Source: an optimization exercise on an open RTL-to-GDS flow (aim: small area and a short achievable clock period). Production flows keep margins and buffers that such runs may drop.
RTL that was checked went through simulation tests only; none was proved equivalent to the original.
Some runs may be left out. An edit can pass the tests and still lose a function that they never use.
For runs 2 to 6, only the layout was checked, not whether the RTL still works.

**flow/config.mk**
```make
export PLATFORM = sky130hd
export DESIGN_NAME = fifo_sync
export DESIGN_NICKNAME = fifo_sync
export VERILOG_FILES = /design/flow/design.v
export SDC_FILE = /design/flow/constraint.sdc
export NUM_CORES = 4
export LEC_CHECK = 0
export CAP_MARGIN = 20
export CORE_MARGIN = 2
export CORE_UTILIZATION = 40
export SLEW_MARGIN = 20
```
**flow/run.sh**
```bash
#!/bin/bash
# synth_recipe.tcl (not shown) runs the flow's synth.tcl, then flattens the netlist and writes it again
# the make line also repeats each setting of config.mk as NAME=value (left out here)
make -C /OpenROAD-flow-scripts/flow DESIGN_CONFIG=/design/flow/config.mk WORK_HOME=/design/flow/orfs CLKGATE_MAP_FILE= SYNTH_SCRIPT=/design/flow/synth_recipe.tcl finish
```
**flow/design.v**
```verilog
module fifo_sync #(
    parameter int WIDTH = 32,
    parameter int DEPTH = 16    
)(
    input  logic                 clk,
    input  logic                 rst_n,
    input  logic                 wr_en,
    input  logic [WIDTH-1:0]     wr_data,
    output logic                 full,
    input  logic                 rd_en,
    output logic [WIDTH-1:0]     rd_data,
    output logic                 empty,
    output logic [$clog2(DEPTH+1)-1:0] level
);
    localparam int PTR_W = $clog2(DEPTH);
    logic [WIDTH-1:0] mem [0:DEPTH-1];
    logic [PTR_W-1:0] wr_ptr, rd_ptr;
    logic [$clog2(DEPTH+1)-1:0] count;
    logic push, pop;
    assign push = wr_en && !full;
    assign pop  = rd_en && !empty;
    always_ff @(posedge clk or negedge rst_n) begin
        if (!rst_n) begin
            wr_ptr <= 0;
            rd_ptr <= 0;
            count <= 0;
        end else begin
            if (push) begin
                mem[wr_ptr] <= wr_data;
                wr_ptr <= wr_ptr + 1;
            end
            if (pop) begin
                rd_ptr <= rd_ptr + 1;
            end
            case ({push, pop})
                2'b10: count <= count + 1;
                2'b01: count <= count - 1;
                default: count <= count;
            endcase
        end
    end
    assign rd_data = mem[rd_ptr];
    assign full = (count == DEPTH);
    assign empty = (count == 0);
    assign level = count;
endmodule
```
**flow/constraint.sdc**
```tcl
create_clock -name core_clock -period 4.3 [get_ports {clk}]
set_input_delay 0.8600 -clock core_clock [delete_from_list [all_inputs] [get_ports {clk}]]
set_output_delay 0.8600 -clock core_clock [all_outputs]
set_load 0.01 [all_outputs]
```
==> run_1/density.png <==
Bar = 50 um. 23 x 23 tiles, from dark blue (low) to red (high), 0 to 100% covered.
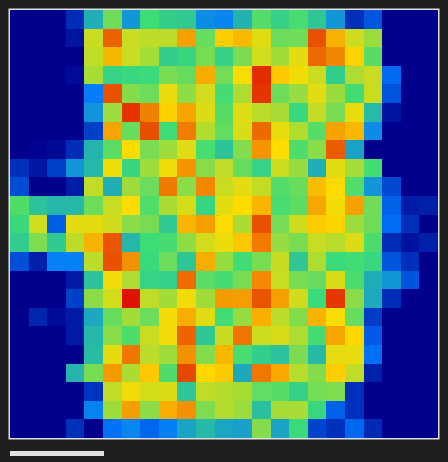
fullest tile: 98%
nearly empty tiles: 22%
tiles over 75% full: 14%
mean over tiles: 44%

==> run_1/final_routing.png <==
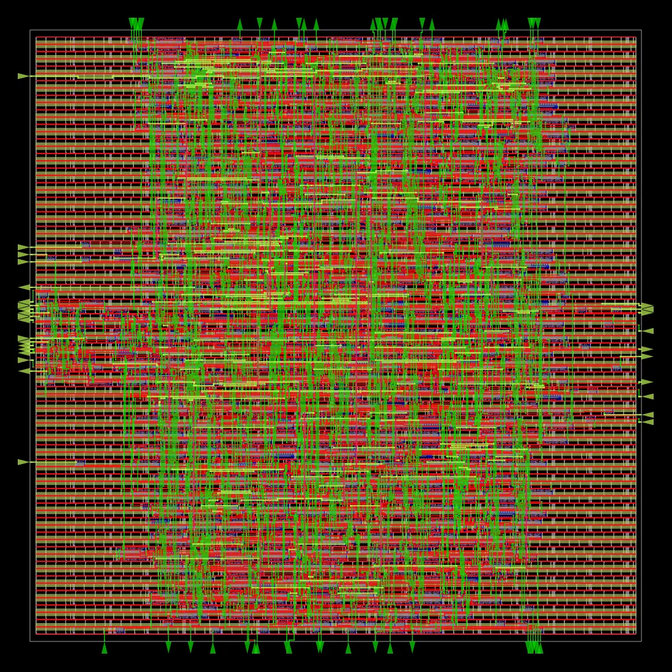
average wire per standard cell: 24.34 um
Top Metal Used: met4
DRT Wirelength: 49820 um

==> reports/summary.txt, run 1 <==
Status - complete, no violations
Worst EP required - 3440 ps
Die ar. - 52160 um^2
Hold_ws - 538.3 ps
Via density - 5.684
Delay-heaviest family, CP - buffers and inverters
RSZ-0062 raised after global routing - false
CTS Buf Count - 53
Worst path bufs/invs - 5
Shortest period the worst path allows - 4150 ps
Critical Path Start Type - flop
WHS Endpoint - count[4]
Global Route Usage Sum - 18.77%
Max_cap viols - 0
Crit Path Class - reg2out
PortBufs - 74
Synthesized area - 20140 um^2
R2R Setup Slk - 1220 ps
Clock skew - 10.61 ps
Hold_buf cts - 0
Total gr overflow - 0
Yosys top cell by area - edfxtp_1
Crit-path slowest cell - clkdlybuf4s50_1
Post-synth top cells - edfxtp_1, nor2_1, a21oi_1
# DRC - 0
Reg2Reg Launch Point - count[0]
Final hold viol count - 0
Final Worst Setup Slack - 149.5 ps
Synth-to-Final Area Change - 18.15%
# diodes - 0
TritonCTS clock tree - done
Asr flop ratio synth - 2.476%
Root Driver - clkbuf_16
Die Y - 228.4 um
Ranking of synthesized cells by area - edfxtp_1, a22oi_1, mux2i_1, a21oi_1, dfrtp_1
Post-DP HPWL - 27490 um
Die Wd - 228.4 um
Synth Flop Type - edfxtp_1
Worst relative slew slack - 48.21%
Max Fanout on Critical Path - 50
Tcrit/Tclk final - 96.52%
EDFF count, synth - 512
Hold depth - 1
Warnings from Yosys - 2
Worst path cell trace - inv_1 > ha_2 > buf_12 > inv_1 > nor2_1 > buf_4 > a222oi_1 > a31oi_1 > clkdlybuf4s50_1
Cell variety after synth - 47
Dpl cell area - 22060 um^2
Vias - 11.64k
First-pass DRT Iterations - 5
CP most frequent cell - inv_1
Synthesized netlist cell count - 1227
Largest net degree at the start of global routing - 114
Hold Path Origin - count[4]
Pre-CTS WS - 340.4 ps
DR iter-0 viols - 1049
R2R cell count - 12
Clock transition at the registers of the reported paths - 60 ps
Share of post-route cells with drive strength above 1 - 11.56%
H-tree depth - 2
==> run_1/cell_classes.png <==
Bar = 50 um. Fill, decap, tap and diode cells in grey.
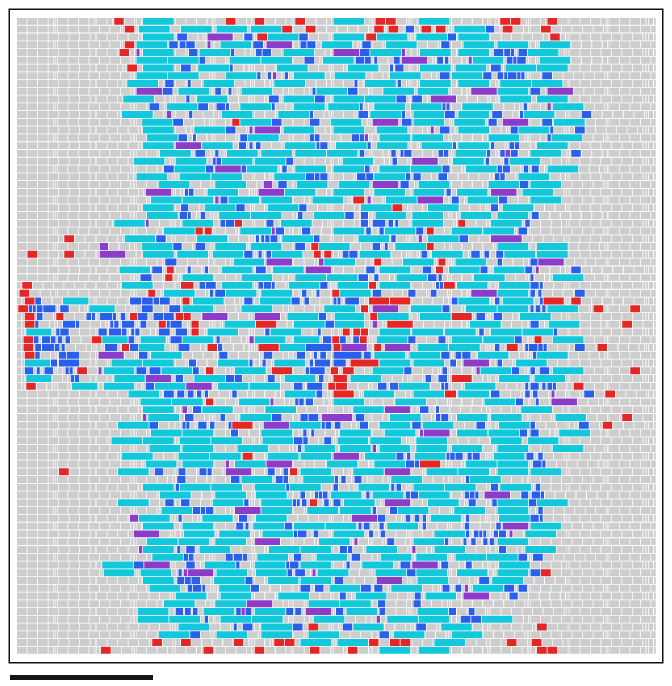
legend:
  other buffers and delay cells:
    colour: red
    cells: 137
    share_of_their_area: 6.2%
  all other logic:
    colour: blue
    cells: 615
    share_of_their_area: 18%
  clock drivers and dummy loads:
    colour: purple
    cells: 98
    share_of_their_area: 7.0%
  flip-flops:
    colour: cyan
    cells: 525
    share_of_their_area: 68%

-- run 1: worst max-delay path by stage --
stage | start | endpoint | slack [ps] | cells after the start
CTS | rd_ptr[3] | rd_data[16] | 5 | 7
floorplan | wr_en | mem[0][0] | 200 | 4
detailed placement | rd_ptr[0] | rd_data[16] | 340 | 7
global placement | rd_ptr[2] | rd_data[16] | 400 | 6
finish | rd_ptr[0] | rd_data[16] | 150 | 9
global route | rd_ptr[0] | rd_data[8] | 10 | 10
-- run 1: flip-flops by register name, indices dropped and copies added (netlist names) --
signal  cells
count       5
mem       512
wr_ptr      4
rd_ptr      4
-- run 1: logic make-up (layout without fill, tap and decap cells) --
group | count (synthesis) | after routing | share of synthesized area, %
muxes | 45 | 45 | 2.237
buffers and inverters | 99 | 247 | 2.094
AOI/OAI and AO/OA | 340 | 340 | 12.26
adders and majority gates | 13 | 13 | 0.8449
DFF | 525 | 525 | 77.96
and+or+nand+nor | 195 | 195 | 4.175
xor gates and xnor gates | 10 | 10 | 0.4349
-- run 1: per-stage QoR --
stage	std cells
floorplan	1227
global placement	1942
detailed placement	1942
CTS	2045
global route	2047
finish	2047
-- run 1: cell usage in the layout, fill, tap and decap left out, types with 12 or more instances in the layout --
cell	count
a221oi_1	37
clkinv_1	16
a311oi_1	12
nand2_1	59
clkbuf_16	56
nor2_1	73
clkbuf_1	16
a222oi_1	13
mux2i_1	45
a21oi_1	82
o22ai_1	17
inv_1	12
a31oi_1	14
o21ai_0	17
a2111oi_0	20
buf_4	43
clkdlybuf4s50_1	73
a22o_1	20
nand3_1	20
edfxtp_1	512
nor2_4	12
a22oi_1	73
-- run 1: area by class of cell --
| cell class | count | area [um^2] |
|---|---|---|
| repair buffers | 137 | 1420 |
| fillers | 4253 | 26170 |
| clock buffers | 71 | 1436 |
| clock inverters | 27 | 176.4 |
| well taps | 672 | 840.8 |
| inverters | 12 | 45.04 |
| flip-flops and latches | 525 | 15710 |
| multi-input cells | 603 | 4168 |
-- run 1: routing by layer --
| layer | vias to the layer above | global-route usage, % | share of wire [%] |
|---|---|---|---|
| li1 | 5154 | - | - |
| met1 | 6003 | 26.51 | 44 |
| met2 | 413 | 30.47 | 48 |
| met3 | 66 | 3.194 | 6.8 |
| met4 | 0 | 4.514 | 1.7 |
| met5 | - | 0 | 0 |
-- run 1: repair_timing --
item / CTS / global route
gates cloned: 0 / 1
setup buffers: 5 / 1
pin swaps: 2 / 2
resized for setup: 4 / 9
endpoints found under the setup margin: 17 / 14
==> run_1/final_congestion.png <==
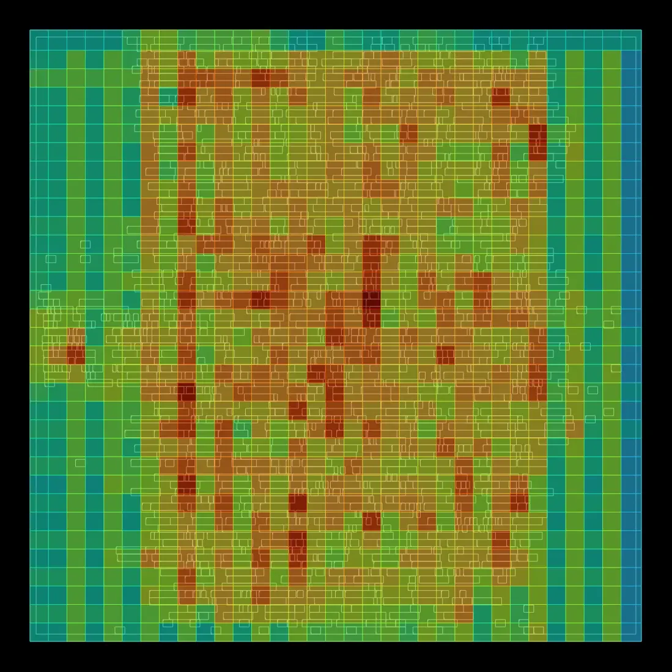

==> run 2: changes to the inputs <==
==> flow/design.v (replaced) <==
module fifo_sync #(
    parameter int WIDTH = 32,
    parameter int DEPTH = 16    
)(
    input  logic                 clk,
    input  logic                 rst_n,
    input  logic                 wr_en,
    input  logic [WIDTH-1:0]     wr_data,
    output logic                 full,
    input  logic                 rd_en,
    output logic [WIDTH-1:0]     rd_data,
    output logic                 empty,
    output logic [$clog2(DEPTH+1)-1:0] level
);
    localparam int PTR_W = $clog2(DEPTH);
    localparam int MDEPTH = DEPTH - 1;        
    logic [WIDTH-1:0] mem [0:MDEPTH-1];
    logic [WIDTH-1:0] head;
    logic [PTR_W-1:0]            wr_ptr;            
    logic [MDEPTH-1:0]           rd_sel;            
    logic [$clog2(DEPTH+1)-1:0]  count;
    logic                        empty_r;           
    logic                        le1_r;             
    logic push, pop;
    assign push = wr_en && !count[PTR_W];
    assign pop  = rd_en && !empty_r;
    logic mem_push, mem_pop;
    assign mem_push = push && !(empty_r || (le1_r && rd_en));
    assign mem_pop  = pop && !le1_r;
    always_ff @(posedge clk) begin
        if (wr_en && !count[PTR_W]) mem[wr_ptr] <= wr_data;
    end
    always_ff @(posedge clk) begin
        if (rd_en || empty_r) head <= head_d;
    end
    logic [WIDTH-1:0] head_d;
    always_comb begin
        head_d = wr_data & {WIDTH{le1_r}};
        for (int i = 0; i < MDEPTH; i++)
            head_d = head_d | (mem[i] & {WIDTH{rd_sel[i] && !le1_r}});
    end
    always_ff @(posedge clk or negedge rst_n) begin
        if (!rst_n) begin
            wr_ptr  <= '0;
            rd_sel  <= MDEPTH'(1);
            count   <= '0;
            empty_r <= 1'b1;
            le1_r   <= 1'b1;
        end else begin
            if (mem_push) wr_ptr <= (wr_ptr == PTR_W'(MDEPTH-1)) ? '0 : wr_ptr + 1'b1;
            if (mem_pop)  rd_sel <= {rd_sel[MDEPTH-2:0], rd_sel[MDEPTH-1]};
            if (push && !pop) begin
                count   <= count + 1'b1;
                empty_r <= 1'b0;
                le1_r   <= empty_r;
            end else if (pop && !push) begin
                count   <= count - 1'b1;
                empty_r <= (count == 1);
                le1_r   <= (count <= 2);
            end
        end
    end
    assign rd_data = head;
    assign full    = count[PTR_W];
    assign empty   = empty_r;
    assign level   = count;
endmodule
--- a/flow/config.mk
+++ b/flow/config.mk
@@ -8,4 +8,5 @@
 export CAP_MARGIN = 20
 export CORE_MARGIN = 2
 export CORE_UTILIZATION = 40
+export SETUP_SLACK_MARGIN = 2.0
 export SLEW_MARGIN = 20
==> run_2/final_congestion.png <==
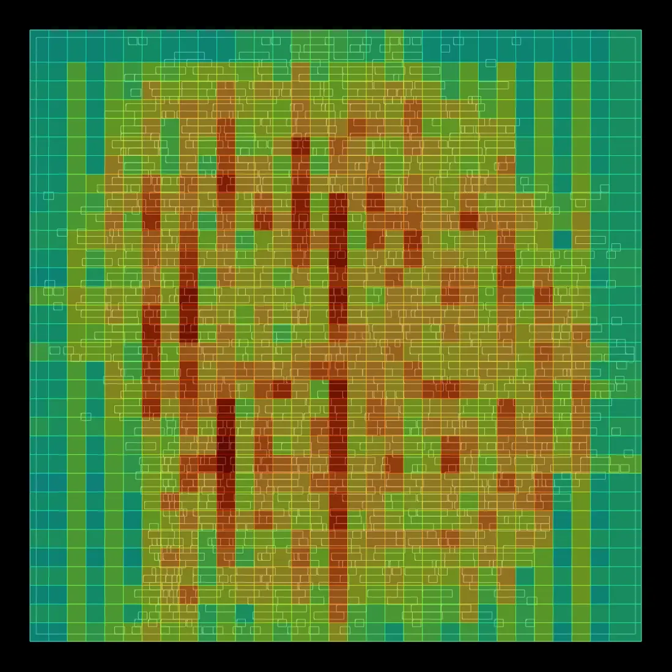
Global Route Usage Sum: 18.81%
GR Util met3: 3.409%
final core occ: 47.51%
GR peak layer: met2
GR Util met1: 25.54%

==> run_2/final_routing.png <==
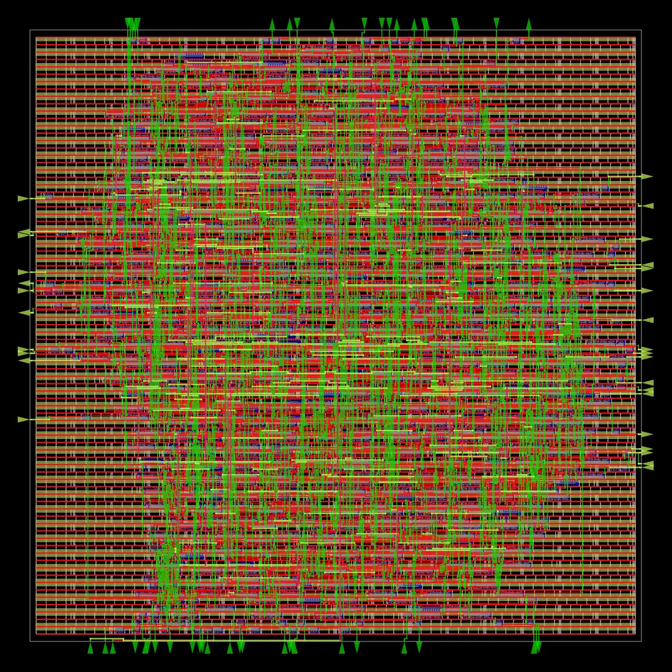
WL met2: 22500 um
met1 WL: 20350 um

==> reports/summary.txt, run 2 <==
Avg Cell Area, Syn - 18.72 um^2 (was 16.41 um^2)
DRT Wirelength - 47340 um (was 49820 um)
Synthesized area - 19680 um^2 (was 20140 um^2)
Worst relative slew slack - 34.26% (was 48.21%)
Average wire per standard cell - 25.49 um (was 24.34 um)
Worst-skew pair later-pin latency - 590 ps (was 570 ps)
Tcrit/Tclk final - 54.19% (was 96.52%)
Biggest register - mem (unchanged)
Share of post-route cells with drive strength above 1 - 14.17% (was 11.56%)
Ports - 75 (unchanged)
Hold_buf cts - 0 (unchanged)
Cell variety after synth - 39 (was 47)
PortBufs - 74 (unchanged)
Worst-Margin Slew - 986.2 ps (was 774.9 ps)
Total gr overflow - 0 (unchanged)
Rows - 81 (was 82)
Commonest non-fill, non-tap cell in the layout - edfxtp_1 (unchanged)
Post-synth top cells - edfxtp_1, a22oi_1, a221oi_1, a22o_1, buf_2 (was edfxtp_1, nor2_1, a21oi_1)
Via density - 5.687 (was 5.684)
Synthesized netlist cell count - 1051 (was 1227)
Slew Viols, Final - 0 (unchanged)
Die ar. - 50980 um^2 (was 52160 um^2)
Vias - 10.56k (was 11.64k)
Clock transition at the registers of the reported paths - 60 ps (about the same)
Most frequent cell after synthesis - edfxtp_1 (unchanged)
Ranking of synthesized cells by area - edfxtp_1, a22oi_1, dfrtp_1, a221oi_1, a22o_1 (was edfxtp_1, a22oi_1, mux2i_1, a21oi_1, dfrtp_1)
CTS Buf Count - 53 (unchanged)
Critical Path Start Type - flop (unchanged)
# DRC - 0 (unchanged)
Largest net degree at the start of global routing - 40 (was 114)
RSZ-0062 raised after global routing - true (was false)
Leading cell types in the layout, fill and taps excluded - edfxtp_1, a22oi_1, a22o_1, a221oi_1, clkbuf_16 (was edfxtp_1, a21oi_1, nor2_1, a22oi_1, clkdlybuf4s50_1)
Fmax achieved - 429.2 MHz (was 240.9 MHz)
CORE AREA - 48750 um^2 (was 49970 um^2)
Vias in the first global route - 10.78k (was 11.68k)
HP Class - reg2reg (unchanged)
Antenna violations before repair - 0 (unchanged)
Max FFs per register - 480 (was 512)
Placed insts - 1747 (was 1942)
Synth Flop Type - edfxtp_1 (unchanged)
Net count, final - 1190 (was 1381)
Root Driver - clkbuf_16 (unchanged)
Synth-to-Final Area Change - 17.69% (was 18.15%)
Biggest regs - mem (480), head (32), rd_sel (15) (was mem (512), count (5))
Initial Utilization - 40.37% (was 40.31%)
DR iter-0 viols - 1017 (was 1049)
# setup viols final - 0 (unchanged)
EDFF count, synth - 512 (unchanged)
Warnings from Yosys - 1 (was 2)
Final hold viol count - 0 (unchanged)
Fin cells - 1857 (was 2047)
Status - complete, no violations (unchanged)
Yosys top cell by area - edfxtp_1 (unchanged)
Post-DP HPWL - 25990 um (was 27490 um)
Sequential area share after synthesis - 81.46% (was 77.96%)
Crit Path Class - reg2reg (was reg2out)
First-pass GRT wire length - 70340 um (was 74110 um)
Worst-case clock buffer depth - 3 (unchanged)
Worst EP required - 4650 ps (was 3440 ps)
# clock sinks - 538 (was 525)
Asr flop ratio synth - 4.833% (was 2.476%)
Die Y - 225.8 um (was 228.4 um)
Yosys top cell area share - 78.13% (was 76.34%)
Shortest period the worst path allows - 2330 ps (was 4150 ps)
Max Fanout on Critical Path - 18 (was 50)
# diodes - 0 (unchanged)
Max_cap viols - 0 (unchanged)
Die Wd - 225.8 um (was 228.4 um)
First-pass DRT Iterations - 5 (unchanged)
Clock skew - 15.05 ps (was 10.61 ps)
H-tree depth - 2 (unchanged)
TritonCTS clock tree - done (unchanged)
==> run_2/cell_classes.png <==
Bar = 50 um. Fill, decap, tap and diode cells in grey.
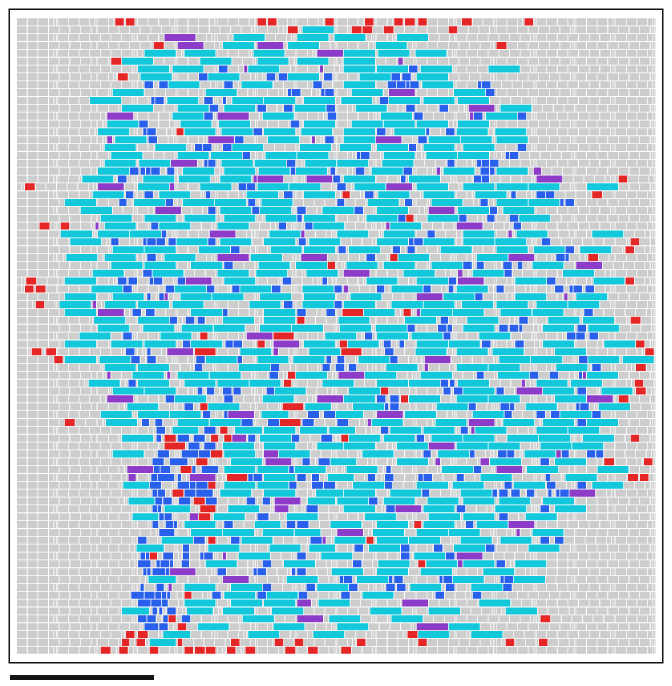
legend:
  flip-flops:
    colour: cyan
    cells: 538
    share_of_their_area: 72%
  other buffers and delay cells:
    colour: red
    cells: 118
    share_of_their_area: 5.2%
  all other logic:
    colour: blue
    cells: 438
    share_of_their_area: 15%
  clock drivers and dummy loads:
    colour: purple
    cells: 99
    share_of_their_area: 7.5%

-- run 2: cell count changes after synthesis, sizes merged, moves of 16 or more --
| cell | change |
|---|---|
| nand3 | -18 |
| mux2 | +16 |
| a22oi | +23 |
| o22ai | -17 |
| a221oi | +27 |
| nand2 | -53 |
| nor2 | -70 |
| a32oi | +32 |
| mux2i | -44 |
| and4 | +32 |
| a2111oi | -22 |
| a21oi | -47 |
| inv | +24 |
| a22o | +44 |
-- run 2: final cells by class --
type	instances	area, um^2
Clock inverter	31	250.2
Fill cell	4061	25590
Tap cell	664	830.8
Sequential cell	538	16040
Inverter	36	135.1
Multi-Input combinational cell	402	3324
Timing Repair Buffer	118	1152
Clock buffer	68	1423
-- run 2: worst paths after layout --
check                                from         to  cells past startpoint  slack (ps)
worst max-delay path            rd_sel[9]   head[27]                      4        1970
worst min-delay path             count[2]   count[2]                      1         530
worst max register to register  rd_sel[9]   head[27]                      4        1970
worst min register to register   count[2]   count[2]                      1         530
max in group asynchronous           rst_n  rd_sel[0]                      2        3310
min in group asynchronous           rst_n   count[4]                      2         660
-- run 2: metrics by stage --
| step | area [um^2] | hold slack [ps] | setup slack, ps |
|---|---|---|---|
| floorplan | 19840 | 549.0 | 1653 |
| global placement | 21370 | 544.6 | 1254 |
| detailed placement | 21370 | 557.1 | 1185 |
| CTS | 23120 | 525.5 | 1970 |
| global route | 23160 | 546.3 | 1977 |
| finish | 23160 | 528.4 | 1970 |
-- run 2: logic make-up after synthesis --
| group | synth area share [%] |
|---|---|
| compound gates | 12.11 |
| xor+xnor | 0.2225 |
| fa+ha+maj | 0.3179 |
| buf+inv | 2.499 |
| flops | 81.46 |
| mux | 0.9665 |
| simple gates | 2.423 |
-- run 2: critical path: stages, from the launching register on --
cell,delay (ps)
dfrtp_1,910
buf_4,430
a22o_1,220
a221oi_1,70
a32oi_1,450
-- run 2: per-layer routing --
metal  wire length [um]  vias up  GRT usage, %  part of all wire [%]
li1                   -     4601             -                     -
met1              20350     5461         25.54                    43
met2              22500      412         30.66                    48
met3               3079       87         3.409                   6.5
met4               1411        0         6.409                   3.0
met5                  0        -             0                     0
-- run 2: repair_timing --
action,CTS,global route
pin swaps,4,1
gates resized for setup,50,11
buffers inserted,9,2
endpoints found under the setup margin,279,120
==> run_2/zoom.png <==
Window x 144 to 194, y 31 to 81 um. Cells in grey, sequential cells in the stronger grey; small squares are vias.
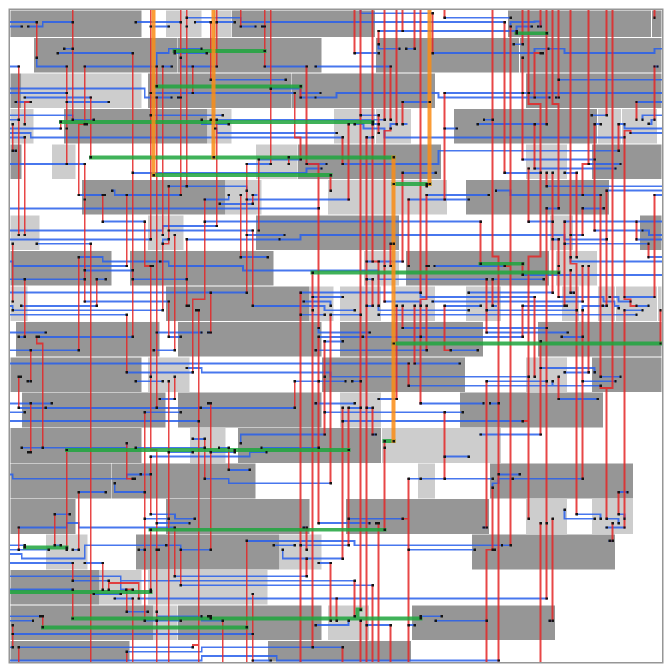

==> run 3: changes to the inputs <==
--- a/flow/config.mk
+++ b/flow/config.mk
@@ -8,5 +8,4 @@
 export CAP_MARGIN = 20
 export CORE_MARGIN = 2
 export CORE_UTILIZATION = 40
-export SETUP_SLACK_MARGIN = 2.0
 export SLEW_MARGIN = 20
==> run_3/zoom.png <==
Window x 144 to 194, y 31 to 81 um. Cells in grey, sequential cells in the stronger grey; small squares are vias.
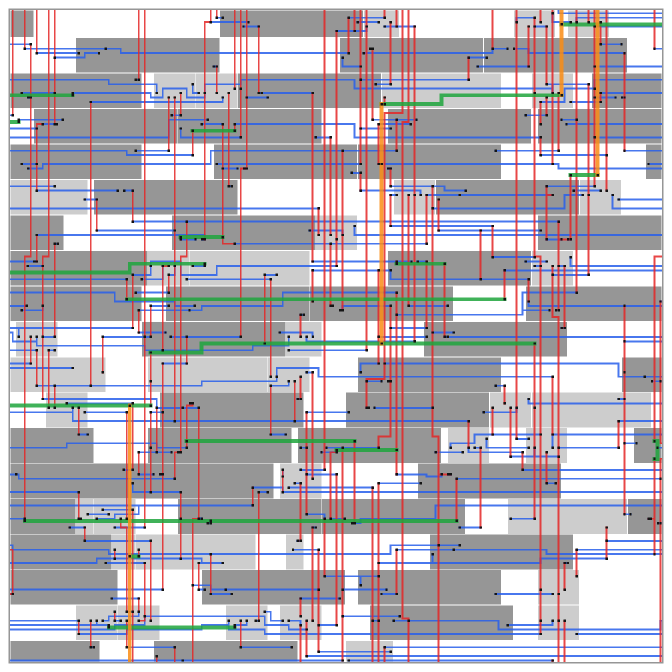
legend:
  met2:
    colour: red
  met4:
    colour: orange
  met3:
    colour: green
  met1:
    colour: blue
most frequent: edfxtp_1 (44), a22o_1 (14)
cells with their middle in the window: 82
netlist names of flops here include: `mem` (44)
sequential cells in the window: 44

==> run_3/registers.png <==
Bar = 50 um. Other sequential cells in the stronger grey, the rest of the logic in the fainter grey.
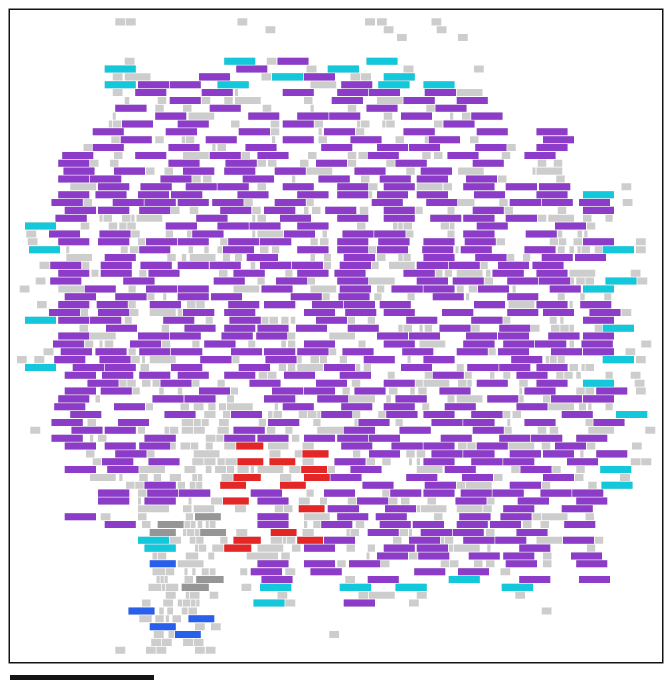
legend:
  `head`:
    colour: cyan
    flops: 32
    where: spread over the die
  `rd_sel`:
    colour: red
    flops: 15
    where: bottom centre
  `mem`:
    colour: purple
    flops: 480
  `count`:
    colour: blue
    flops: 5
    where: lower left
not coloured: 6

==> run_3/density.png <==
Bar = 50 um. 23 x 23 tiles, from dark blue (low) to red (high), 0 to 100% covered.
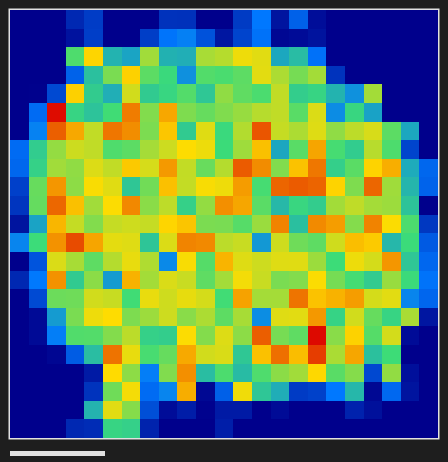
nearly empty tiles: 20%
tiles over 75% full: 14%
fullest tile: 99%
mean over tiles: 43%

==> reports/summary.txt, run 3 <==
Post-synth top cells - edfxtp_1, a22oi_1, a221oi_1, a22o_1, buf_2 (unchanged)
Warnings from Yosys - 1 (unchanged)
Fin cells - 1839 (was 1857)
Rows - 81 (unchanged)
Synthesized netlist cell count - 1051 (unchanged)
Clock skew - 17.51 ps (was 15.05 ps)
Critical Path Start Type - input pin (was flop)
Root Driver - clkbuf_16 (unchanged)
First-pass DRT Iterations - 5 (unchanged)
Biggest register - mem (unchanged)
WHS Endpoint - count[4] (was count[2])
Final hold viol count - 0 (unchanged)
Asr flop ratio synth - 4.833% (unchanged)
Average wire per standard cell - 26.06 um (was 25.49 um)
Avg Cell Area, Syn - 18.72 um^2 (unchanged)
Most frequent cell after synthesis - edfxtp_1 (unchanged)
Post-DP HPWL - 27690 um (was 25990 um)
Yosys top cell area share - 78.13% (unchanged)
Fmax achieved - 373.5 MHz (was 429.2 MHz)
End of the worst register-to-register path - mem[5][5] (was head[27])
# clock sinks - 538 (unchanged)
Shortest period the worst path allows - 2677 ps (was 2330 ps)
Total gr overflow - 0 (unchanged)
Met3 WL - 2512 um (was 3079 um)
# setup viols final - 0 (unchanged)
CORE AREA - 48750 um^2 (unchanged)
Clock transition at the registers of the reported paths - 60 ps (about the same)
Commonest non-fill, non-tap cell in the layout - edfxtp_1 (unchanged)
Hold_buf cts - 0 (unchanged)
Worst-Margin Slew - 1050 ps (was 986.2 ps)
Hold depth - 1 (unchanged)
Ranking of synthesized cells by area - edfxtp_1, a22oi_1, dfrtp_1, a221oi_1, a22o_1 (unchanged)
Final Worst Setup Slack - 1623 ps (was 1970 ps)
Tcrit/Tclk final - 62.27% (was 54.19%)
Pre-CTS WS - 997.8 ps (was 1185 ps)
HP Class - reg2reg (unchanged)
Ports - 75 (unchanged)
Slew Viols, Final - 0 (unchanged)
Worst-case clock buffer depth - 3 (unchanged)
CP Launch Point - wr_en (was rd_sel[9])
Die ar. - 50980 um^2 (unchanged)
Die Wd - 225.8 um (unchanged)
Worst EP required - 4570 ps (was 4650 ps)
Share of post-route cells with drive strength above 1 - 11.91% (was 14.17%)
TritonCTS clock tree - done (unchanged)
Global Route Usage Sum - 19.05% (was 18.81%)
RSZ-0062 raised after global routing - false (was true)
PortBufs - 74 (unchanged)
R2R Setup Slk - 1800 ps (was 1970 ps)
Sequential area share after synthesis - 81.46% (unchanged)
R2R cell count - 4 (unchanged)
Net count, final - 1179 (was 1190)
Max_cap viols - 0 (unchanged)
Vias - 10.53k (was 10.56k)
H-tree depth - 2 (unchanged)
Hold_ws - 546.2 ps (was 528.4 ps)
Max FFs per register - 480 (unchanged)
Worst relative slew slack - 29.99% (was 34.26%)
WL met2 - 24300 um (was 22500 um)
Antenna violations before repair - 0 (unchanged)
Vias in the first global route - 10.64k (was 10.78k)
Top Metal Used - met4 (unchanged)
Biggest regs - mem (480), head (32), rd_sel (15) (unchanged)
DRT Wirelength - 47930 um (was 47340 um)
Status - complete, no violations (unchanged)
Leading cell types in the layout, fill and taps excluded - edfxtp_1, a22oi_1, clkdlybuf4s50_1, a22o_1, a221oi_1 (was edfxtp_1, a22oi_1, a22o_1, a221oi_1, clkbuf_16)
Crit Path Class - in2reg (was reg2reg)
Yosys top cell by area - edfxtp_1 (unchanged)
Largest net degree at the start of global routing - 35 (was 40)
Post-CTS resize count - 0 (was 50)
Hold Path Origin - count[4] (was count[2])
Reg2Reg Launch Point - count[4] (was rd_sel[9])
# diodes - 0 (unchanged)
Synth-to-Final Area Change - 16.15% (was 17.69%)
## run 3: area by class of cell
type	count	area, um^2
Clock buffer	62	1381
Clock inverter	30	212.7
Fill cell	4084	25890
Inverter	36	135.1
Multi-Input combinational cell	402	3262
Sequential cell	538	16030
Tap cell	664	830.8
Timing Repair Buffer	107	1001
## run 3: through the flow
step                      instance area, um^2  util, %
final                                   22860    46.89
after global placement                  21260    43.61
after global routing                    22860    46.89
after CTS                               22850    46.88
after floorplan                         19680        -
after detailed placement                21260    43.61
## run 3: logic make-up (layout without fill, tap and decap cells)
group | count (synthesis) | after routing | share of synthesized area (%)
xor gates and xnor gates | 5 | 5 | 0.2225
AOI/OAI and AO/OA | 303 | 303 | 12.11
DFF | 538 | 538 | 81.46
and+or+nand+nor | 72 | 72 | 2.423
buffers and inverters | 111 | 235 | 2.499
adders and majority gates | 5 | 5 | 0.3179
muxes | 17 | 17 | 0.9665
## run 3: worst max-delay path by stage
stage	end	cells past startpoint	slack [ps]
final	mem[5][5]	5	1620
after global routing	mem[5][6]	5	1500
after global placement	mem[5][13]	5	1020
after detailed placement	mem[5][13]	5	1000
after floorplan	mem[4][0]	3	280
after CTS	mem[5][11]	5	1610
## run 3: per-layer routing
metal	vias up	track usage, %
li1	4577	-
met1	5502	24.87
met2	380	33.01
met3	69	3.123
met4	0	5.191
met5	-	0
## run 3: critical path: stages
cell	delay [ps]
clkdlybuf4s50_1	460
nand2b_1	160
or3_1	510
nor2_4	540
buf_4	400
==> run_3/final_routing.png <==
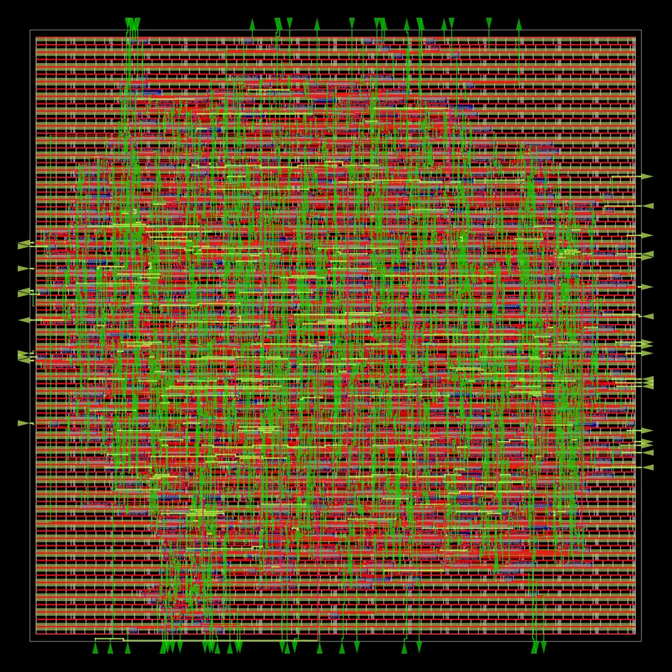

==> run 4: changes to the inputs <==
--- a/flow/config.mk
+++ b/flow/config.mk
@@ -8,4 +8,5 @@
 export CAP_MARGIN = 20
 export CORE_MARGIN = 2
 export CORE_UTILIZATION = 40
+export SETUP_SLACK_MARGIN = 2.2
 export SLEW_MARGIN = 20
==> run_4/final_routing.png <==
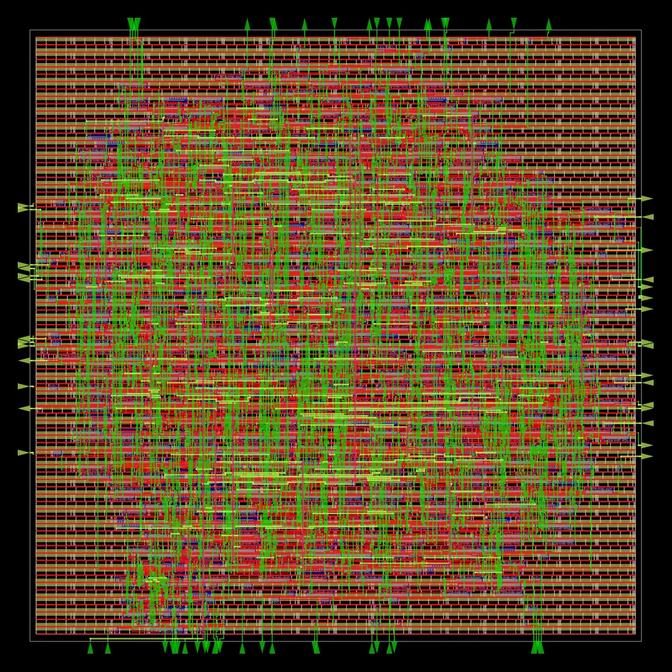
vias: 10.78k
Global Route Usage Sum: 19.73%

==> run_4/final_congestion.png <==
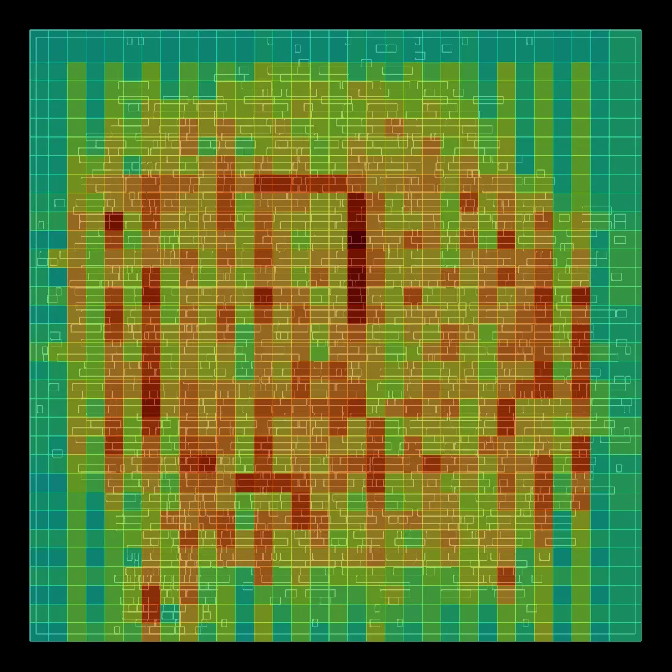
GR Util met1: 26.27%
average wire per standard cell: 26.44 um
final core occ: 48.36%
global routing usage on met2: 33.33%
GR Util met3: 3.643%

==> run_4/registers.png <==
Bar = 50 um. Other sequential cells in the stronger grey, the rest of the logic in the fainter grey.
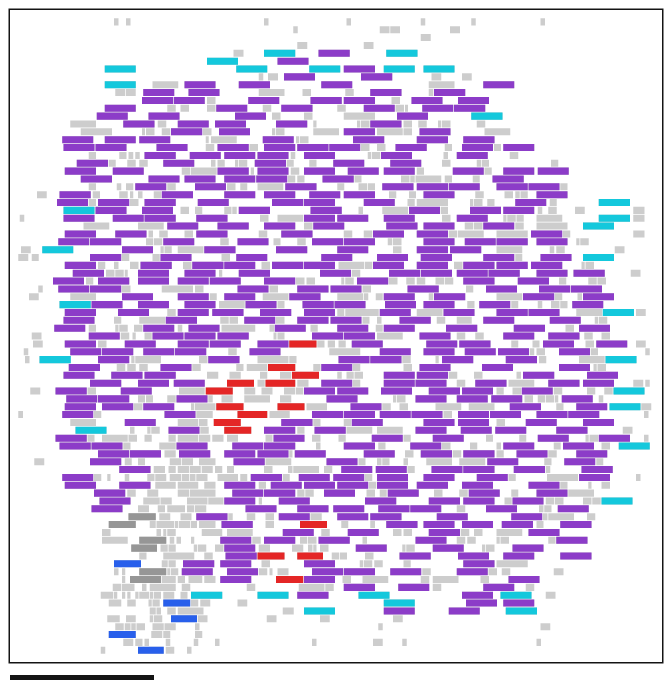
register area: 16060 um^2
Seq/total area: 68.14%

==> reports/summary.txt, run 4 <==
Total gr overflow - 0 (unchanged)
Yosys top cell area share - 78.13% (unchanged)
Worst-skew pair later-pin latency - 600 ps (was 610 ps)
Via density - 5.741 (was 5.725)
Max FFs per register - 480 (unchanged)
Crit Path Class - reg2out (was in2reg)
Final hold viol count - 0 (unchanged)
Sequential area share after synthesis - 81.46% (unchanged)
# setup viols final - 0 (unchanged)
Largest net degree at the start of global routing - 35 (unchanged)
DRT Wirelength - 49640 um (was 47930 um)
Worst-Margin Slew - 865.0 ps (was 1050 ps)
Footprint of the multi-input gates - 3361 um^2 (was 3262 um^2)
Fillers - 4021 (was 4084)
Post-route cell area - 23570 um^2 (was 22860 um^2)
Antenna violations before repair - 0 (unchanged)
Net count, final - 1212 (was 1179)
Cell variety after synth - 39 (unchanged)
Met1 WL - 21150 um (was 20100 um)
Die Y - 225.8 um (unchanged)
Die ar. - 50980 um^2 (unchanged)
PortBufs - 74 (unchanged)
Worst relative slew slack - 42.33% (was 29.99%)
Synthesized area - 19680 um^2 (unchanged)
Initial Utilization - 40.37% (unchanged)
Slew Viols, Final - 0 (unchanged)
Ranking of synthesized cells by area - edfxtp_1, a22oi_1, dfrtp_1, a221oi_1, a22o_1 (unchanged)
Biggest register - mem (unchanged)
Ports - 75 (unchanged)
Worst EP required - 3440 ps (was 4570 ps)
Avg Cell Area, Syn - 18.72 um^2 (unchanged)
Post-synth top cells - edfxtp_1, a22oi_1, a221oi_1, a22o_1, buf_2 (unchanged)
Clock skew - 16.60 ps (was 17.51 ps)
Vias in the first global route - 11.03k (was 10.64k)
Crit-path slowest cell - dfrtp_1 (was nor2_4)
Tcrit/Tclk final - 50.98% (was 62.27%)
DR iter-0 viols - 1161 (was 1001)
TritonCTS clock tree - done (unchanged)
Yosys top cell by area - edfxtp_1 (unchanged)
H-tree depth - 2 (unchanged)
Met3 WL - 3007 um (was 2512 um)
Worst path cell trace - buf_6 > buf_6 > buf_6 (was clkdlybuf4s50_1 > nand2b_1 > or3_1 > nor2_4 > buf_4)
Crit-path max cell delay - 400 ps (was 540 ps)
Synth Flop Type - edfxtp_1 (unchanged)
Status - complete, no violations (unchanged)
CTS Buf Count - 54 (was 53)
Warnings from Yosys - 1 (unchanged)
CORE AREA - 48750 um^2 (unchanged)
Biggest regs - mem (480), head (32), rd_sel (15) (unchanged)
HP Class - in2async (was reg2reg)
Worst-case clock buffer depth - 3 (unchanged)
CP most frequent cell - buf_6
Critical Path Start Type - flop (was input pin)
First-pass GRT wire length - 73070 um (was 70900 um)
RSZ-0062 raised after global routing - true (was false)
Max_cap viols - 0 (unchanged)
Leading cell types in the layout, fill and taps excluded - edfxtp_1, a22oi_1, a22o_1, a221oi_1, clkbuf_16 (was edfxtp_1, a22oi_1, clkdlybuf4s50_1, a22o_1, a221oi_1)
Fmax achieved - 456.1 MHz (was 373.5 MHz)
Synth-to-Final Area Change - 19.79% (was 16.15%)
# clock sinks - 538 (unchanged)
WL met2 - 24490 um (was 24300 um)
# DRC - 0 (unchanged)
Dpl cell area - 21380 um^2 (was 21260 um^2)
Hold_buf cts - 0 (unchanged)
Root Driver - clkbuf_16 (unchanged)
Shortest period the worst path allows - 2192 ps (was 2677 ps)
# diodes - 0 (unchanged)
-- run 4: cell count changes in the layout (fill, tap and decap cells not counted), sizes merged --
cell / delta
buf: +52
clkdlybuf4s50: -41
clkdlybuf4s15: +10
bufinv: +9
clkbuf: +4
clkinv: -4
clkinvlp: +3
bufbuf: +2
inv: +2
dlygate4sd2: +1
-- run 4: cell type report --
cell class	count	area share [%]
clock inverter	40	2.134
tap	664	3.524
inverter	36	0.5733
clock buffer	58	5.796
timing repair buffer	139	5.579
multi-input combinational	402	14.26
sequential	538	68.14
-- run 4: logic make-up (layout without fill, tap and decap cells) --
family	count (synthesis)	count (layout)	share of synthesized area, %
XOR/XNOR	5	5	0.2225
AND/OR/NAND/NOR	72	72	2.423
multiplexers	17	17	0.9665
buffers and inverters	111	273	2.499
flip-flops	538	538	81.46
adder cells (fa/ha/maj)	5	5	0.3179
AO/OA/AOI/OAI	303	303	12.11
-- run 4: final timing paths --
check	from	slack, ps	cells past startpoint	end
min	rst_n	250	1	count[4]
max reg2reg	rd_sel[3]	2250	4	head[9]
max	count[4]	2110	3	level[4]
min reg2reg	count[3]	570	2	count[3]
min in group core_clock	count[3]	570	2	count[3]
max in group asynchronous	rst_n	3530	2	rd_sel[3]
-- run 4: routing by layer --
layer / track usage (%) / vias to the layer above
met5: 0 / -
met4: 5.298 / 0
met3: 3.643 / 71
met2: 33.33 / 390
met1: 26.27 / 5656
li1: - / 4658
-- run 4: repair_timing --
action,in CTS,in global routing
pin swaps,6,1
gates resized for setup,147,32
gates cloned,2,0
setup buffers,19,6
endpoints found under the setup margin,504,205
-- run 4: stage by stage --
step	hold slack, ps	instances	util, %	setup WS (ps)
2_1_floorplan	549.0	1051	-	1655
3_3_place_gp	543.0	1752	43.87	1200
3_5_place_dp	548.5	1752	43.86	1164
4_1_cts	247.4	1871	48.25	1961
5_1_grt	291.9	1877	48.36	2069
6_report	254.6	1877	48.36	2108
==> run_4/cell_classes.png <==
Bar = 50 um. Fill, decap, tap and diode cells in grey.
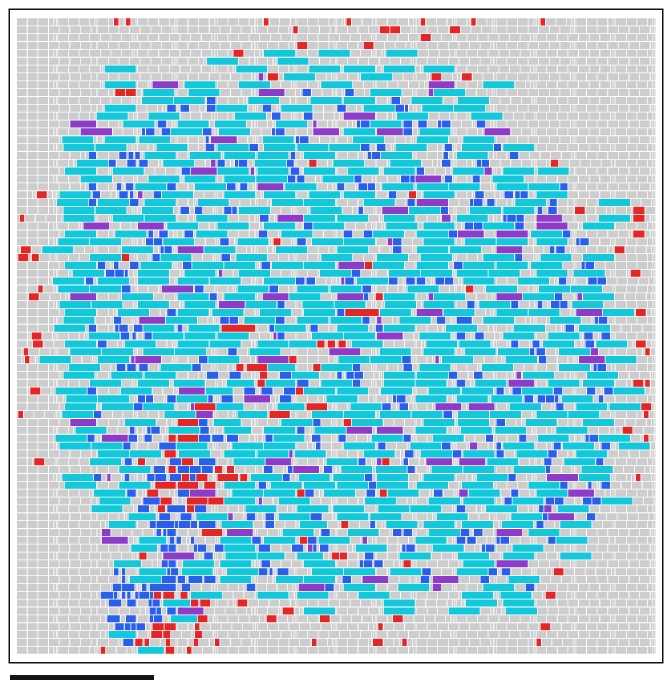

==> run 5: changes to the inputs <==
--- a/flow/config.mk
+++ b/flow/config.mk
@@ -8,5 +8,5 @@
 export CAP_MARGIN = 20
 export CORE_MARGIN = 2
 export CORE_UTILIZATION = 40
-export SETUP_SLACK_MARGIN = 2.2
+export SETUP_SLACK_MARGIN = 3.0
 export SLEW_MARGIN = 20
==> run_5/cell_classes.png <==
Bar = 50 um. Fill, decap, tap and diode cells in grey.
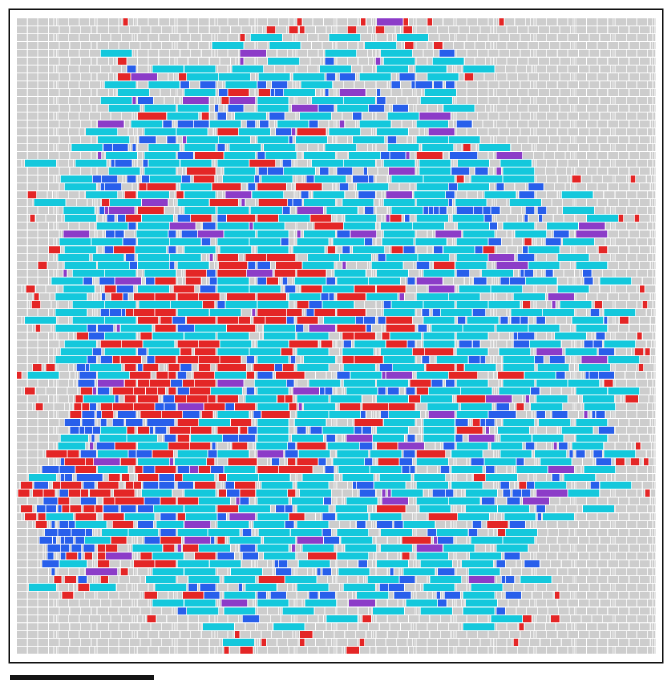
legend:
  other buffers and delay cells:
    colour: red
    cells: 349
    share_of_their_area: 19%
  flip-flops:
    colour: cyan
    cells: 538
    share_of_their_area: 59%
  clock drivers and dummy loads:
    colour: purple
    cells: 97
    share_of_their_area: 6.1%
  all other logic:
    colour: blue
    cells: 439
    share_of_their_area: 16%

==> run_5/zoom.png <==
Window x 144 to 194, y 31 to 81 um. Cells in grey, sequential cells in the stronger grey; small squares are vias.
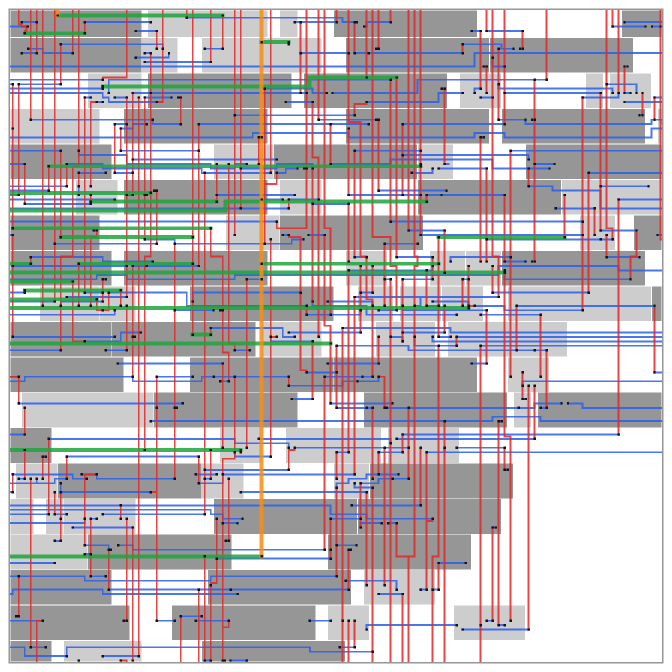
legend:
  met3:
    colour: green
  met4:
    colour: orange
  met1:
    colour: blue
  met2:
    colour: red
sequential cells in the window: 40
cells with their middle in the window: 84
most frequent: edfxtp_1 (40), a22oi_1 (6)
netlist names of flops here include: `mem` (40)

==> reports/summary.txt, run 5 <==
Worst-skew pair later-pin latency - 610 ps (was 600 ps)
Via density - 6.017 (was 5.741)
Clock skew - 19.79 ps (was 16.60 ps)
Post-route cell area - 28150 um^2 (was 23570 um^2)
Worst relative slew slack - 56.00% (was 42.33%)
Max_cap viols - 0 (unchanged)
Die ar. - 50980 um^2 (unchanged)
Synth Flop Type - edfxtp_1 (unchanged)
Reg2Reg Launch Point - count[4] (was rd_sel[3])
Average wire per standard cell - 31.32 um (was 26.44 um)
EDFF count, synth - 512 (unchanged)
Leading cell types in the layout, fill and taps excluded - edfxtp_1, buf_12, a22oi_1, clkbuf_16, buf_6 (was edfxtp_1, a22oi_1, a22o_1, a221oi_1, clkbuf_16)
Status - complete, no violations (unchanged)
Worst-Margin Slew - 660.0 ps (was 865.0 ps)
Clock transition at the registers of the reported paths - 60 ps (about the same)
Shortest period the worst path allows - 2159 ps (was 2192 ps)
Yosys top cell by area - edfxtp_1 (unchanged)
Largest net degree at the start of global routing - 33 (was 35)
Antenna violations before repair - 1 (was 0)
Ports - 75 (unchanged)
Asr flop ratio synth - 4.833% (unchanged)
Net count, final - 1424 (was 1212)
DRT Wirelength - 65400 um (was 49640 um)
Crit Path Class - reg2reg (was reg2out)
# DRC - 0 (unchanged)
DR iter-0 viols - 1734 (was 1161)
First-pass DRT Iterations - 6 (was 5)
Final hold viol count - 0 (unchanged)
Post-DP HPWL - 26610 um (was 27020 um)
Vias - 12.56k (was 10.78k)
# clock sinks - 538 (unchanged)
CP most frequent cell - buf_12 (was buf_6)
Synthesized netlist cell count - 1051 (unchanged)
PortBufs - 74 (unchanged)
Fmax achieved - 463.2 MHz (was 456.1 MHz)
CTS Buf Count - 55 (was 54)
CP Launch Point - count[4] (unchanged)
Worst path cell trace - nand2b_4 > buf_12 > or3_4 > buf_4 > buf_6 > nor2_4 > buf_12 > clkbuf_16 (was buf_6 > buf_6 > buf_6)
Ranking of synthesized cells by area - edfxtp_1, a22oi_1, dfrtp_1, a221oi_1, a22o_1 (unchanged)
Tcrit/Tclk final - 50.21% (was 50.98%)
Hold Path Origin - rd_sel[2]
Yosys top cell area share - 78.13% (unchanged)
Crit-path max cell delay - 440 ps (was 400 ps)
Biggest regs - mem (480), head (32), rd_sel (15) (unchanged)
Crit-path slowest cell - dfrtp_2 (was dfrtp_1)
HP Class - reg2reg (was in2async)
Commonest non-fill, non-tap cell in the layout - edfxtp_1 (unchanged)
Worst EP arrival - 2470 ps (was 1330 ps)
TritonCTS clock tree - done (unchanged)
Synthesized Nets - 1092 (unchanged)
Most frequent cell after synthesis - edfxtp_1 (unchanged)
Worst EP required - 4610 ps (was 3440 ps)
Warnings from Yosys - 1 (unchanged)
Share of post-route cells with drive strength above 1 - 40.97% (was 20.61%)
Max FFs per register - 480 (unchanged)
Avg Cell Area, Syn - 18.72 um^2 (unchanged)
# setup viols final - 0 (unchanged)
Worst path bufs/invs - 5 (was 3)
Seq cells post-synth - 538 (unchanged)
Sequential area share after synthesis - 81.46% (unchanged)
Rows - 81 (unchanged)
Total gr overflow - 0 (unchanged)
H-tree depth - 2 (unchanged)
Vias in the first global route - 12.26k (was 11.03k)
RSZ-0062 raised after global routing - true (unchanged)
Delay-heaviest family, CP - buffers and inverters (was flip-flops)
Synth-to-Final Area Change - 43.08% (was 19.79%)
Synthesized area - 19680 um^2 (unchanged)
Die Wd - 225.8 um (unchanged)
Critical Path Start Type - flop (unchanged)
Setup TNS - 0 ps (unchanged)
First-pass GRT wire length - 88570 um (was 73070 um)
R2R Setup Slk - 2140 ps (was 2250 ps)
Dpl cell area - 21840 um^2 (was 21380 um^2)
Biggest register - mem (unchanged)
Post-route ant nets - 0 (unchanged)
RD Place Congestion - 0.7246 (was 0.7698)
Slew Viols, Final - 0 (unchanged)
Post-synth top cells - edfxtp_1, a22oi_1, a221oi_1, a22o_1, buf_2 (unchanged)
Initial Utilization - 40.37% (unchanged)
Die Y - 225.8 um (unchanged)
Worst-case clock buffer depth - 3 (unchanged)
Global Route Usage Sum - 24.69% (was 19.73%)
Root Driver - clkbuf_16 (unchanged)
Max Fanout on Critical Path - 8 (was 3)
Fillers - 3487 (was 4021)
Cell variety after synth - 39 (unchanged)
CORE AREA - 48750 um^2 (unchanged)
CP endpoint kind - flop (was primary output)
==> run_5/registers.png <==
Bar = 50 um. Other sequential cells in the stronger grey, the rest of the logic in the fainter grey.
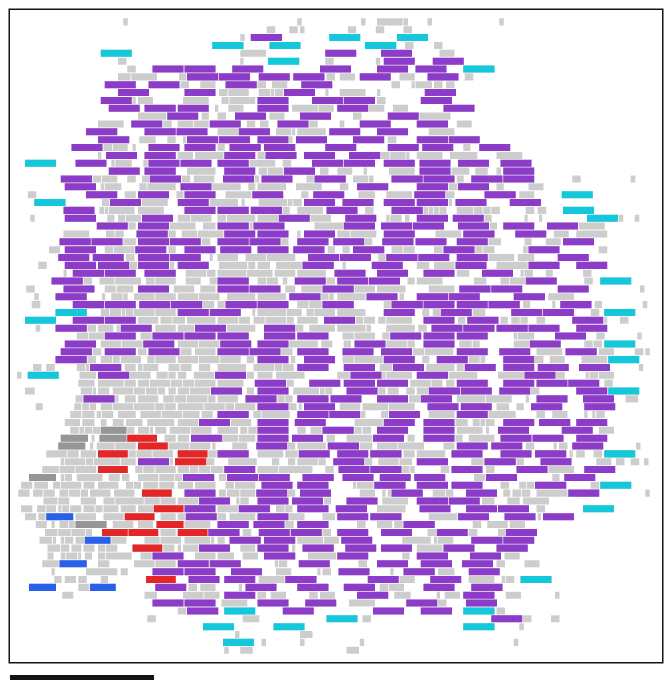
legend:
  `count`:
    colour: blue
    flops: 5
    where: lower left
  `rd_sel`:
    colour: red
    flops: 15
    where: lower left
  `mem`:
    colour: purple
    flops: 480
  `head`:
    colour: cyan
    flops: 32
    where: spread over the die
not coloured: 6

## run 5: cell counts after synthesis
No cell type changed its count.
## run 5: per-stage QoR
stage	setup slack [ps]	hold WS (ps)	std cells	util (%)
2_1_floorplan	1655	524.0	1051	-
3_3_place_gp	1209	501.8	1753	44.81
3_5_place_dp	1197	506.2	1753	44.81
4_1_cts	2184	568.0	2038	55.76
5_1_grt	2116	606.4	2087	57.75
6_report	2141	595.9	2088	57.76
## run 5: cells by family after synthesis
| group | after synthesis | synth area share, % |
|---|---|---|
| flip-flops | 538 | 81.46 |
| AO/OA/AOI/OAI | 303 | 12.11 |
| buffers and inverters | 111 | 2.499 |
| AND/OR/NAND/NOR | 72 | 2.423 |
| multiplexers | 17 | 0.9665 |
| XOR/XNOR | 5 | 0.2225 |
| adder cells (fa/ha/maj) | 5 | 0.3179 |
## run 5: repair_timing
action                                  CTS  global route
pin swaps                                81            57
hold buffers                              0             0
endpoints found under the setup margin  999           699
resized for setup                       472            66
setup buffers                           144            38
cloned                                   44            11
## run 5: final cells by class
| cell class | instances | area, um^2 | area share, % |
|---|---|---|---|
| clock buffer | 76 | 1455 | 5.168 |
| timing repair buffer | 349 | 5182 | 18.41 |
| multi-input combinational | 403 | 4234 | 15.04 |
| tap | 664 | 830.8 | 2.951 |
| sequential | 538 | 16090 | 57.15 |
| antenna | 1 | 2.502 | 0.008888 |
| inverter | 36 | 138.9 | 0.4933 |
| clock inverter | 21 | 220.2 | 0.7822 |
## run 5: final timing paths
| path | endpoint | depth (start not counted) |
|---|---|---|
| min in group asynchronous | count[4] | 2 |
| hold / removal | rd_sel[3] | 1 |
| setup reg to reg | mem[7][7] | 8 |
| hold reg to reg | rd_sel[3] | 1 |
| max in group asynchronous | le1_r | 2 |
| setup / recovery | mem[7][7] | 8 |
## run 5: layer usage
metal  part of all wire, %  track usage, %
met3                    10           4.567
met2                    46           37.75
met4                   4.9           11.28
met1                    38           34.51
met5                     0               0
==> run_5/final_routing.png <==
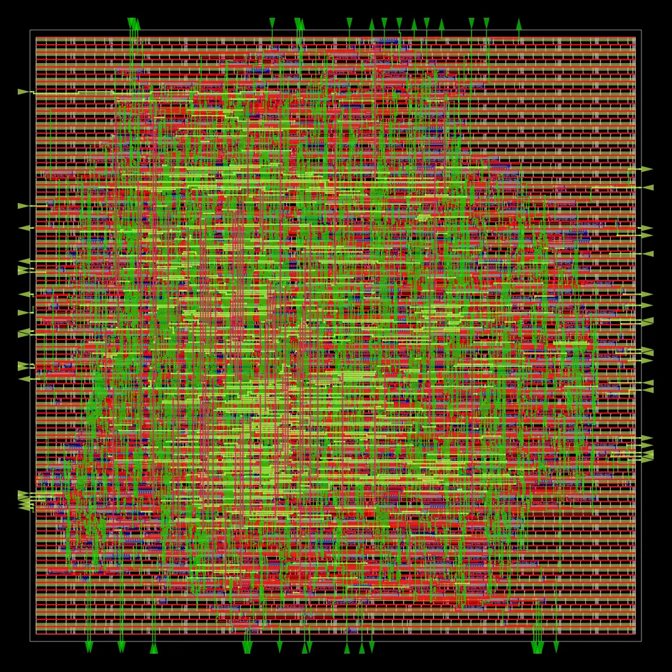

==> run 6: changes to the inputs <==
==> flow/flow/run.sh (new file) <==
#!/bin/bash
# Standard ORFS layout with faster port buffers and sizing free to change
# cell footprints; each tool's output goes to the ORFS logs and standard.log.
set -e
bash standard.sh MATCH_CELL_FOOTPRINT=0 \
  "BUFFER_PORTS_ARGS=-buffer_cell sky130_fd_sc_hd__buf_2" \
  SETUP_SLACK_MARGIN=2.4 finish > standard.log 2>&1
==> flow/standard.sh (new file) <==
#!/bin/bash
# synth_recipe.tcl (not shown) runs the flow's synth.tcl, then flattens the netlist and writes it again
# the make line also repeats each setting of config.mk as NAME=value (left out here)
make -C /OpenROAD-flow-scripts/flow DESIGN_CONFIG=/design/flow/config.mk WORK_HOME=/design/flow/orfs CLKGATE_MAP_FILE= SYNTH_SCRIPT=/design/flow/synth_recipe.tcl "${@:-finish}"
--- a/flow/config.mk
+++ b/flow/config.mk
@@ -8,5 +8,4 @@
 export CAP_MARGIN = 20
 export CORE_MARGIN = 2
 export CORE_UTILIZATION = 40
-export SETUP_SLACK_MARGIN = 3.0
 export SLEW_MARGIN = 20
removed: flow/run.sh
==> run_6/final_routing.png <==
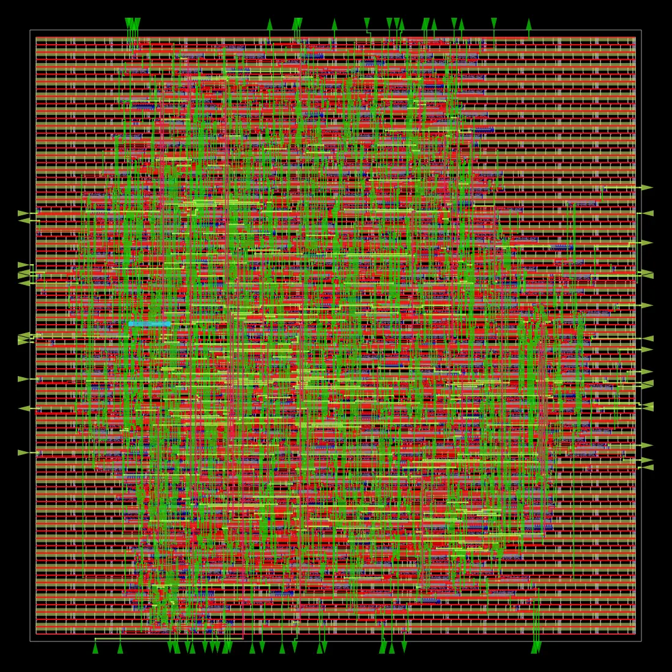
met1 WL: 20760 um
met3 WL: 3222 um

==> run_6/final_congestion.png <==
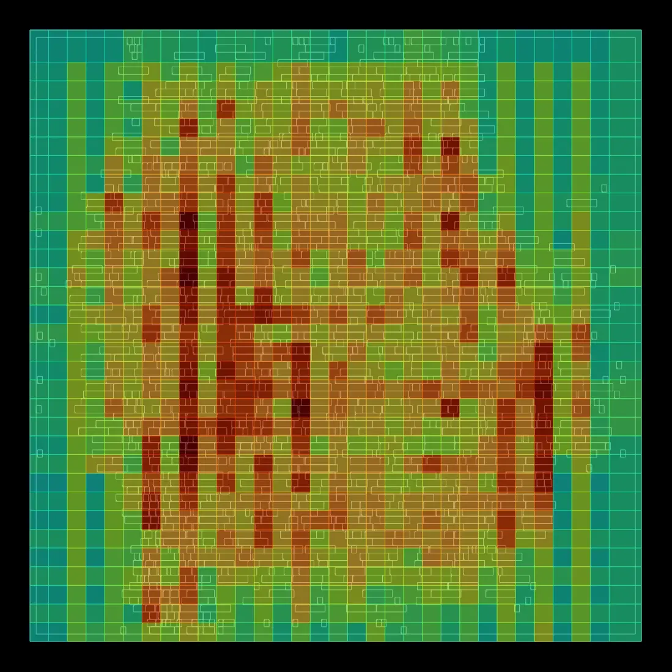
final core occ: 48.51%
GR Util met1: 26.06%
global routing usage on met2: 33.77%

==> reports/summary.txt, run 6 <==
Status - complete, no violations (unchanged)
DR iter-0 viols - 1141 (was 1734)
TritonCTS clock tree - done (unchanged)
Hold_buf cts - 0 (unchanged)
Average wire per standard cell - 26.95 um (was 31.32 um)
Warnings from Yosys - 1 (unchanged)
Most frequent cell after synthesis - edfxtp_1 (unchanged)
Delay-heaviest family, CP - flip-flops (was buffers and inverters)
Yosys top cell by area - edfxtp_1 (unchanged)
Largest net degree at the start of global routing - 35 (was 33)
Die Y - 225.8 um (unchanged)
Clock transition at the registers of the reported paths - 60 ps (about the same)
# diodes - 0 (was 1)
PortBufs - 74 (unchanged)
CP endpoint kind - primary output (was flop)
Vias - 10.88k (was 12.56k)
Biggest regs - mem (480), head (32), rd_sel (15) (unchanged)
First-pass GRT wire length - 73930 um (was 88570 um)
First-pass DRT Iterations - 7 (was 6)
Crit Path Class - reg2out (was reg2reg)
Biggest register - mem (unchanged)
RSZ-0062 raised after global routing - true (unchanged)
Sequential area share after synthesis - 81.46% (unchanged)
Antenna violations before repair - 1 (unchanged)
Tcrit/Tclk final - 49.61% (was 50.21%)
Worst path bufs/invs - 1 (was 5)
CTS Buf Count - 51 (was 55)
EDFF count, synth - 512 (unchanged)
H-tree depth - 2 (unchanged)
Worst-skew pair later-pin latency - 600 ps (was 610 ps)
Ranking of synthesized cells by area - edfxtp_1, a22oi_1, dfrtp_1, a221oi_1, a22o_1 (unchanged)
Total gr overflow - 0 (unchanged)
Initial Utilization - 40.37% (unchanged)
Post-DP HPWL - 26840 um (was 26610 um)
Avg Cell Area, Syn - 18.72 um^2 (unchanged)
# DRC - 0 (unchanged)
Slew Viols, Final - 0 (unchanged)
Synth Flop Type - edfxtp_1 (unchanged)
Ports - 75 (unchanged)
Share of post-route cells with drive strength above 1 - 26.52% (was 40.97%)
Max Fanout on Critical Path - 1 (was 8)
Post-route cell area - 23650 um^2 (was 28150 um^2)
Worst-case clock buffer depth - 3 (unchanged)
==> run_6/density.png <==
Bar = 50 um. 23 x 23 tiles, from dark blue (low) to red (high), 0 to 100% covered.
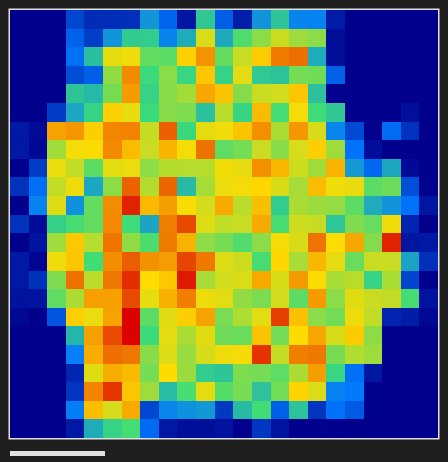
nearly empty tiles: 20%
tiles over 75% full: 19%
fullest tile: 100%

run 6: metal layers:
metal  track usage (%)  vias to the layer above  wire [um]
li1                  -                     4701          -
met1             26.06                     5657      20760
met2             33.77                      428      25380
met3             3.500                       93       3222
met4             8.673                        2       1860
met5                 0                        -         13
run 6: worst paths after layout:
| check | end | cells past startpoint | from |
|---|---|---|---|
| worst max-delay path | rd_data[27] | 1 | head[27] |
| worst min-delay path | count[4] | 1 | rst_n |
| worst max register to register | count[3] | 6 | count[4] |
| worst min register to register | count[3] | 2 | count[3] |
| max in group asynchronous | rd_sel[10] | 1 | rst_n |
| min in group core_clock | count[3] | 2 | count[3] |
run 6: cells by family (layout without fill, tap and decap cells):
kind of cell             after synthesis  count (layout)  share of synthesized area, %
adder cells (fa/ha/maj)                5               5                        0.3179
buffers and inverters                111             291                         2.499
AND/OR/NAND/NOR                       72              78                         2.423
AO/OA/AOI/OAI                        303             303                         12.11
XOR/XNOR                               5               5                        0.2225
multiplexers                          17              17                        0.9665
flip-flops                           538             538                         81.46
run 6: cell type report:
cell class | count | area [um^2]
clock buffers | 65 | 1350
well taps | 664 | 830.8
multi-input cells | 408 | 3571
inverters | 36 | 138.9
clock inverters | 31 | 222.7
flip-flops and latches | 538 | 16070
repair buffers | 159 | 1463
fillers | 3938 | 25100
run 6: through the flow:
step / hold slack [ps] / setup slack, ps / std cells / util [%]
after global routing: 319.6 / 2169 / 1901 / 48.51
after floorplan: 549.0 / 1655 / 1051 / -
after detailed placement: 531.8 / 1396 / 1743 / 43.01
after CTS: 297.1 / 2152 / 1896 / 48.12
final: 287.6 / 2167 / 1901 / 48.51
after global placement: 518.8 / 1416 / 1740 / 42.86
run 6: repair_timing:
action,in CTS,in global routing
gates cloned,10,0
endpoints found under the setup margin,569,297
pin swaps,20,2
setup buffers,47,5
resized for setup,67,36
==> run_6/registers.png <==
Bar = 50 um. Other sequential cells in the stronger grey, the rest of the logic in the fainter grey.
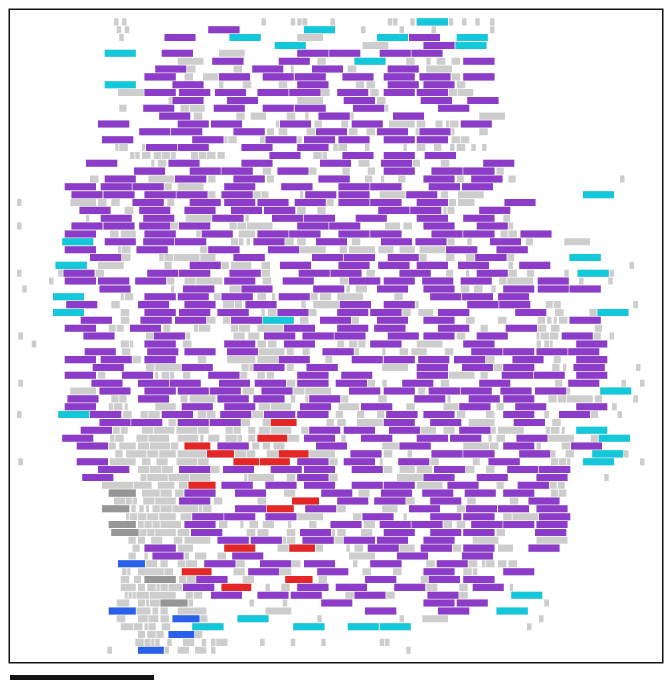

==> run 7: changes to the inputs <==
==> flow/design.v (replaced) <==
module fifo_sync #(
    parameter int WIDTH = 32,
    parameter int DEPTH = 16    
)(
    input  logic                 clk,
    input  logic                 rst_n,
    input  logic                 wr_en,
    input  logic [WIDTH-1:0]     wr_data,
    output logic                 full,
    input  logic                 rd_en,
    output logic [WIDTH-1:0]     rd_data,
    output logic                 empty,
    output logic [$clog2(DEPTH+1)-1:0] level
);
    localparam int PTR_W  = $clog2(DEPTH);
    localparam int MDEPTH = DEPTH - 1;         
    logic [WIDTH-1:0] mem [0:MDEPTH-1];
    logic [WIDTH-1:0] head;
    logic [MDEPTH-1:0]           wr_sel;       
    logic [MDEPTH-1:0]           rd_sel;       
    logic [$clog2(DEPTH+1)-1:0]  count;
    logic                        full_r;       
    logic                        nonempty_r;   
    logic                        le1_r;        
    logic push, pop;
    assign push = wr_en && !full_r;
    assign pop  = rd_en && nonempty_r;
    logic mem_push, mem_pop;
    assign mem_push = push && nonempty_r && !(le1_r && rd_en);
    assign mem_pop  = pop && !le1_r;
    always_ff @(posedge clk) begin
        for (int i = 0; i < MDEPTH; i++)
            if (push && wr_sel[i]) mem[i] <= wr_data;
    end
    logic             keep;
    logic [WIDTH-1:0] head_d;
    assign keep = !rd_en && nonempty_r;
    always_comb begin
        head_d = (head & {WIDTH{keep}}) | (wr_data & {WIDTH{!keep && le1_r}});
        for (int i = 0; i < MDEPTH; i++)
            head_d = head_d | (mem[i] & {WIDTH{!keep && !le1_r && rd_sel[i]}});
    end
    always_ff @(posedge clk) begin
        head <= head_d;
    end
    always_ff @(posedge clk or negedge rst_n) begin
        if (!rst_n) begin
            wr_sel     <= MDEPTH'(1);
            rd_sel     <= MDEPTH'(1);
            count      <= '0;
            full_r     <= 1'b0;
            nonempty_r <= 1'b0;
            le1_r      <= 1'b1;
        end else begin
            if (mem_push) wr_sel <= {wr_sel[MDEPTH-2:0], wr_sel[MDEPTH-1]};
            if (mem_pop)  rd_sel <= {rd_sel[MDEPTH-2:0], rd_sel[MDEPTH-1]};
            if (push && !pop) begin
                count      <= count + 1'b1;
                full_r     <= (count == DEPTH-1);
                nonempty_r <= 1'b1;
                le1_r      <= !nonempty_r;
            end else if (pop && !push) begin
                count      <= count - 1'b1;
                full_r     <= 1'b0;
                nonempty_r <= (count != 1);
                le1_r      <= (count <= 2);
            end
        end
    end
    assign rd_data = head;
    assign full    = count[PTR_W];
    assign empty   = !nonempty_r;
    assign level   = count;
endmodule
==> flow/flow/run.sh (replaced) <==
#!/bin/bash
# Standard ORFS layout with faster port buffers and sizing free to change
# cell footprints; the tools' output goes to standard.log and the ORFS logs.
set -e
bash standard.sh MATCH_CELL_FOOTPRINT=0 \
  "BUFFER_PORTS_ARGS=-buffer_cell sky130_fd_sc_hd__buf_2" \
  SETUP_SLACK_MARGIN=2.3 CTS_CLUSTER_SIZE=30 CTS_CLUSTER_DIAMETER=150 finish > standard.log 2>&1
==> run_7/registers.png <==
Bar = 50 um. Other sequential cells in the stronger grey, the rest of the logic in the fainter grey.
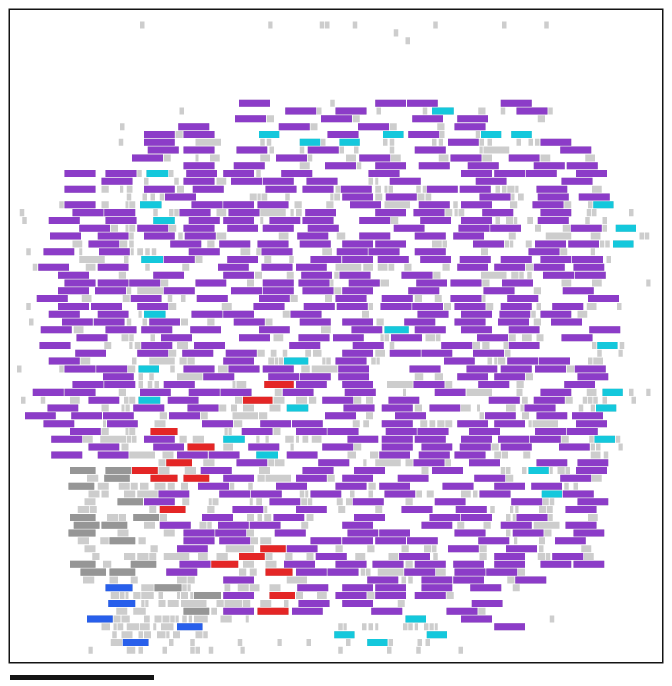
Seq/total area: 73.56%
final core occ: 44.57%
register area: 16050 um^2

==> run_7/density.png <==
Bar = 50 um. 23 x 23 tiles, from dark blue (low) to red (high), 0 to 100% covered.
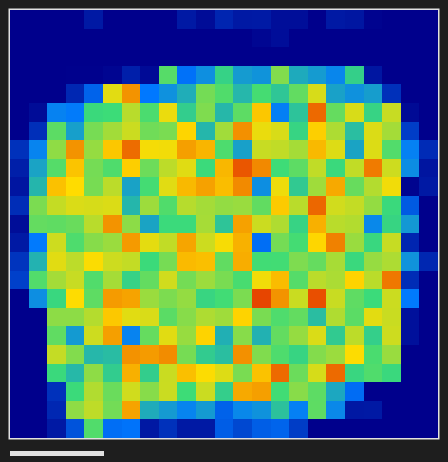
Initial Utilization: 40.61%
CORE AREA: 48950 um^2

==> run_7/zoom.png <==
Window x 145 to 195, y 32 to 82 um. Cells in grey, sequential cells in the stronger grey; small squares are vias.
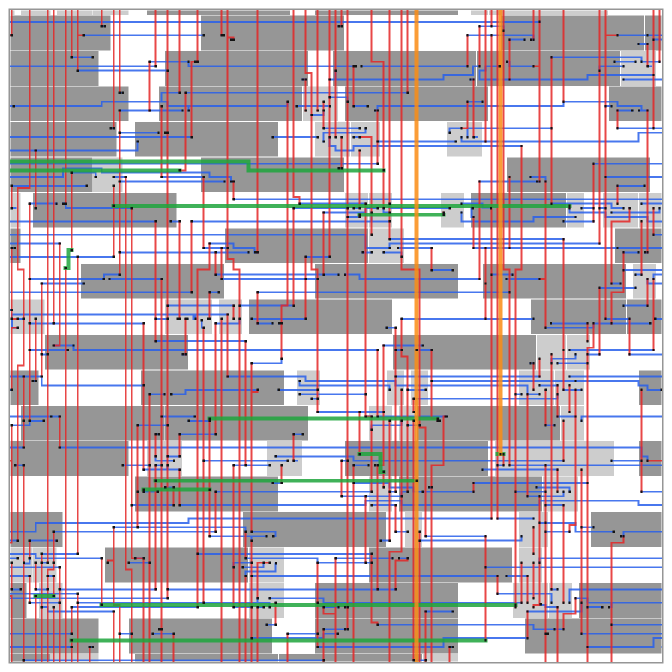
legend:
  met1:
    colour: blue
  met2:
    colour: red
  met3:
    colour: green
  met4:
    colour: orange
netlist names of flops here include: `mem` (40), `head` (2)
most frequent: edfxtp_1 (40), a22oi_1 (15)
cells with their middle in the window: 84
sequential cells in the window: 42

==> reports/summary.txt, run 7 <==
DRT Wirelength - 48330 um (was 51230 um)
Compound-Gate Fraction of Synth Area - 12.02% (was 12.11%)
Setup TNS - 0 ps (unchanged)
R2R cell count - 2 (was 6)
Synth-to-Final Area Change - 9.763% (was 20.17%)
Global Route Usage Sum - 18.49% (was 20.21%)
Worst-skew pair later-pin latency - 570 ps (was 600 ps)
Vias in the first global route - 10.80k (was 10.99k)
Leading cell types in the layout, fill and taps excluded - edfxtp_1, a22oi_1, a21oi_1, buf_2, a222oi_1 (was edfxtp_1, a22oi_1, buf_2, a22o_1, clkbuf_16)
Synth Flop Type - edfxtp_1 (unchanged)
Average wire per standard cell - 25.79 um (was 26.95 um)
First-pass GRT wire length - 69960 um (was 73930 um)
Crit-path slowest cell - and2_2 (was edfxtp_1)
Share of post-route cells with drive strength above 1 - 18.02% (was 26.52%)
Largest net degree at the start of global routing - 39 (was 35)
Worst path bufs/invs - 0 (was 1)
Biggest register - mem (unchanged)
Synth Area in Adders - 0.3777% (was 0.3179%)
Max FFs per register - 480 (unchanged)
Cell variety after synth - 39 (unchanged)
Yosys top cell area share - 72.51% (was 78.13%)
Crit Path Class - reg2reg (was reg2out)
Synthesized netlist cell count - 1140 (was 1051)
Status - complete, no violations (unchanged)
Post-synth top cells - edfxtp_1, a22oi_1, a21oi_1 (was edfxtp_1, a22oi_1, a221oi_1, a22o_1, buf_2)
Post-synthesis simple-gate area fraction - 3.135% (was 2.423%)
Max_cap viols - 0 (unchanged)
Worst EP required - 4490 ps (was 3440 ps)
Post-Synth XOR/XNOR Area - 0.2203% (was 0.2225%)
Delay-heaviest family, CP - simple AND/OR/NAND/NOR gates (was flip-flops)
Avg Cell Area, Syn - 17.44 um^2 (was 18.72 um^2)
Worst relative slew slack - 27.04% (was 56.74%)
Die Wd - 226.9 um (was 225.8 um)
Dpl cell area - 20910 um^2 (was 20970 um^2)
Ports - 75 (unchanged)
# clock sinks - 550 (was 538)
# diodes - 0 (unchanged)
Worst-case clock buffer depth - 3 (unchanged)
Shortest period the worst path allows - 2127 ps (was 2133 ps)
Rows - 81 (unchanged)
Vias - 10.72k (was 10.88k)
Post-DP HPWL - 25580 um (was 26840 um)
Post-route ant nets - 0 (unchanged)
Tcrit/Tclk final - 49.45% (was 49.61%)
RD Place Congestion - 0.7555 (was 0.8127)
PortBufs - 74 (unchanged)
Mux cell area share after synthesis - 1.750% (was 0.9665%)
Biggest regs - mem (480), head (32) (was mem (480), head (32), rd_sel (15))
Clock transition at the registers of the reported paths - 110 ps (was 60 ps)
Post-route cell area - 21820 um^2 (was 23650 um^2)
Stages on the worst setup path - 2 (was 1)
Ranking of synthesized cells by area - edfxtp_1, a22oi_1, dfrtp_1, dfxtp_1, a222oi_1 (was edfxtp_1, a22oi_1, dfrtp_1, a221oi_1, a22o_1)
Root Driver - clkbuf_16 (unchanged)
Most frequent cell after synthesis - edfxtp_1 (unchanged)
Warnings from Yosys - 2 (was 1)
Clock skew - 29.82 ps (was 15.85 ps)
EDFF count, synth - 480 (was 512)
Total gr overflow - 0 (unchanged)
Worst EP arrival - 2320 ps (was 1270 ps)
Synthesized area - 19880 um^2 (was 19680 um^2)
DR iter-0 viols - 1278 (was 1141)
HP Class - in2async (unchanged)
Final hold viol count - 0 (unchanged)
CP endpoint kind - flop (was primary output)
# setup viols final - 0 (unchanged)
Worst-Margin Slew - 1094 ps (was 648.9 ps)
Slew Viols, Final - 0 (unchanged)
Fmax achieved - 470.2 MHz (was 468.8 MHz)
Die Y - 226.9 um (was 225.8 um)
Main combinational cell family by area after synthesis - compound AO/OA/AOI/OAI gates (unchanged)
Crit-path max cell delay - 940 ps (was 490 ps)
Yosys top cell by area - edfxtp_1 (unchanged)
Seq cells post-synth - 550 (was 538)
Antenna violations before repair - 1 (unchanged)
Max Fanout on Critical Path - 32 (was 1)
Sequential area share after synthesis - 80.54% (was 81.46%)
Asr flop ratio synth - 6.909% (was 4.833%)
Via density - 5.720 (was 5.724)
Die ar. - 51490 um^2 (was 50980 um^2)
Worst path cell trace - nor2b_4 > and2_2 (was buf_2)
CTS Buf Count - 22 (was 51)
run 7: cell types whose count changed after synthesis, moves of 36 or more:
cell,change
a221oi_1,-60
a22o_1,-60
a222oi_1,+58
a21oi_1,+42
a22oi_1,+36
nand2_1,+36
run 7: kinds of logic after synthesis:
family                     Yosys count
muxes                               31
xor gates and xnor gates             5
AOI/OAI and AO/OA                  339
and+or+nand+nor                    124
DFF                                550
adders and majority gates            6
buffers and inverters               85
run 7: routing by layer:
layer | routed length (um) | up-vias | GRT usage, %
li1 | - | 4757 | -
met1 | 20910 | 5550 | 26.52
met2 | 23400 | 354 | 30.35
met3 | 2984 | 58 | 2.060
met4 | 1031 | 0 | 4.542
met5 | 0 | - | 0
run 7: path summary, 6_finish.rpt:
kind                          start   endpoint  slack [ps]
min                           rst_n   count[3]         410
min in group core_clock    head[13]   head[13]         460
max in group asynchronous     rst_n  rd_sel[2]        3240
max reg2reg                  full_r  mem[2][1]        2170
min reg2reg                head[13]   head[13]         460
max                          full_r  mem[2][1]        2170
run 7: area by class of cell:
type / count / area share [%]
Clock buffer: 38 / 2.896
Clock inverter: 1 / 0.09175
Inverter: 5 / 0.09749
Multi-Input combinational cell: 506 / 16.29
Sequential cell: 550 / 73.56
Tap cell: 664 / 3.808
Timing Repair Buffer: 110 / 3.257
run 7: per-stage QoR:
stage          hold slack [ps]  utilization, %  setup WS (ps)  instances
2_1_floorplan            483.2               -           2107       1140
6_report                 409.7           44.57           2173       1874
3_5_place_dp             445.3           42.71           1326       1818
3_3_place_gp             439.4           42.71           1437       1818
4_1_cts                  433.9           44.29           2130       1865
5_1_grt                  463.5           44.57           2074       1874
run 7: timing repair:
action,CTS,global route
hold buffers,0,0
setup buffers,8,7
resized for setup,26,13
gates cloned,0,1
pin swaps,1,2
endpoints found under the setup margin,490,421
==> run_7/final_congestion.png <==
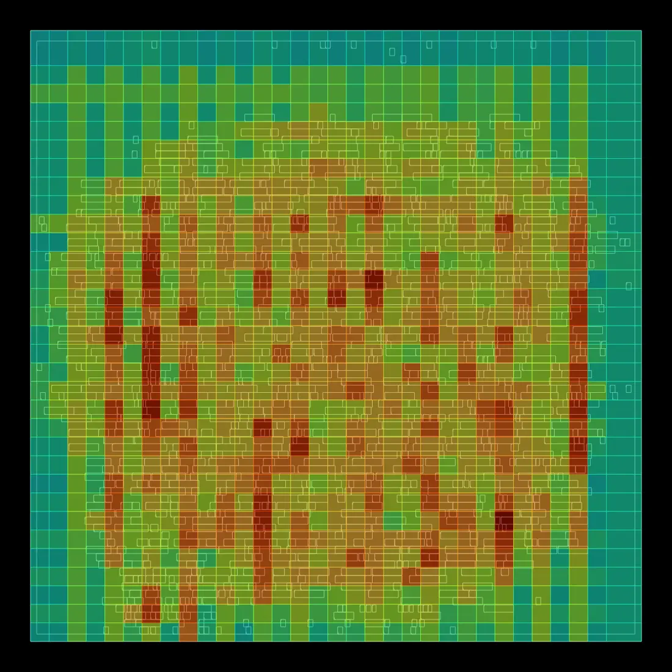

==> run 8: changes to the inputs <==
--- a/flow/config.mk
+++ b/flow/config.mk
@@ -8,4 +8,4 @@
 export CAP_MARGIN = 20
 export CORE_MARGIN = 2
 export CORE_UTILIZATION = 40
-export SLEW_MARGIN = 20
+export SLEW_MARGIN = 50
==> run_8/final_congestion.png <==
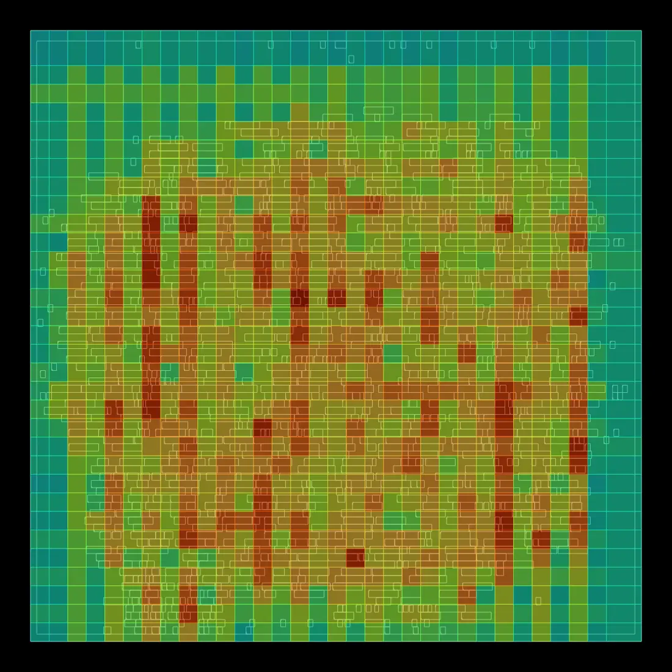
global routing usage on met2: 30.66%
average wire per standard cell: 25.59 um
GR Util met1: 25.99%
Global Route Usage Sum: 18.43%

==> run_8/final_routing.png <==
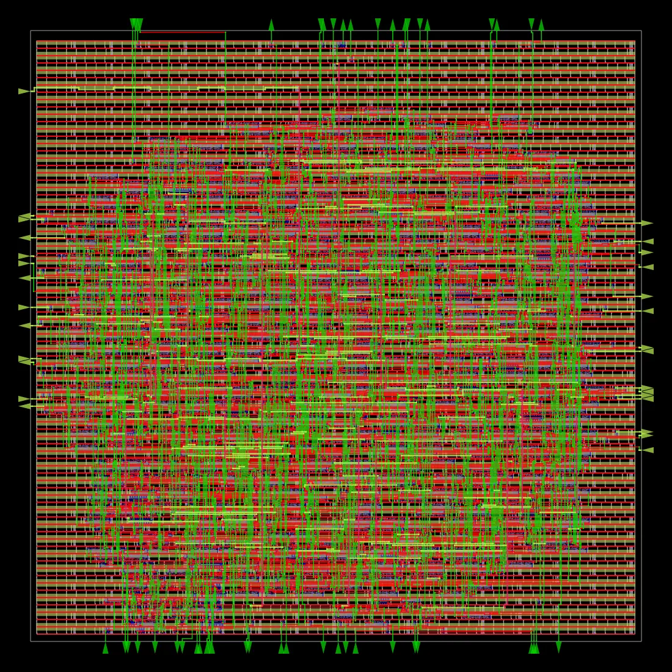
WL met2: 23200 um
met1 WL: 20770 um

==> reports/summary.txt, run 8 <==
Synthesized Nets - 1182 (unchanged)
Die Wd - 226.9 um (unchanged)
Crit Path Class - reg2out (was reg2reg)
Share of post-route cells with drive strength above 1 - 18.03% (was 18.02%)
Max Fanout on Critical Path - 2 (was 32)
Biggest regs - mem (480), head (32) (unchanged)
Asr flop ratio synth - 6.909% (unchanged)
Synth-to-Final Area Change - 9.863% (was 9.763%)
Synthesized netlist cell count - 1140 (unchanged)
Critical Path Start Type - flop (unchanged)
Dpl cell area - 20960 um^2 (was 20910 um^2)
Final hold viol count - 0 (unchanged)
CTS Buf Count - 22 (unchanged)
Vias - 10.73k (was 10.72k)
Worst relative slew slack - 53.76% (was 27.04%)
Fmax achieved - 492.2 MHz (was 470.2 MHz)
# DRC - 0 (unchanged)
Total gr overflow - 0 (unchanged)
TritonCTS clock tree - done (unchanged)
Biggest register - mem (unchanged)
Largest net degree at the start of global routing - 39 (unchanged)
Ranking of synthesized cells by area - edfxtp_1, a22oi_1, dfrtp_1, dfxtp_1, a222oi_1 (unchanged)
Avg Cell Area, Syn - 17.44 um^2 (unchanged)
CORE AREA - 48950 um^2 (unchanged)
Hold_buf cts - 0 (unchanged)
Yosys top cell area share - 72.51% (unchanged)
Die ar. - 51490 um^2 (unchanged)
Most frequent cell after synthesis - edfxtp_1 (unchanged)
H-tree depth - 1 (unchanged)
Worst path cell trace - inv_4 > buf_6 (was nor2b_4 > and2_2)
Shortest period the worst path allows - 2032 ps (was 2127 ps)
PortBufs - 74 (unchanged)
Seq cells post-synth - 550 (unchanged)
Commonest non-fill, non-tap cell in the layout - edfxtp_1 (unchanged)
Initial Utilization - 40.61% (unchanged)
Vias in the first global route - 10.70k (was 10.80k)
RD Place Congestion - 0.7555 (unchanged)
Sequential area share after synthesis - 80.54% (unchanged)
First-pass DRT Iterations - 6 (was 8)
Setup TNS - 0 ps (unchanged)
Delay-heaviest family, CP - flip-flops (was simple AND/OR/NAND/NOR gates)
Post-route cell area - 21840 um^2 (was 21820 um^2)
Antenna violations before repair - 1 (unchanged)
Fillers - 4233 (was 4225)
Cell variety after synth - 39 (unchanged)
# diodes - 0 (unchanged)
Crit-path slowest cell - dfrtp_2 (was and2_2)
Tcrit/Tclk final - 47.25% (was 49.45%)
HP Class - in2async (unchanged)
Pre-CTS WS - 1637 ps (was 1326 ps)
Slew Viols, Final - 0 (unchanged)
DR iter-0 viols - 1322 (was 1278)
CP endpoint kind - primary output (was flop)
DRT Wirelength - 47920 um (was 48330 um)
Rows - 81 (unchanged)
Ports - 75 (unchanged)
First-pass GRT wire length - 69480 um (was 69960 um)
# clock sinks - 550 (unchanged)
Crit-path max cell delay - 450 ps (was 940 ps)
Root Driver - clkbuf_16 (unchanged)
Worst EP required - 3440 ps (was 4490 ps)
Leading cell types in the layout, fill and taps excluded - edfxtp_1, a22oi_1, a21oi_1, buf_2, a222oi_1 (unchanged)
Yosys top cell by area - edfxtp_1 (unchanged)
Via density - 5.730 (was 5.720)
Synthesized area - 19880 um^2 (unchanged)
RSZ-0062 raised after global routing - true (unchanged)
Final Worst Setup Slack - 2268 ps (was 2173 ps)
Max FFs per register - 480 (unchanged)
# setup viols final - 0 (unchanged)
EDFF count, synth - 480 (unchanged)
Max_cap viols - 0 (unchanged)
Worst-skew pair later-pin latency - 580 ps (was 570 ps)
Synth Flop Type - edfxtp_1 (unchanged)
Final core occ - 44.61% (was 44.57%)
Post-route ant nets - 0 (unchanged)
Placed insts - 1819 (was 1818)
Clock skew - 31.05 ps (was 29.82 ps)
Status - complete, no violations (unchanged)
Post-synth top cells - edfxtp_1, a22oi_1, a21oi_1 (unchanged)
Worst-Margin Slew - 693.6 ps (was 1094 ps)
Post-DP HPWL - 25680 um (was 25580 um)
Warnings from Yosys - 2 (unchanged)
==> run_8/zoom.png <==
Window x 145 to 195, y 32 to 82 um. Cells in grey, sequential cells in the stronger grey; small squares are vias.
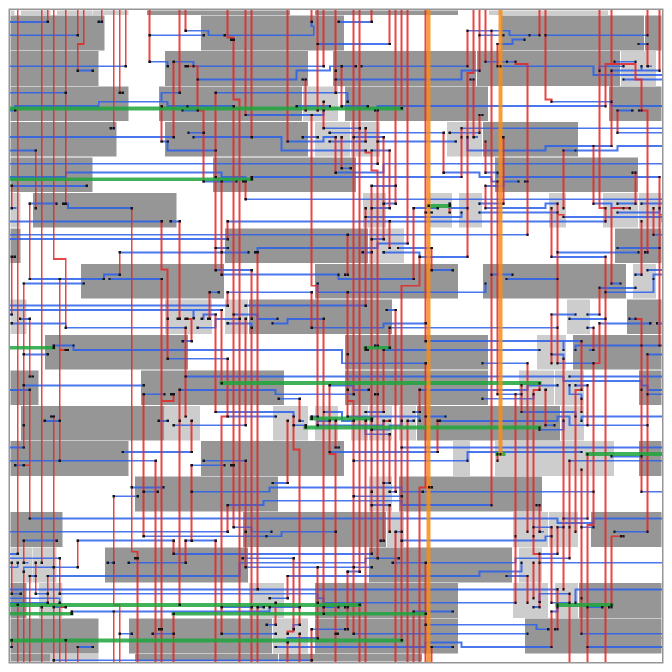
legend:
  met3:
    colour: green
  met1:
    colour: blue
  met2:
    colour: red
  met4:
    colour: orange
cells with their middle in the window: 82
most frequent: edfxtp_1 (40), a22oi_1 (14)
netlist names of flops here include: `mem` (40), `head` (2)
sequential cells in the window: 42

-- run 8: worst reg2reg max path, delay by kind of cell, from the launching register on --
family	cells	cell delay (ps)
AO/OA/AOI/OAI	3	670
AND/OR/NAND/NOR	2	270
flip-flops	1	530
buffers and inverters	1	340
-- run 8: path summary, 6_finish.rpt --
path	cells after the start	startpoint	slack, ps	end
setup / recovery	2	nonempty_r	2270	empty
hold / removal	1	rst_n	250	rd_sel[11]
setup reg to reg	6	rd_sel[4]	2370	head[24]
hold reg to reg	2	head[13]	460	head[13]
max in group asynchronous	1	rst_n	3650	rd_sel[2]
min in group core_clock	2	head[13]	460	head[13]
-- run 8: cells by family (layout without fill, tap and decap cells) --
kind of cell / count (synthesis) / in the layout / synth area share, %
AND/OR/NAND/NOR: 124 / 124 / 3.135
multiplexers: 31 / 31 / 1.750
flip-flops: 550 / 550 / 80.54
AO/OA/AOI/OAI: 339 / 339 / 12.02
adder cells (fa/ha/maj): 6 / 6 / 0.3777
buffers and inverters: 85 / 154 / 1.958
XOR/XNOR: 5 / 5 / 0.2203
-- run 8: final cells by class --
type	count	area [um^2]	area share, %
repair buffers	110	715.7	3.277
inverters	5	21.27	0.09740
multi-input cells	505	3562	16.31
clock inverters	1	20.02	0.09167
flip-flops and latches	550	16060	73.52
clock buffers	38	631.9	2.893
well taps	664	830.8	3.804
-- run 8: what timing repair did --
action,CTS,global route
resized for setup,20,15
pin swaps,0,1
buffers inserted,8,7
cloned,0,0
setup endpoints to repair,18,42
-- run 8: layer usage --
metal  vias to the layer above  part of all wire [%]  GRT usage [%]
met5                         -                     0              0
met3                        58                   6.1          2.151
met2                       364                    48          30.66
li1                       4747                     -              -
met1                      5563                    43          25.99
met4                         0                   2.2          4.520
==> run_8/density.png <==
Bar = 50 um. 23 x 23 tiles, from dark blue (low) to red (high), 0 to 100% covered.
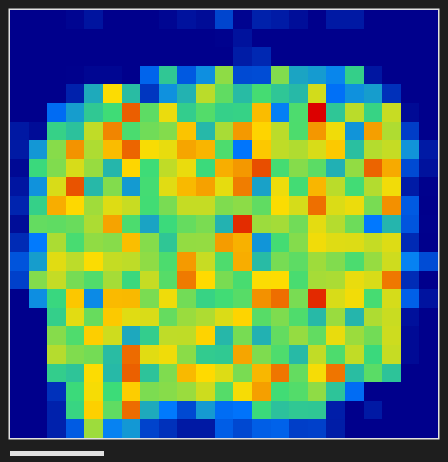

==> run 9: changes to the inputs <==
==> flow/flow/run.sh (replaced) <==
#!/bin/bash
# Standard ORFS layout with faster port buffers and sizing free to change
# cell footprints; the tools' output goes to standard.log and the ORFS logs.
set -e
bash standard.sh MATCH_CELL_FOOTPRINT=0 \
  "BUFFER_PORTS_ARGS=-buffer_cell sky130_fd_sc_hd__buf_2" \
  SETUP_SLACK_MARGIN=2.4 CTS_CLUSTER_SIZE=30 CTS_CLUSTER_DIAMETER=150 finish > standard.log 2>&1
--- a/flow/config.mk
+++ b/flow/config.mk
@@ -7,5 +7,6 @@
 export LEC_CHECK = 0
 export CAP_MARGIN = 20
 export CORE_MARGIN = 2
-export CORE_UTILIZATION = 40
-export SLEW_MARGIN = 50
+export CORE_UTILIZATION = 60
+export PLACE_DENSITY = 0.72
+export SLEW_MARGIN = 20
==> run_9/density.png <==
Bar = 50 um. 19 x 19 tiles, from dark blue (low) to red (high), 0 to 100% covered.
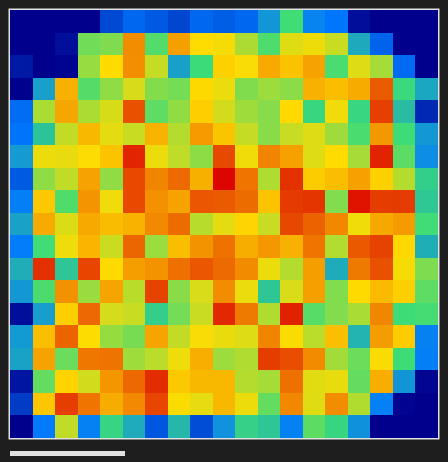
fullest tile: 100%
densest ninth of the die: centre
tiles over 75% full: 39%

==> run_9/cell_classes.png <==
Bar = 50 um. Fill, decap, tap and diode cells in grey.
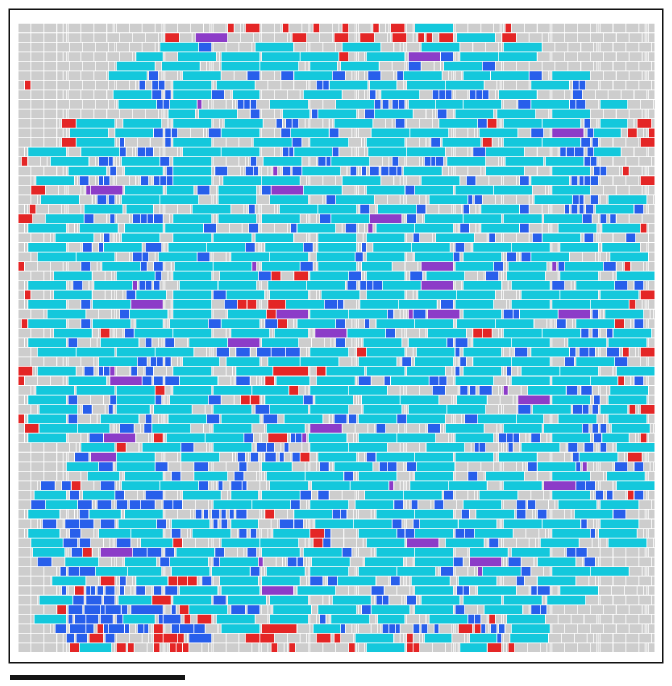
post-route cell area: 21870 um^2
Seq/total area: 73.57%

==> reports/summary.txt, run 9 <==
PortBufs - 74 (unchanged)
Clock skew - 23.67 ps (was 31.05 ps)
Rows - 66 (was 81)
Post-synth top cells - edfxtp_1, a22oi_1, a21oi_1 (unchanged)
Fmax achieved - 494.7 MHz (was 492.2 MHz)
Leading cell types in the layout, fill and taps excluded - edfxtp_1, a22oi_1, a21oi_1, a222oi_1, buf_2 (was edfxtp_1, a22oi_1, a21oi_1, buf_2, a222oi_1)
GR peak layer - met2 (unchanged)
Antenna violations before repair - 0 (was 1)
Shortest period the worst path allows - 2022 ps (was 2032 ps)
Yosys top cell area share - 72.51% (unchanged)
Setup TNS - 0 ps (unchanged)
Average wire per standard cell - 27.36 um (was 25.59 um)
Synthesized Nets - 1182 (unchanged)
Global Route Usage Sum - 26.17% (was 18.43%)
Root Driver - clkbuf_16 (unchanged)
Post-route ant nets - 0 (unchanged)
Via density - 6.644 (was 5.730)
Ranking of synthesized cells by area - edfxtp_1, a22oi_1, dfrtp_1, dfxtp_1, a222oi_1 (unchanged)
Die Y - 186.0 um (was 226.9 um)
# setup viols final - 0 (unchanged)
Net count, final - 1247 (was 1236)
Worst EP arrival - 1160 ps (was 1170 ps)
RSZ-0062 raised after global routing - true (unchanged)
# DRC - 0 (unchanged)
Biggest regs - mem (480), head (32) (unchanged)
Synth-to-Final Area Change - 10.05% (was 9.863%)
GR Util met3 - 2.094% (was 2.151%)
Max Fanout on Critical Path - 3 (was 2)
Fin cells - 1662 (was 1873)
HP Class - in2async (unchanged)
Cell variety after synth - 39 (unchanged)
CORE AREA - 32620 um^2 (was 48950 um^2)
Avg Cell Area, Syn - 17.44 um^2 (unchanged)
RD Place Congestion - 0.7582 (was 0.7555)
Warnings from Yosys - 2 (unchanged)
Final hold viol count - 0 (unchanged)
EDFF count, synth - 480 (unchanged)
First-pass DRT Iterations - 8 (was 6)
Asr flop ratio synth - 6.909% (unchanged)
Synthesized netlist cell count - 1140 (unchanged)
Synth Flop Type - edfxtp_1 (unchanged)
Most frequent cell after synthesis - edfxtp_1 (unchanged)
Share of post-route cells with drive strength above 1 - 20.98% (was 18.03%)
Status - complete, no violations (unchanged)
Sequential area share after synthesis - 80.54% (unchanged)
# clock sinks - 550 (unchanged)
Hold_buf cts - 0 (unchanged)
Worst-case clock buffer depth - 3 (unchanged)
Post-DP HPWL - 24740 um (was 25680 um)
H-tree depth - 1 (unchanged)
CTS Buf Count - 22 (unchanged)
GR Util met1 - 37.91% (was 25.99%)
# diodes - 0 (unchanged)
Ports - 75 (unchanged)
Vias in the first global route - 10.72k (was 10.70k)
Max_cap viols - 0 (unchanged)
Max FFs per register - 480 (unchanged)
Placed insts - 1593 (was 1819)
Seq cells post-synth - 550 (unchanged)
Worst-skew pair later-pin latency - 560 ps (was 580 ps)
Global routing usage on met2 - 44.16% (was 30.66%)
Largest net degree at the start of global routing - 39 (unchanged)
Biggest register - mem (unchanged)
Die ar. - 34600 um^2 (was 51490 um^2)
Critical Path Start Type - flop (unchanged)
CP endpoint kind - primary output (unchanged)
Yosys top cell by area - edfxtp_1 (unchanged)
TritonCTS clock tree - done (unchanged)
Clock transition at the registers of the reported paths - 110 ps (was 120 ps)
Die Wd - 186.0 um (was 226.9 um)
Total gr overflow - 0 (unchanged)
Crit Path Class - reg2out (unchanged)
Tcrit/Tclk final - 47.01% (was 47.25%)
Worst-Margin Slew - 1046 ps (was 693.6 ps)
Worst relative slew slack - 30.30% (was 53.76%)
First-pass GRT wire length - 66240 um (was 69480 um)
Initial Utilization - 60.94% (was 40.61%)
Slew Viols, Final - 0 (unchanged)
Worst EP required - 3440 ps (about the same)
Commonest non-fill, non-tap cell in the layout - edfxtp_1 (unchanged)
DR iter-0 viols - 1590 (was 1322)
Synthesized area - 19880 um^2 (unchanged)
==> run_9/final_routing.png <==
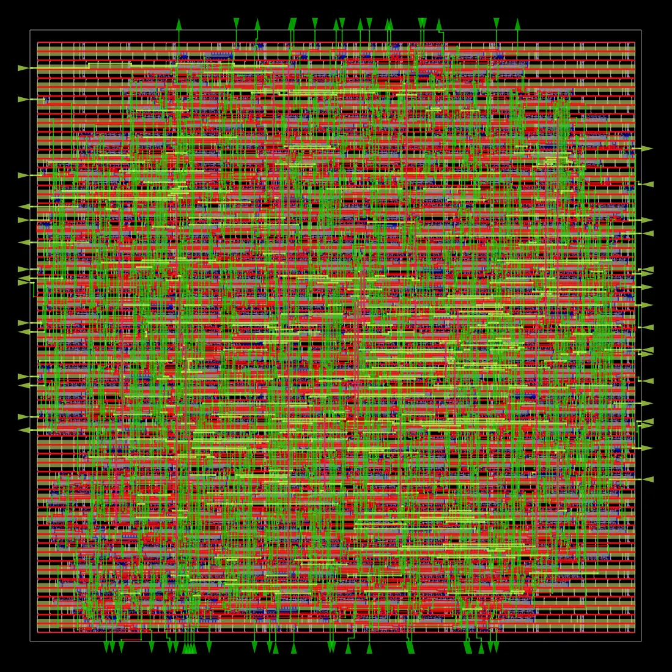
WL met2: 22670 um
met3 WL: 3914 um
DRT Wirelength: 45480 um
vias: 11.04k
met1 WL: 17940 um

==> run 9: cell count changes in the layout (fill, tap and decap cells not counted), moves of 8 or more <==
cell	before	now
buf_6	8	33
buf_2	69	44
and2_4	15	5
buf_4	30	38
dfxtp_2	10	28
and2_2	0	10
dfxtp_1	19	0
==> run 9: through the flow <==
| stage | hold slack [ps] | worst slack (ps) | utilization, % | area, um^2 |
|---|---|---|---|---|
| CTS | 457.5 | 2175 | 66.08 | 21560 |
| global placement | 430.5 | 1697 | 63.18 | 20610 |
| floorplan | 483.2 | 2108 | - | 19940 |
| finish | 427.7 | 2278 | 67.06 | 21870 |
| global route | 482.3 | 2238 | 67.06 | 21870 |
| detailed placement | 444.7 | 1643 | 63.18 | 20610 |
==> run 9: routing by layer <==
| metal | part of all wire (%) | vias to the layer above |
|---|---|---|
| li1 | - | 4778 |
| met1 | 39 | 5638 |
| met2 | 50 | 558 |
| met3 | 8.6 | 69 |
| met4 | 2.1 | 0 |
| met5 | 0 | - |
==> run 9: kinds of logic (layout without fill, tap and decap cells) <==
family	count (synthesis)	in the layout	share of synthesized area [%]
compound gates	339	339	12.02
xor+xnor	5	5	0.2203
fa+ha+maj	6	6	0.3777
buf+inv	85	164	1.958
flops	550	550	80.54
mux	31	31	1.750
simple gates	124	125	3.135
==> run 9: path summary, 6_finish.rpt <==
| check | slack (ps) | start | cells after the start | endpoint |
|---|---|---|---|---|
| max | 2280 | nonempty_r | 2 | empty |
| min | 430 | rst_n | 1 | rd_sel[5] |
| max reg2reg | 2330 | full_r | 2 | mem[6][10] |
| min reg2reg | 460 | head[3] | 2 | head[3] |
| max in group asynchronous | 3200 | rst_n | 1 | rd_sel[3] |
| min in group core_clock | 460 | head[3] | 2 | head[3] |
==> run 9: area by class of cell <==
type	count	area [um^2]
multi-input cells	506	3577
well taps	442	553.0
flip-flops and latches	550	16090
inverters	5	23.77
clock buffers	38	631.9
repair buffers	120	975.9
fillers	2162	10740
clock inverters	1	20.02
==> run 9: critical path: stages, from the launching register on <==
cell	delay, ps
dfrtp_2	450
inv_4	60
buf_6	90
==> run 9: what timing repair did <==
item,in CTS,in global routing
endpoints found under the setup margin,577,557
pin swaps,0,5
gates resized for setup,78,35
buffers inserted,9,20
gates cloned,0,1
==> run_9/final_congestion.png <==
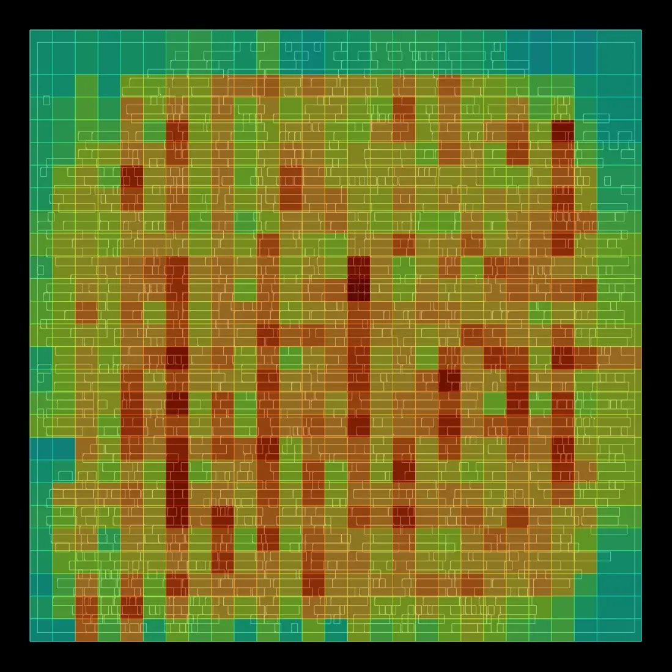

==> run 10: changes to the inputs <==
--- a/flow/config.mk
+++ b/flow/config.mk
@@ -9,4 +9,4 @@
 export CORE_MARGIN = 2
 export CORE_UTILIZATION = 60
 export PLACE_DENSITY = 0.72
-export SLEW_MARGIN = 20
+export SLEW_MARGIN = 60
==> run_10/final_congestion.png <==
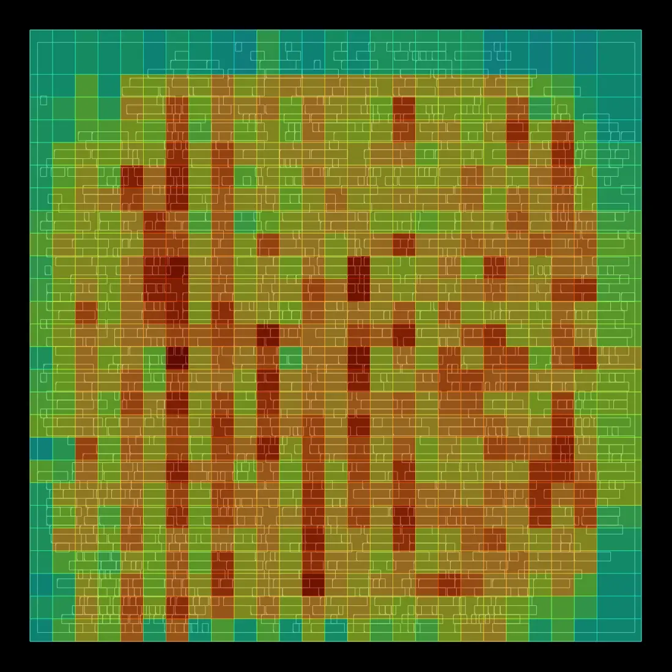
final core occ: 67.95%
average wire per standard cell: 27.31 um
Global Route Usage Sum: 26.23%
GR Util met1: 37.93%

==> run_10/cell_classes.png <==
Bar = 50 um. Fill, decap, tap and diode cells in grey.
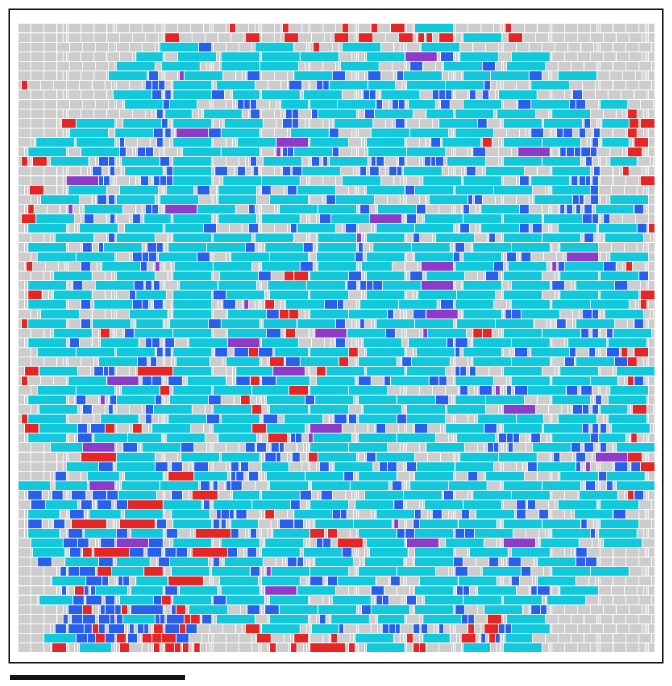
legend:
  flip-flops:
    colour: cyan
    cells: 550
    share_of_their_area: 74%
  other buffers and delay cells:
    colour: red
    cells: 133
    share_of_their_area: 6.0%
  clock drivers and dummy loads:
    colour: purple
    cells: 38
    share_of_their_area: 3.0%
  all other logic:
    colour: blue
    cells: 510
    share_of_their_area: 17%

==> reports/summary.txt, run 10 <==
Setup TNS - 0 ps (unchanged)
Worst-case clock buffer depth - 3 (unchanged)
Post-synth top cells - edfxtp_1, a22oi_1, a21oi_1 (unchanged)
Ports - 75 (unchanged)
Worst path bufs/invs - 2 (unchanged)
Root Driver - clkbuf_16 (unchanged)
Synthesized Nets - 1182 (unchanged)
Biggest register - mem (unchanged)
Worst EP arrival - 1150 ps (was 1160 ps)
EDFF count, synth - 480 (unchanged)
Asr flop ratio synth - 6.909% (unchanged)
RSZ-0062 raised after global routing - true (unchanged)
Max Fanout on Critical Path - 2 (was 3)
Fmax achieved - 496.8 MHz (was 494.7 MHz)
Yosys top cell by area - edfxtp_1 (unchanged)
Post-DP HPWL - 24860 um (was 24740 um)
First-pass DRT Iterations - 5 (was 8)
Die Y - 186.0 um (unchanged)
Worst relative slew slack - 62.73% (was 30.30%)
Worst-Margin Slew - 559.1 ps (was 1046 ps)
Slew Viols, Final - 0 (unchanged)
DR iter-0 viols - 1719 (was 1590)
Post-route ant nets - 0 (unchanged)
Ranking of synthesized cells by area - edfxtp_1, a22oi_1, dfrtp_1, dfxtp_1, a222oi_1 (unchanged)
# setup viols final - 0 (unchanged)
CP endpoint kind - primary output (unchanged)
# DRC - 0 (unchanged)
Total gr overflow - 0 (unchanged)
Initial Utilization - 60.94% (unchanged)
Tcrit/Tclk final - 46.81% (was 47.01%)
Clock skew - 28.30 ps (was 23.67 ps)
DRT Wirelength - 45680 um (was 45480 um)
Synthesized netlist cell count - 1140 (unchanged)
Final hold viol count - 0 (unchanged)
Die ar. - 34600 um^2 (unchanged)
HP Class - in2async (unchanged)
Vias in the first global route - 10.68k (was 10.72k)
Worst-skew pair later-pin latency - 560 ps (about the same)
Largest net degree at the start of global routing - 39 (unchanged)
Max_cap viols - 0 (unchanged)
Yosys top cell area share - 72.51% (unchanged)
Worst EP required - 3440 ps (about the same)
Crit-path slowest cell - dfrtp_2 (unchanged)
Avg Cell Area, Syn - 17.44 um^2 (unchanged)
Sequential area share after synthesis - 80.54% (unchanged)
Crit-path max cell delay - 430 ps (was 450 ps)
Seq cells post-synth - 550 (unchanged)
Die Wd - 186.0 um (unchanged)
Synth Flop Type - edfxtp_1 (unchanged)
Vias - 11.03k (was 11.04k)
Status - complete, no violations (unchanged)
CORE AREA - 32620 um^2 (unchanged)
Share of post-route cells with drive strength above 1 - 21.61% (was 20.98%)
H-tree depth - 1 (unchanged)
RD Place Congestion - 0.7582 (unchanged)
TritonCTS clock tree - done (unchanged)
Max FFs per register - 480 (unchanged)
Most frequent cell after synthesis - edfxtp_1 (unchanged)
Fillers - 2149 (was 2162)
CTS Buf Count - 22 (unchanged)
Worst path cell trace - inv_2 > buf_6 (was inv_4 > buf_6)
Synth-to-Final Area Change - 11.51% (was 10.05%)
First-pass GRT wire length - 66340 um (was 66240 um)
Commonest non-fill, non-tap cell in the layout - edfxtp_1 (unchanged)
Leading cell types in the layout, fill and taps excluded - edfxtp_1, a22oi_1, a21oi_1, a222oi_1, nand2_1 (was edfxtp_1, a22oi_1, a21oi_1, a222oi_1, buf_2)
PortBufs - 74 (unchanged)
Via density - 6.591 (was 6.644)
Warnings from Yosys - 2 (unchanged)
Critical Path Start Type - flop (unchanged)
==> run_10/density.png <==
Bar = 50 um. 19 x 19 tiles, from dark blue (low) to red (high), 0 to 100% covered.
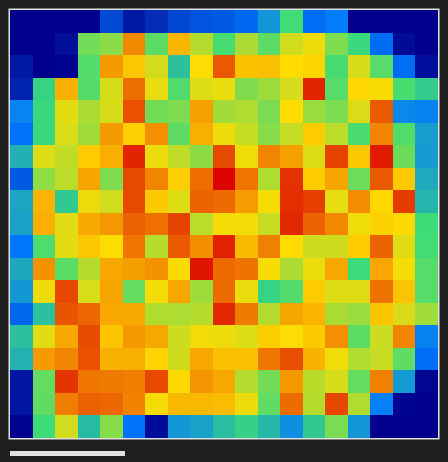
mean over tiles: 63%
densest ninth of the die: centre
nearly empty tiles: 5.5%
fullest tile: 100%
tiles over 75% full: 39%

-- run 10: worst paths after layout --
kind                             from          to  slack (ps)  cells past startpoint
setup / recovery           nonempty_r       empty        2290                      2
hold / removal                  rst_n   rd_sel[4]         210                      1
setup reg to reg            rd_sel[5]    head[11]        2460                      4
hold reg to reg               head[3]     head[3]         460                      2
max in group asynchronous       rst_n  rd_sel[13]        3760                      1
min in group core_clock       head[3]     head[3]         460                      2
-- run 10: cell type report --
cell class	instances	area, um^2	area share [%]
inverter	5	21.27	0.09596
clock buffer	37	628.1	2.834
tap	442	553.0	2.495
multi-input combinational	505	3552	16.03
clock inverter	1	20.02	0.09032
sequential	550	16090	72.59
timing repair buffer	133	1301	5.871
-- run 10: repair_timing --
| action | CTS | global route |
|---|---|---|
| resized for setup | 56 | 32 |
| endpoints found under the setup margin | 63 | 86 |
| setup buffers | 8 | 22 |
-- run 10: metrics by stage --
stage	instances	instance area [um^2]	hold slack, ps	setup WS, ps
detailed placement	1594	20680	444.9	1834
global placement	1593	20610	430.5	1697
floorplan	1140	19940	483.2	2108
finish	1673	22170	205.6	2287
CTS	1640	21550	290.7	2284
global route	1673	22170	215.4	2255
-- run 10: cell families (layout without fill, tap and decap cells) --
logic type	after synthesis	in the layout	share of synthesized area, %
compound gates	339	339	12.02
xor+xnor	5	5	0.2203
fa+ha+maj	6	6	0.3777
buf+inv	85	176	1.958
flops	550	550	80.54
mux	31	31	1.750
simple gates	124	124	3.135
-- run 10: routing by layer --
metal  GRT usage, %  wire (um)  up-vias
met5              0          0        -
met4          6.079        833        0
met3          2.700       3478       54
met2          43.82      22800      520
met1          37.93      18570     5655
li1               -          -     4797
==> run_10/final_routing.png <==
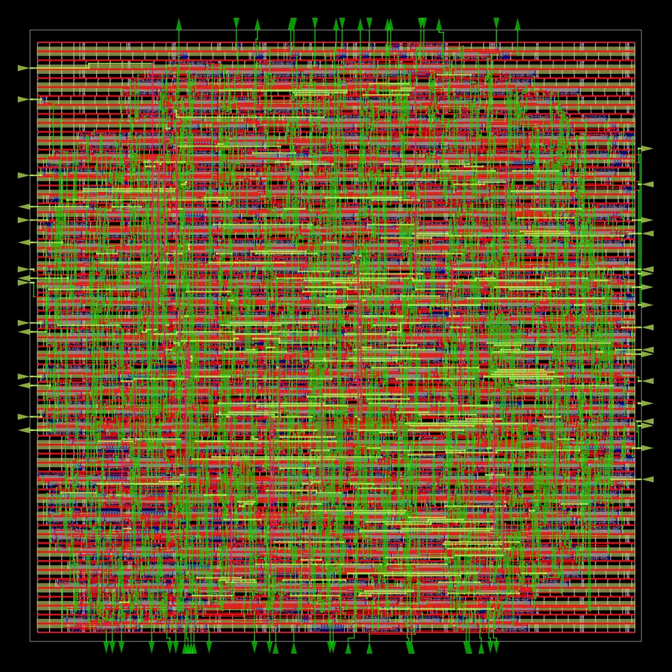

==> run 11: changes to the inputs <==
--- a/flow/config.mk
+++ b/flow/config.mk
@@ -5,8 +5,8 @@
 export SDC_FILE = /design/flow/constraint.sdc
 export NUM_CORES = 4
 export LEC_CHECK = 0
-export CAP_MARGIN = 20
+export CAP_MARGIN = 50
 export CORE_MARGIN = 2
 export CORE_UTILIZATION = 60
 export PLACE_DENSITY = 0.72
-export SLEW_MARGIN = 60
+export SLEW_MARGIN = 70
==> run_11/final_routing.png <==
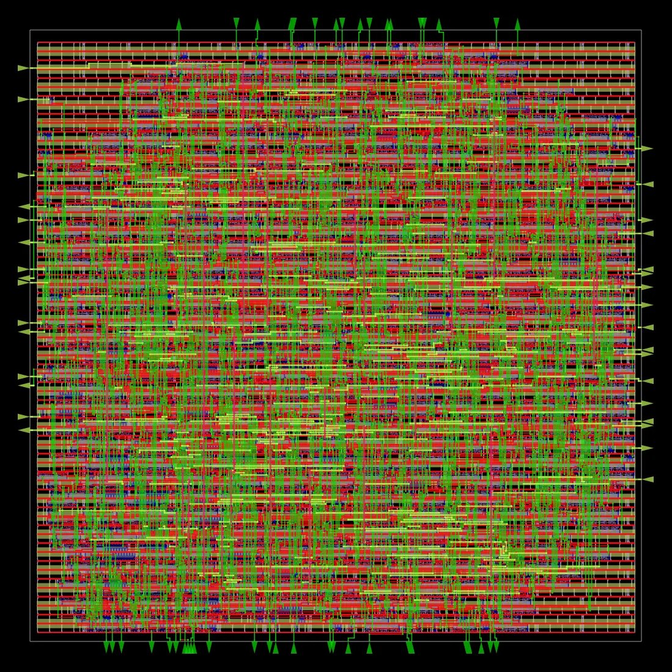
vias: 11.22k
average wire per standard cell: 27.64 um
met3 WL: 3743 um
met1 WL: 18850 um

==> run_11/registers.png <==
Bar = 50 um. Other sequential cells in the stronger grey, the rest of the logic in the fainter grey.
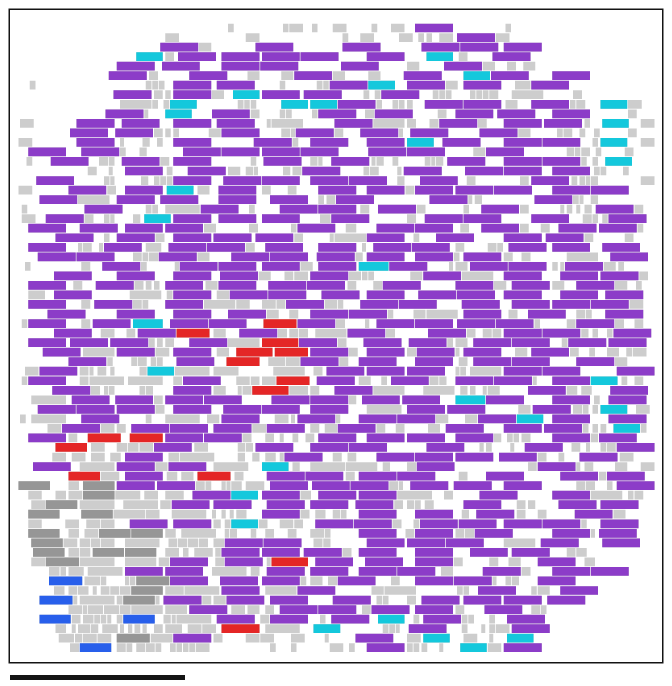
legend:
  `rd_sel`:
    colour: red
    flops: 15
  `count`:
    colour: blue
    flops: 5
    where: lower left
  `head`:
    colour: cyan
    flops: 32
    where: spread over the die
  `mem`:
    colour: purple
    flops: 480
    where: spread over the die

==> run_11/density.png <==
Bar = 50 um. 19 x 19 tiles, from dark blue (low) to red (high), 0 to 100% covered.
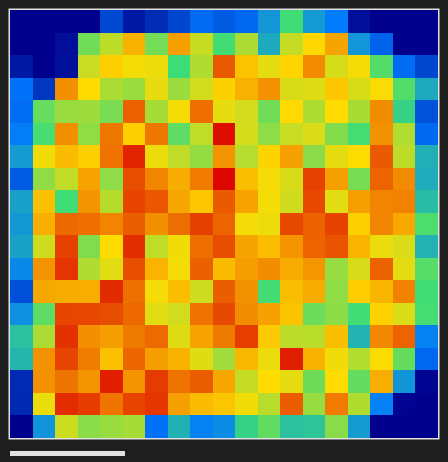
nearly empty tiles: 5.3%
mean over tiles: 64%
fullest tile: 100%
tiles over 75% full: 44%
densest ninth of the die: centre

==> reports/summary.txt, run 11 <==
Worst-Margin Slew - 454.2 ps (was 559.1 ps)
Ports - 75 (unchanged)
# diodes - 0 (unchanged)
TritonCTS clock tree - done (unchanged)
Antenna violations before repair - 0 (unchanged)
CTS Buf Count - 22 (unchanged)
Worst-case clock buffer depth - 3 (unchanged)
Post-route cell area - 22750 um^2 (was 22170 um^2)
Die Y - 186.0 um (unchanged)
Hold_buf cts - 0 (unchanged)
Final core occ - 69.74% (was 67.95%)
Worst relative slew slack - 69.72% (was 62.73%)
Max Fanout on Critical Path - 2 (unchanged)
Ranking of synthesized cells by area - edfxtp_1, a22oi_1, dfrtp_1, dfxtp_1, a222oi_1 (unchanged)
RD Place Congestion - 0.7582 (unchanged)
Sequential area share after synthesis - 80.54% (unchanged)
Post-route ant nets - 0 (unchanged)
Worst path cell trace - inv_4 > buf_6 (was inv_2 > buf_6)
Warnings from Yosys - 2 (unchanged)
Max FFs per register - 480 (unchanged)
Slew Viols, Final - 0 (unchanged)
Die Wd - 186.0 um (unchanged)
CP endpoint kind - primary output (unchanged)
Crit-path slowest cell - dfrtp_2 (unchanged)
Total gr overflow - 0 (unchanged)
Global Route Usage Sum - 27.07% (was 26.23%)
First-pass DRT Iterations - 6 (was 5)
Seq cells post-synth - 550 (unchanged)
Leading cell types in the layout, fill and taps excluded - edfxtp_1, a22oi_1, a21oi_1, a222oi_1, buf_4 (was edfxtp_1, a22oi_1, a21oi_1, a222oi_1, nand2_1)
Delay-heaviest family, CP - flip-flops (unchanged)
Post-DP HPWL - 27690 um (was 24860 um)
Asr flop ratio synth - 6.909% (unchanged)
Clock skew - 24.68 ps (was 28.30 ps)
Worst path bufs/invs - 2 (unchanged)
Vias in the first global route - 11.06k (was 10.68k)
Share of post-route cells with drive strength above 1 - 23.15% (was 21.61%)
Largest net degree at the start of global routing - 39 (unchanged)
Rows - 66 (unchanged)
PortBufs - 74 (unchanged)
Initial Utilization - 60.94% (unchanged)
Status - complete, no violations (unchanged)
-- run 11: cell counts after synthesis --
Identical to the previous run, type by type.
-- run 11: cells by family (layout without fill, tap and decap cells) --
kind of cell,Yosys count,after routing,synth area share [%]
AOI/OAI and AO/OA,339,339,12.02
xor gates and xnor gates,5,5,0.2203
adders and majority gates,6,6,0.3777
buffers and inverters,85,202,1.958
DFF,550,550,80.54
muxes,31,31,1.750
and+or+nand+nor,124,124,3.135
-- run 11: final timing paths --
kind                             from         to  slack [ps]  depth (start not counted)
max                        nonempty_r      empty        2280                          2
min                             rst_n  rd_sel[1]         210                          1
max reg2reg                 rd_sel[3]   head[27]        2460                          6
min reg2reg                  head[30]   head[30]         470                          2
max in group asynchronous       rst_n  rd_sel[0]        3780                          1
min in group core_clock      head[30]   head[30]         470                          2
-- run 11: repair_timing --
action / 4_1_cts / 5_1_grt
buffers inserted: 16 / 17
gates cloned: 0 / 1
endpoints found under the setup margin: 46 / 67
pin swaps: 0 / 7
resized for setup: 68 / 20
-- run 11: final cells by class --
cell class                      instances  area [um^2]
Sequential cell                       550        16090
Fill cell                            2033         9872
Multi-Input combinational cell        505         3578
Timing Repair Buffer                  157         1844
Clock buffer                           39        635.6
Tap cell                              442        553.0
Inverter                                5        26.28
Clock inverter                          1        20.02
-- run 11: per-layer routing --
metal | vias to the layer above | routed length (um)
li1 | 4850 | -
met4 | 0 | 901
met2 | 572 | 23460
met3 | 58 | 3743
met1 | 5742 | 18850
met5 | - | 0
-- run 11: per-stage QoR --
stage          std cells  worst slack, ps
2_1_floorplan       1140             2108
3_3_place_gp        1593             1697
3_5_place_dp        1623             1854
4_1_cts             1679             2274
5_1_grt             1699             2242
6_report            1699             2281

==> static timing again, ports no longer ideal <==
In the flow no input, the clock included, has a driving cell. The finished layouts below were timed again as built, in two steps.
Step 1 (the two cells are an assumption about what drives the block):
set clk [get_ports {clk}]
set_driving_cell -lib_cell sky130_fd_sc_hd__clkbuf_16 $clk
set_driving_cell -lib_cell sky130_fd_sc_hd__buf_2 [delete_from_list [all_inputs] $clk]
Step 2, shift: input delay + t, output delay - t, t = (earliest + latest rising clock arrival at the registers) / 2. This alone moves slack from input paths to output paths.
Three values: no drivers, after step 1, after step 2; two values: the first two.
run | t (ns) | setup WS [ns] | pins driven straight from the clock port
run 1 | 0.629 | 0.150 / 0.091 / 0.720 | 1
run 2 | 0.636 | 1.970 / 1.970 / 1.423 | 1
run 3 | 0.649 | 1.623 / 1.650 / 1.001 | 1
run 4 | 0.657 | 2.108 / 2.048 / 1.672 | 1
run 5 | 0.655 | 2.141 / 2.100 / 1.597 | 1
run 6 | 0.647 | 2.167 / 2.113 / 1.850 | 1
run 7 | 0.607 | 2.173 / 2.173 / 1.635 | 1
run 8 | 0.616 | 2.268 / 2.213 / 1.851 | 1
run 9 | 0.594 | 2.278 / 2.230 / 1.814 | 1
run 10 | 0.599 | 2.287 / 2.235 / 1.969 | 1
run 11 | 0.599 | 2.281 / 2.231 / 1.934 | 1
After both steps setup and hold are still met in every run listed. The setup slack of run 3, which loses most, moves by +0.027 ns with the drivers and by -0.622 ns with both steps.
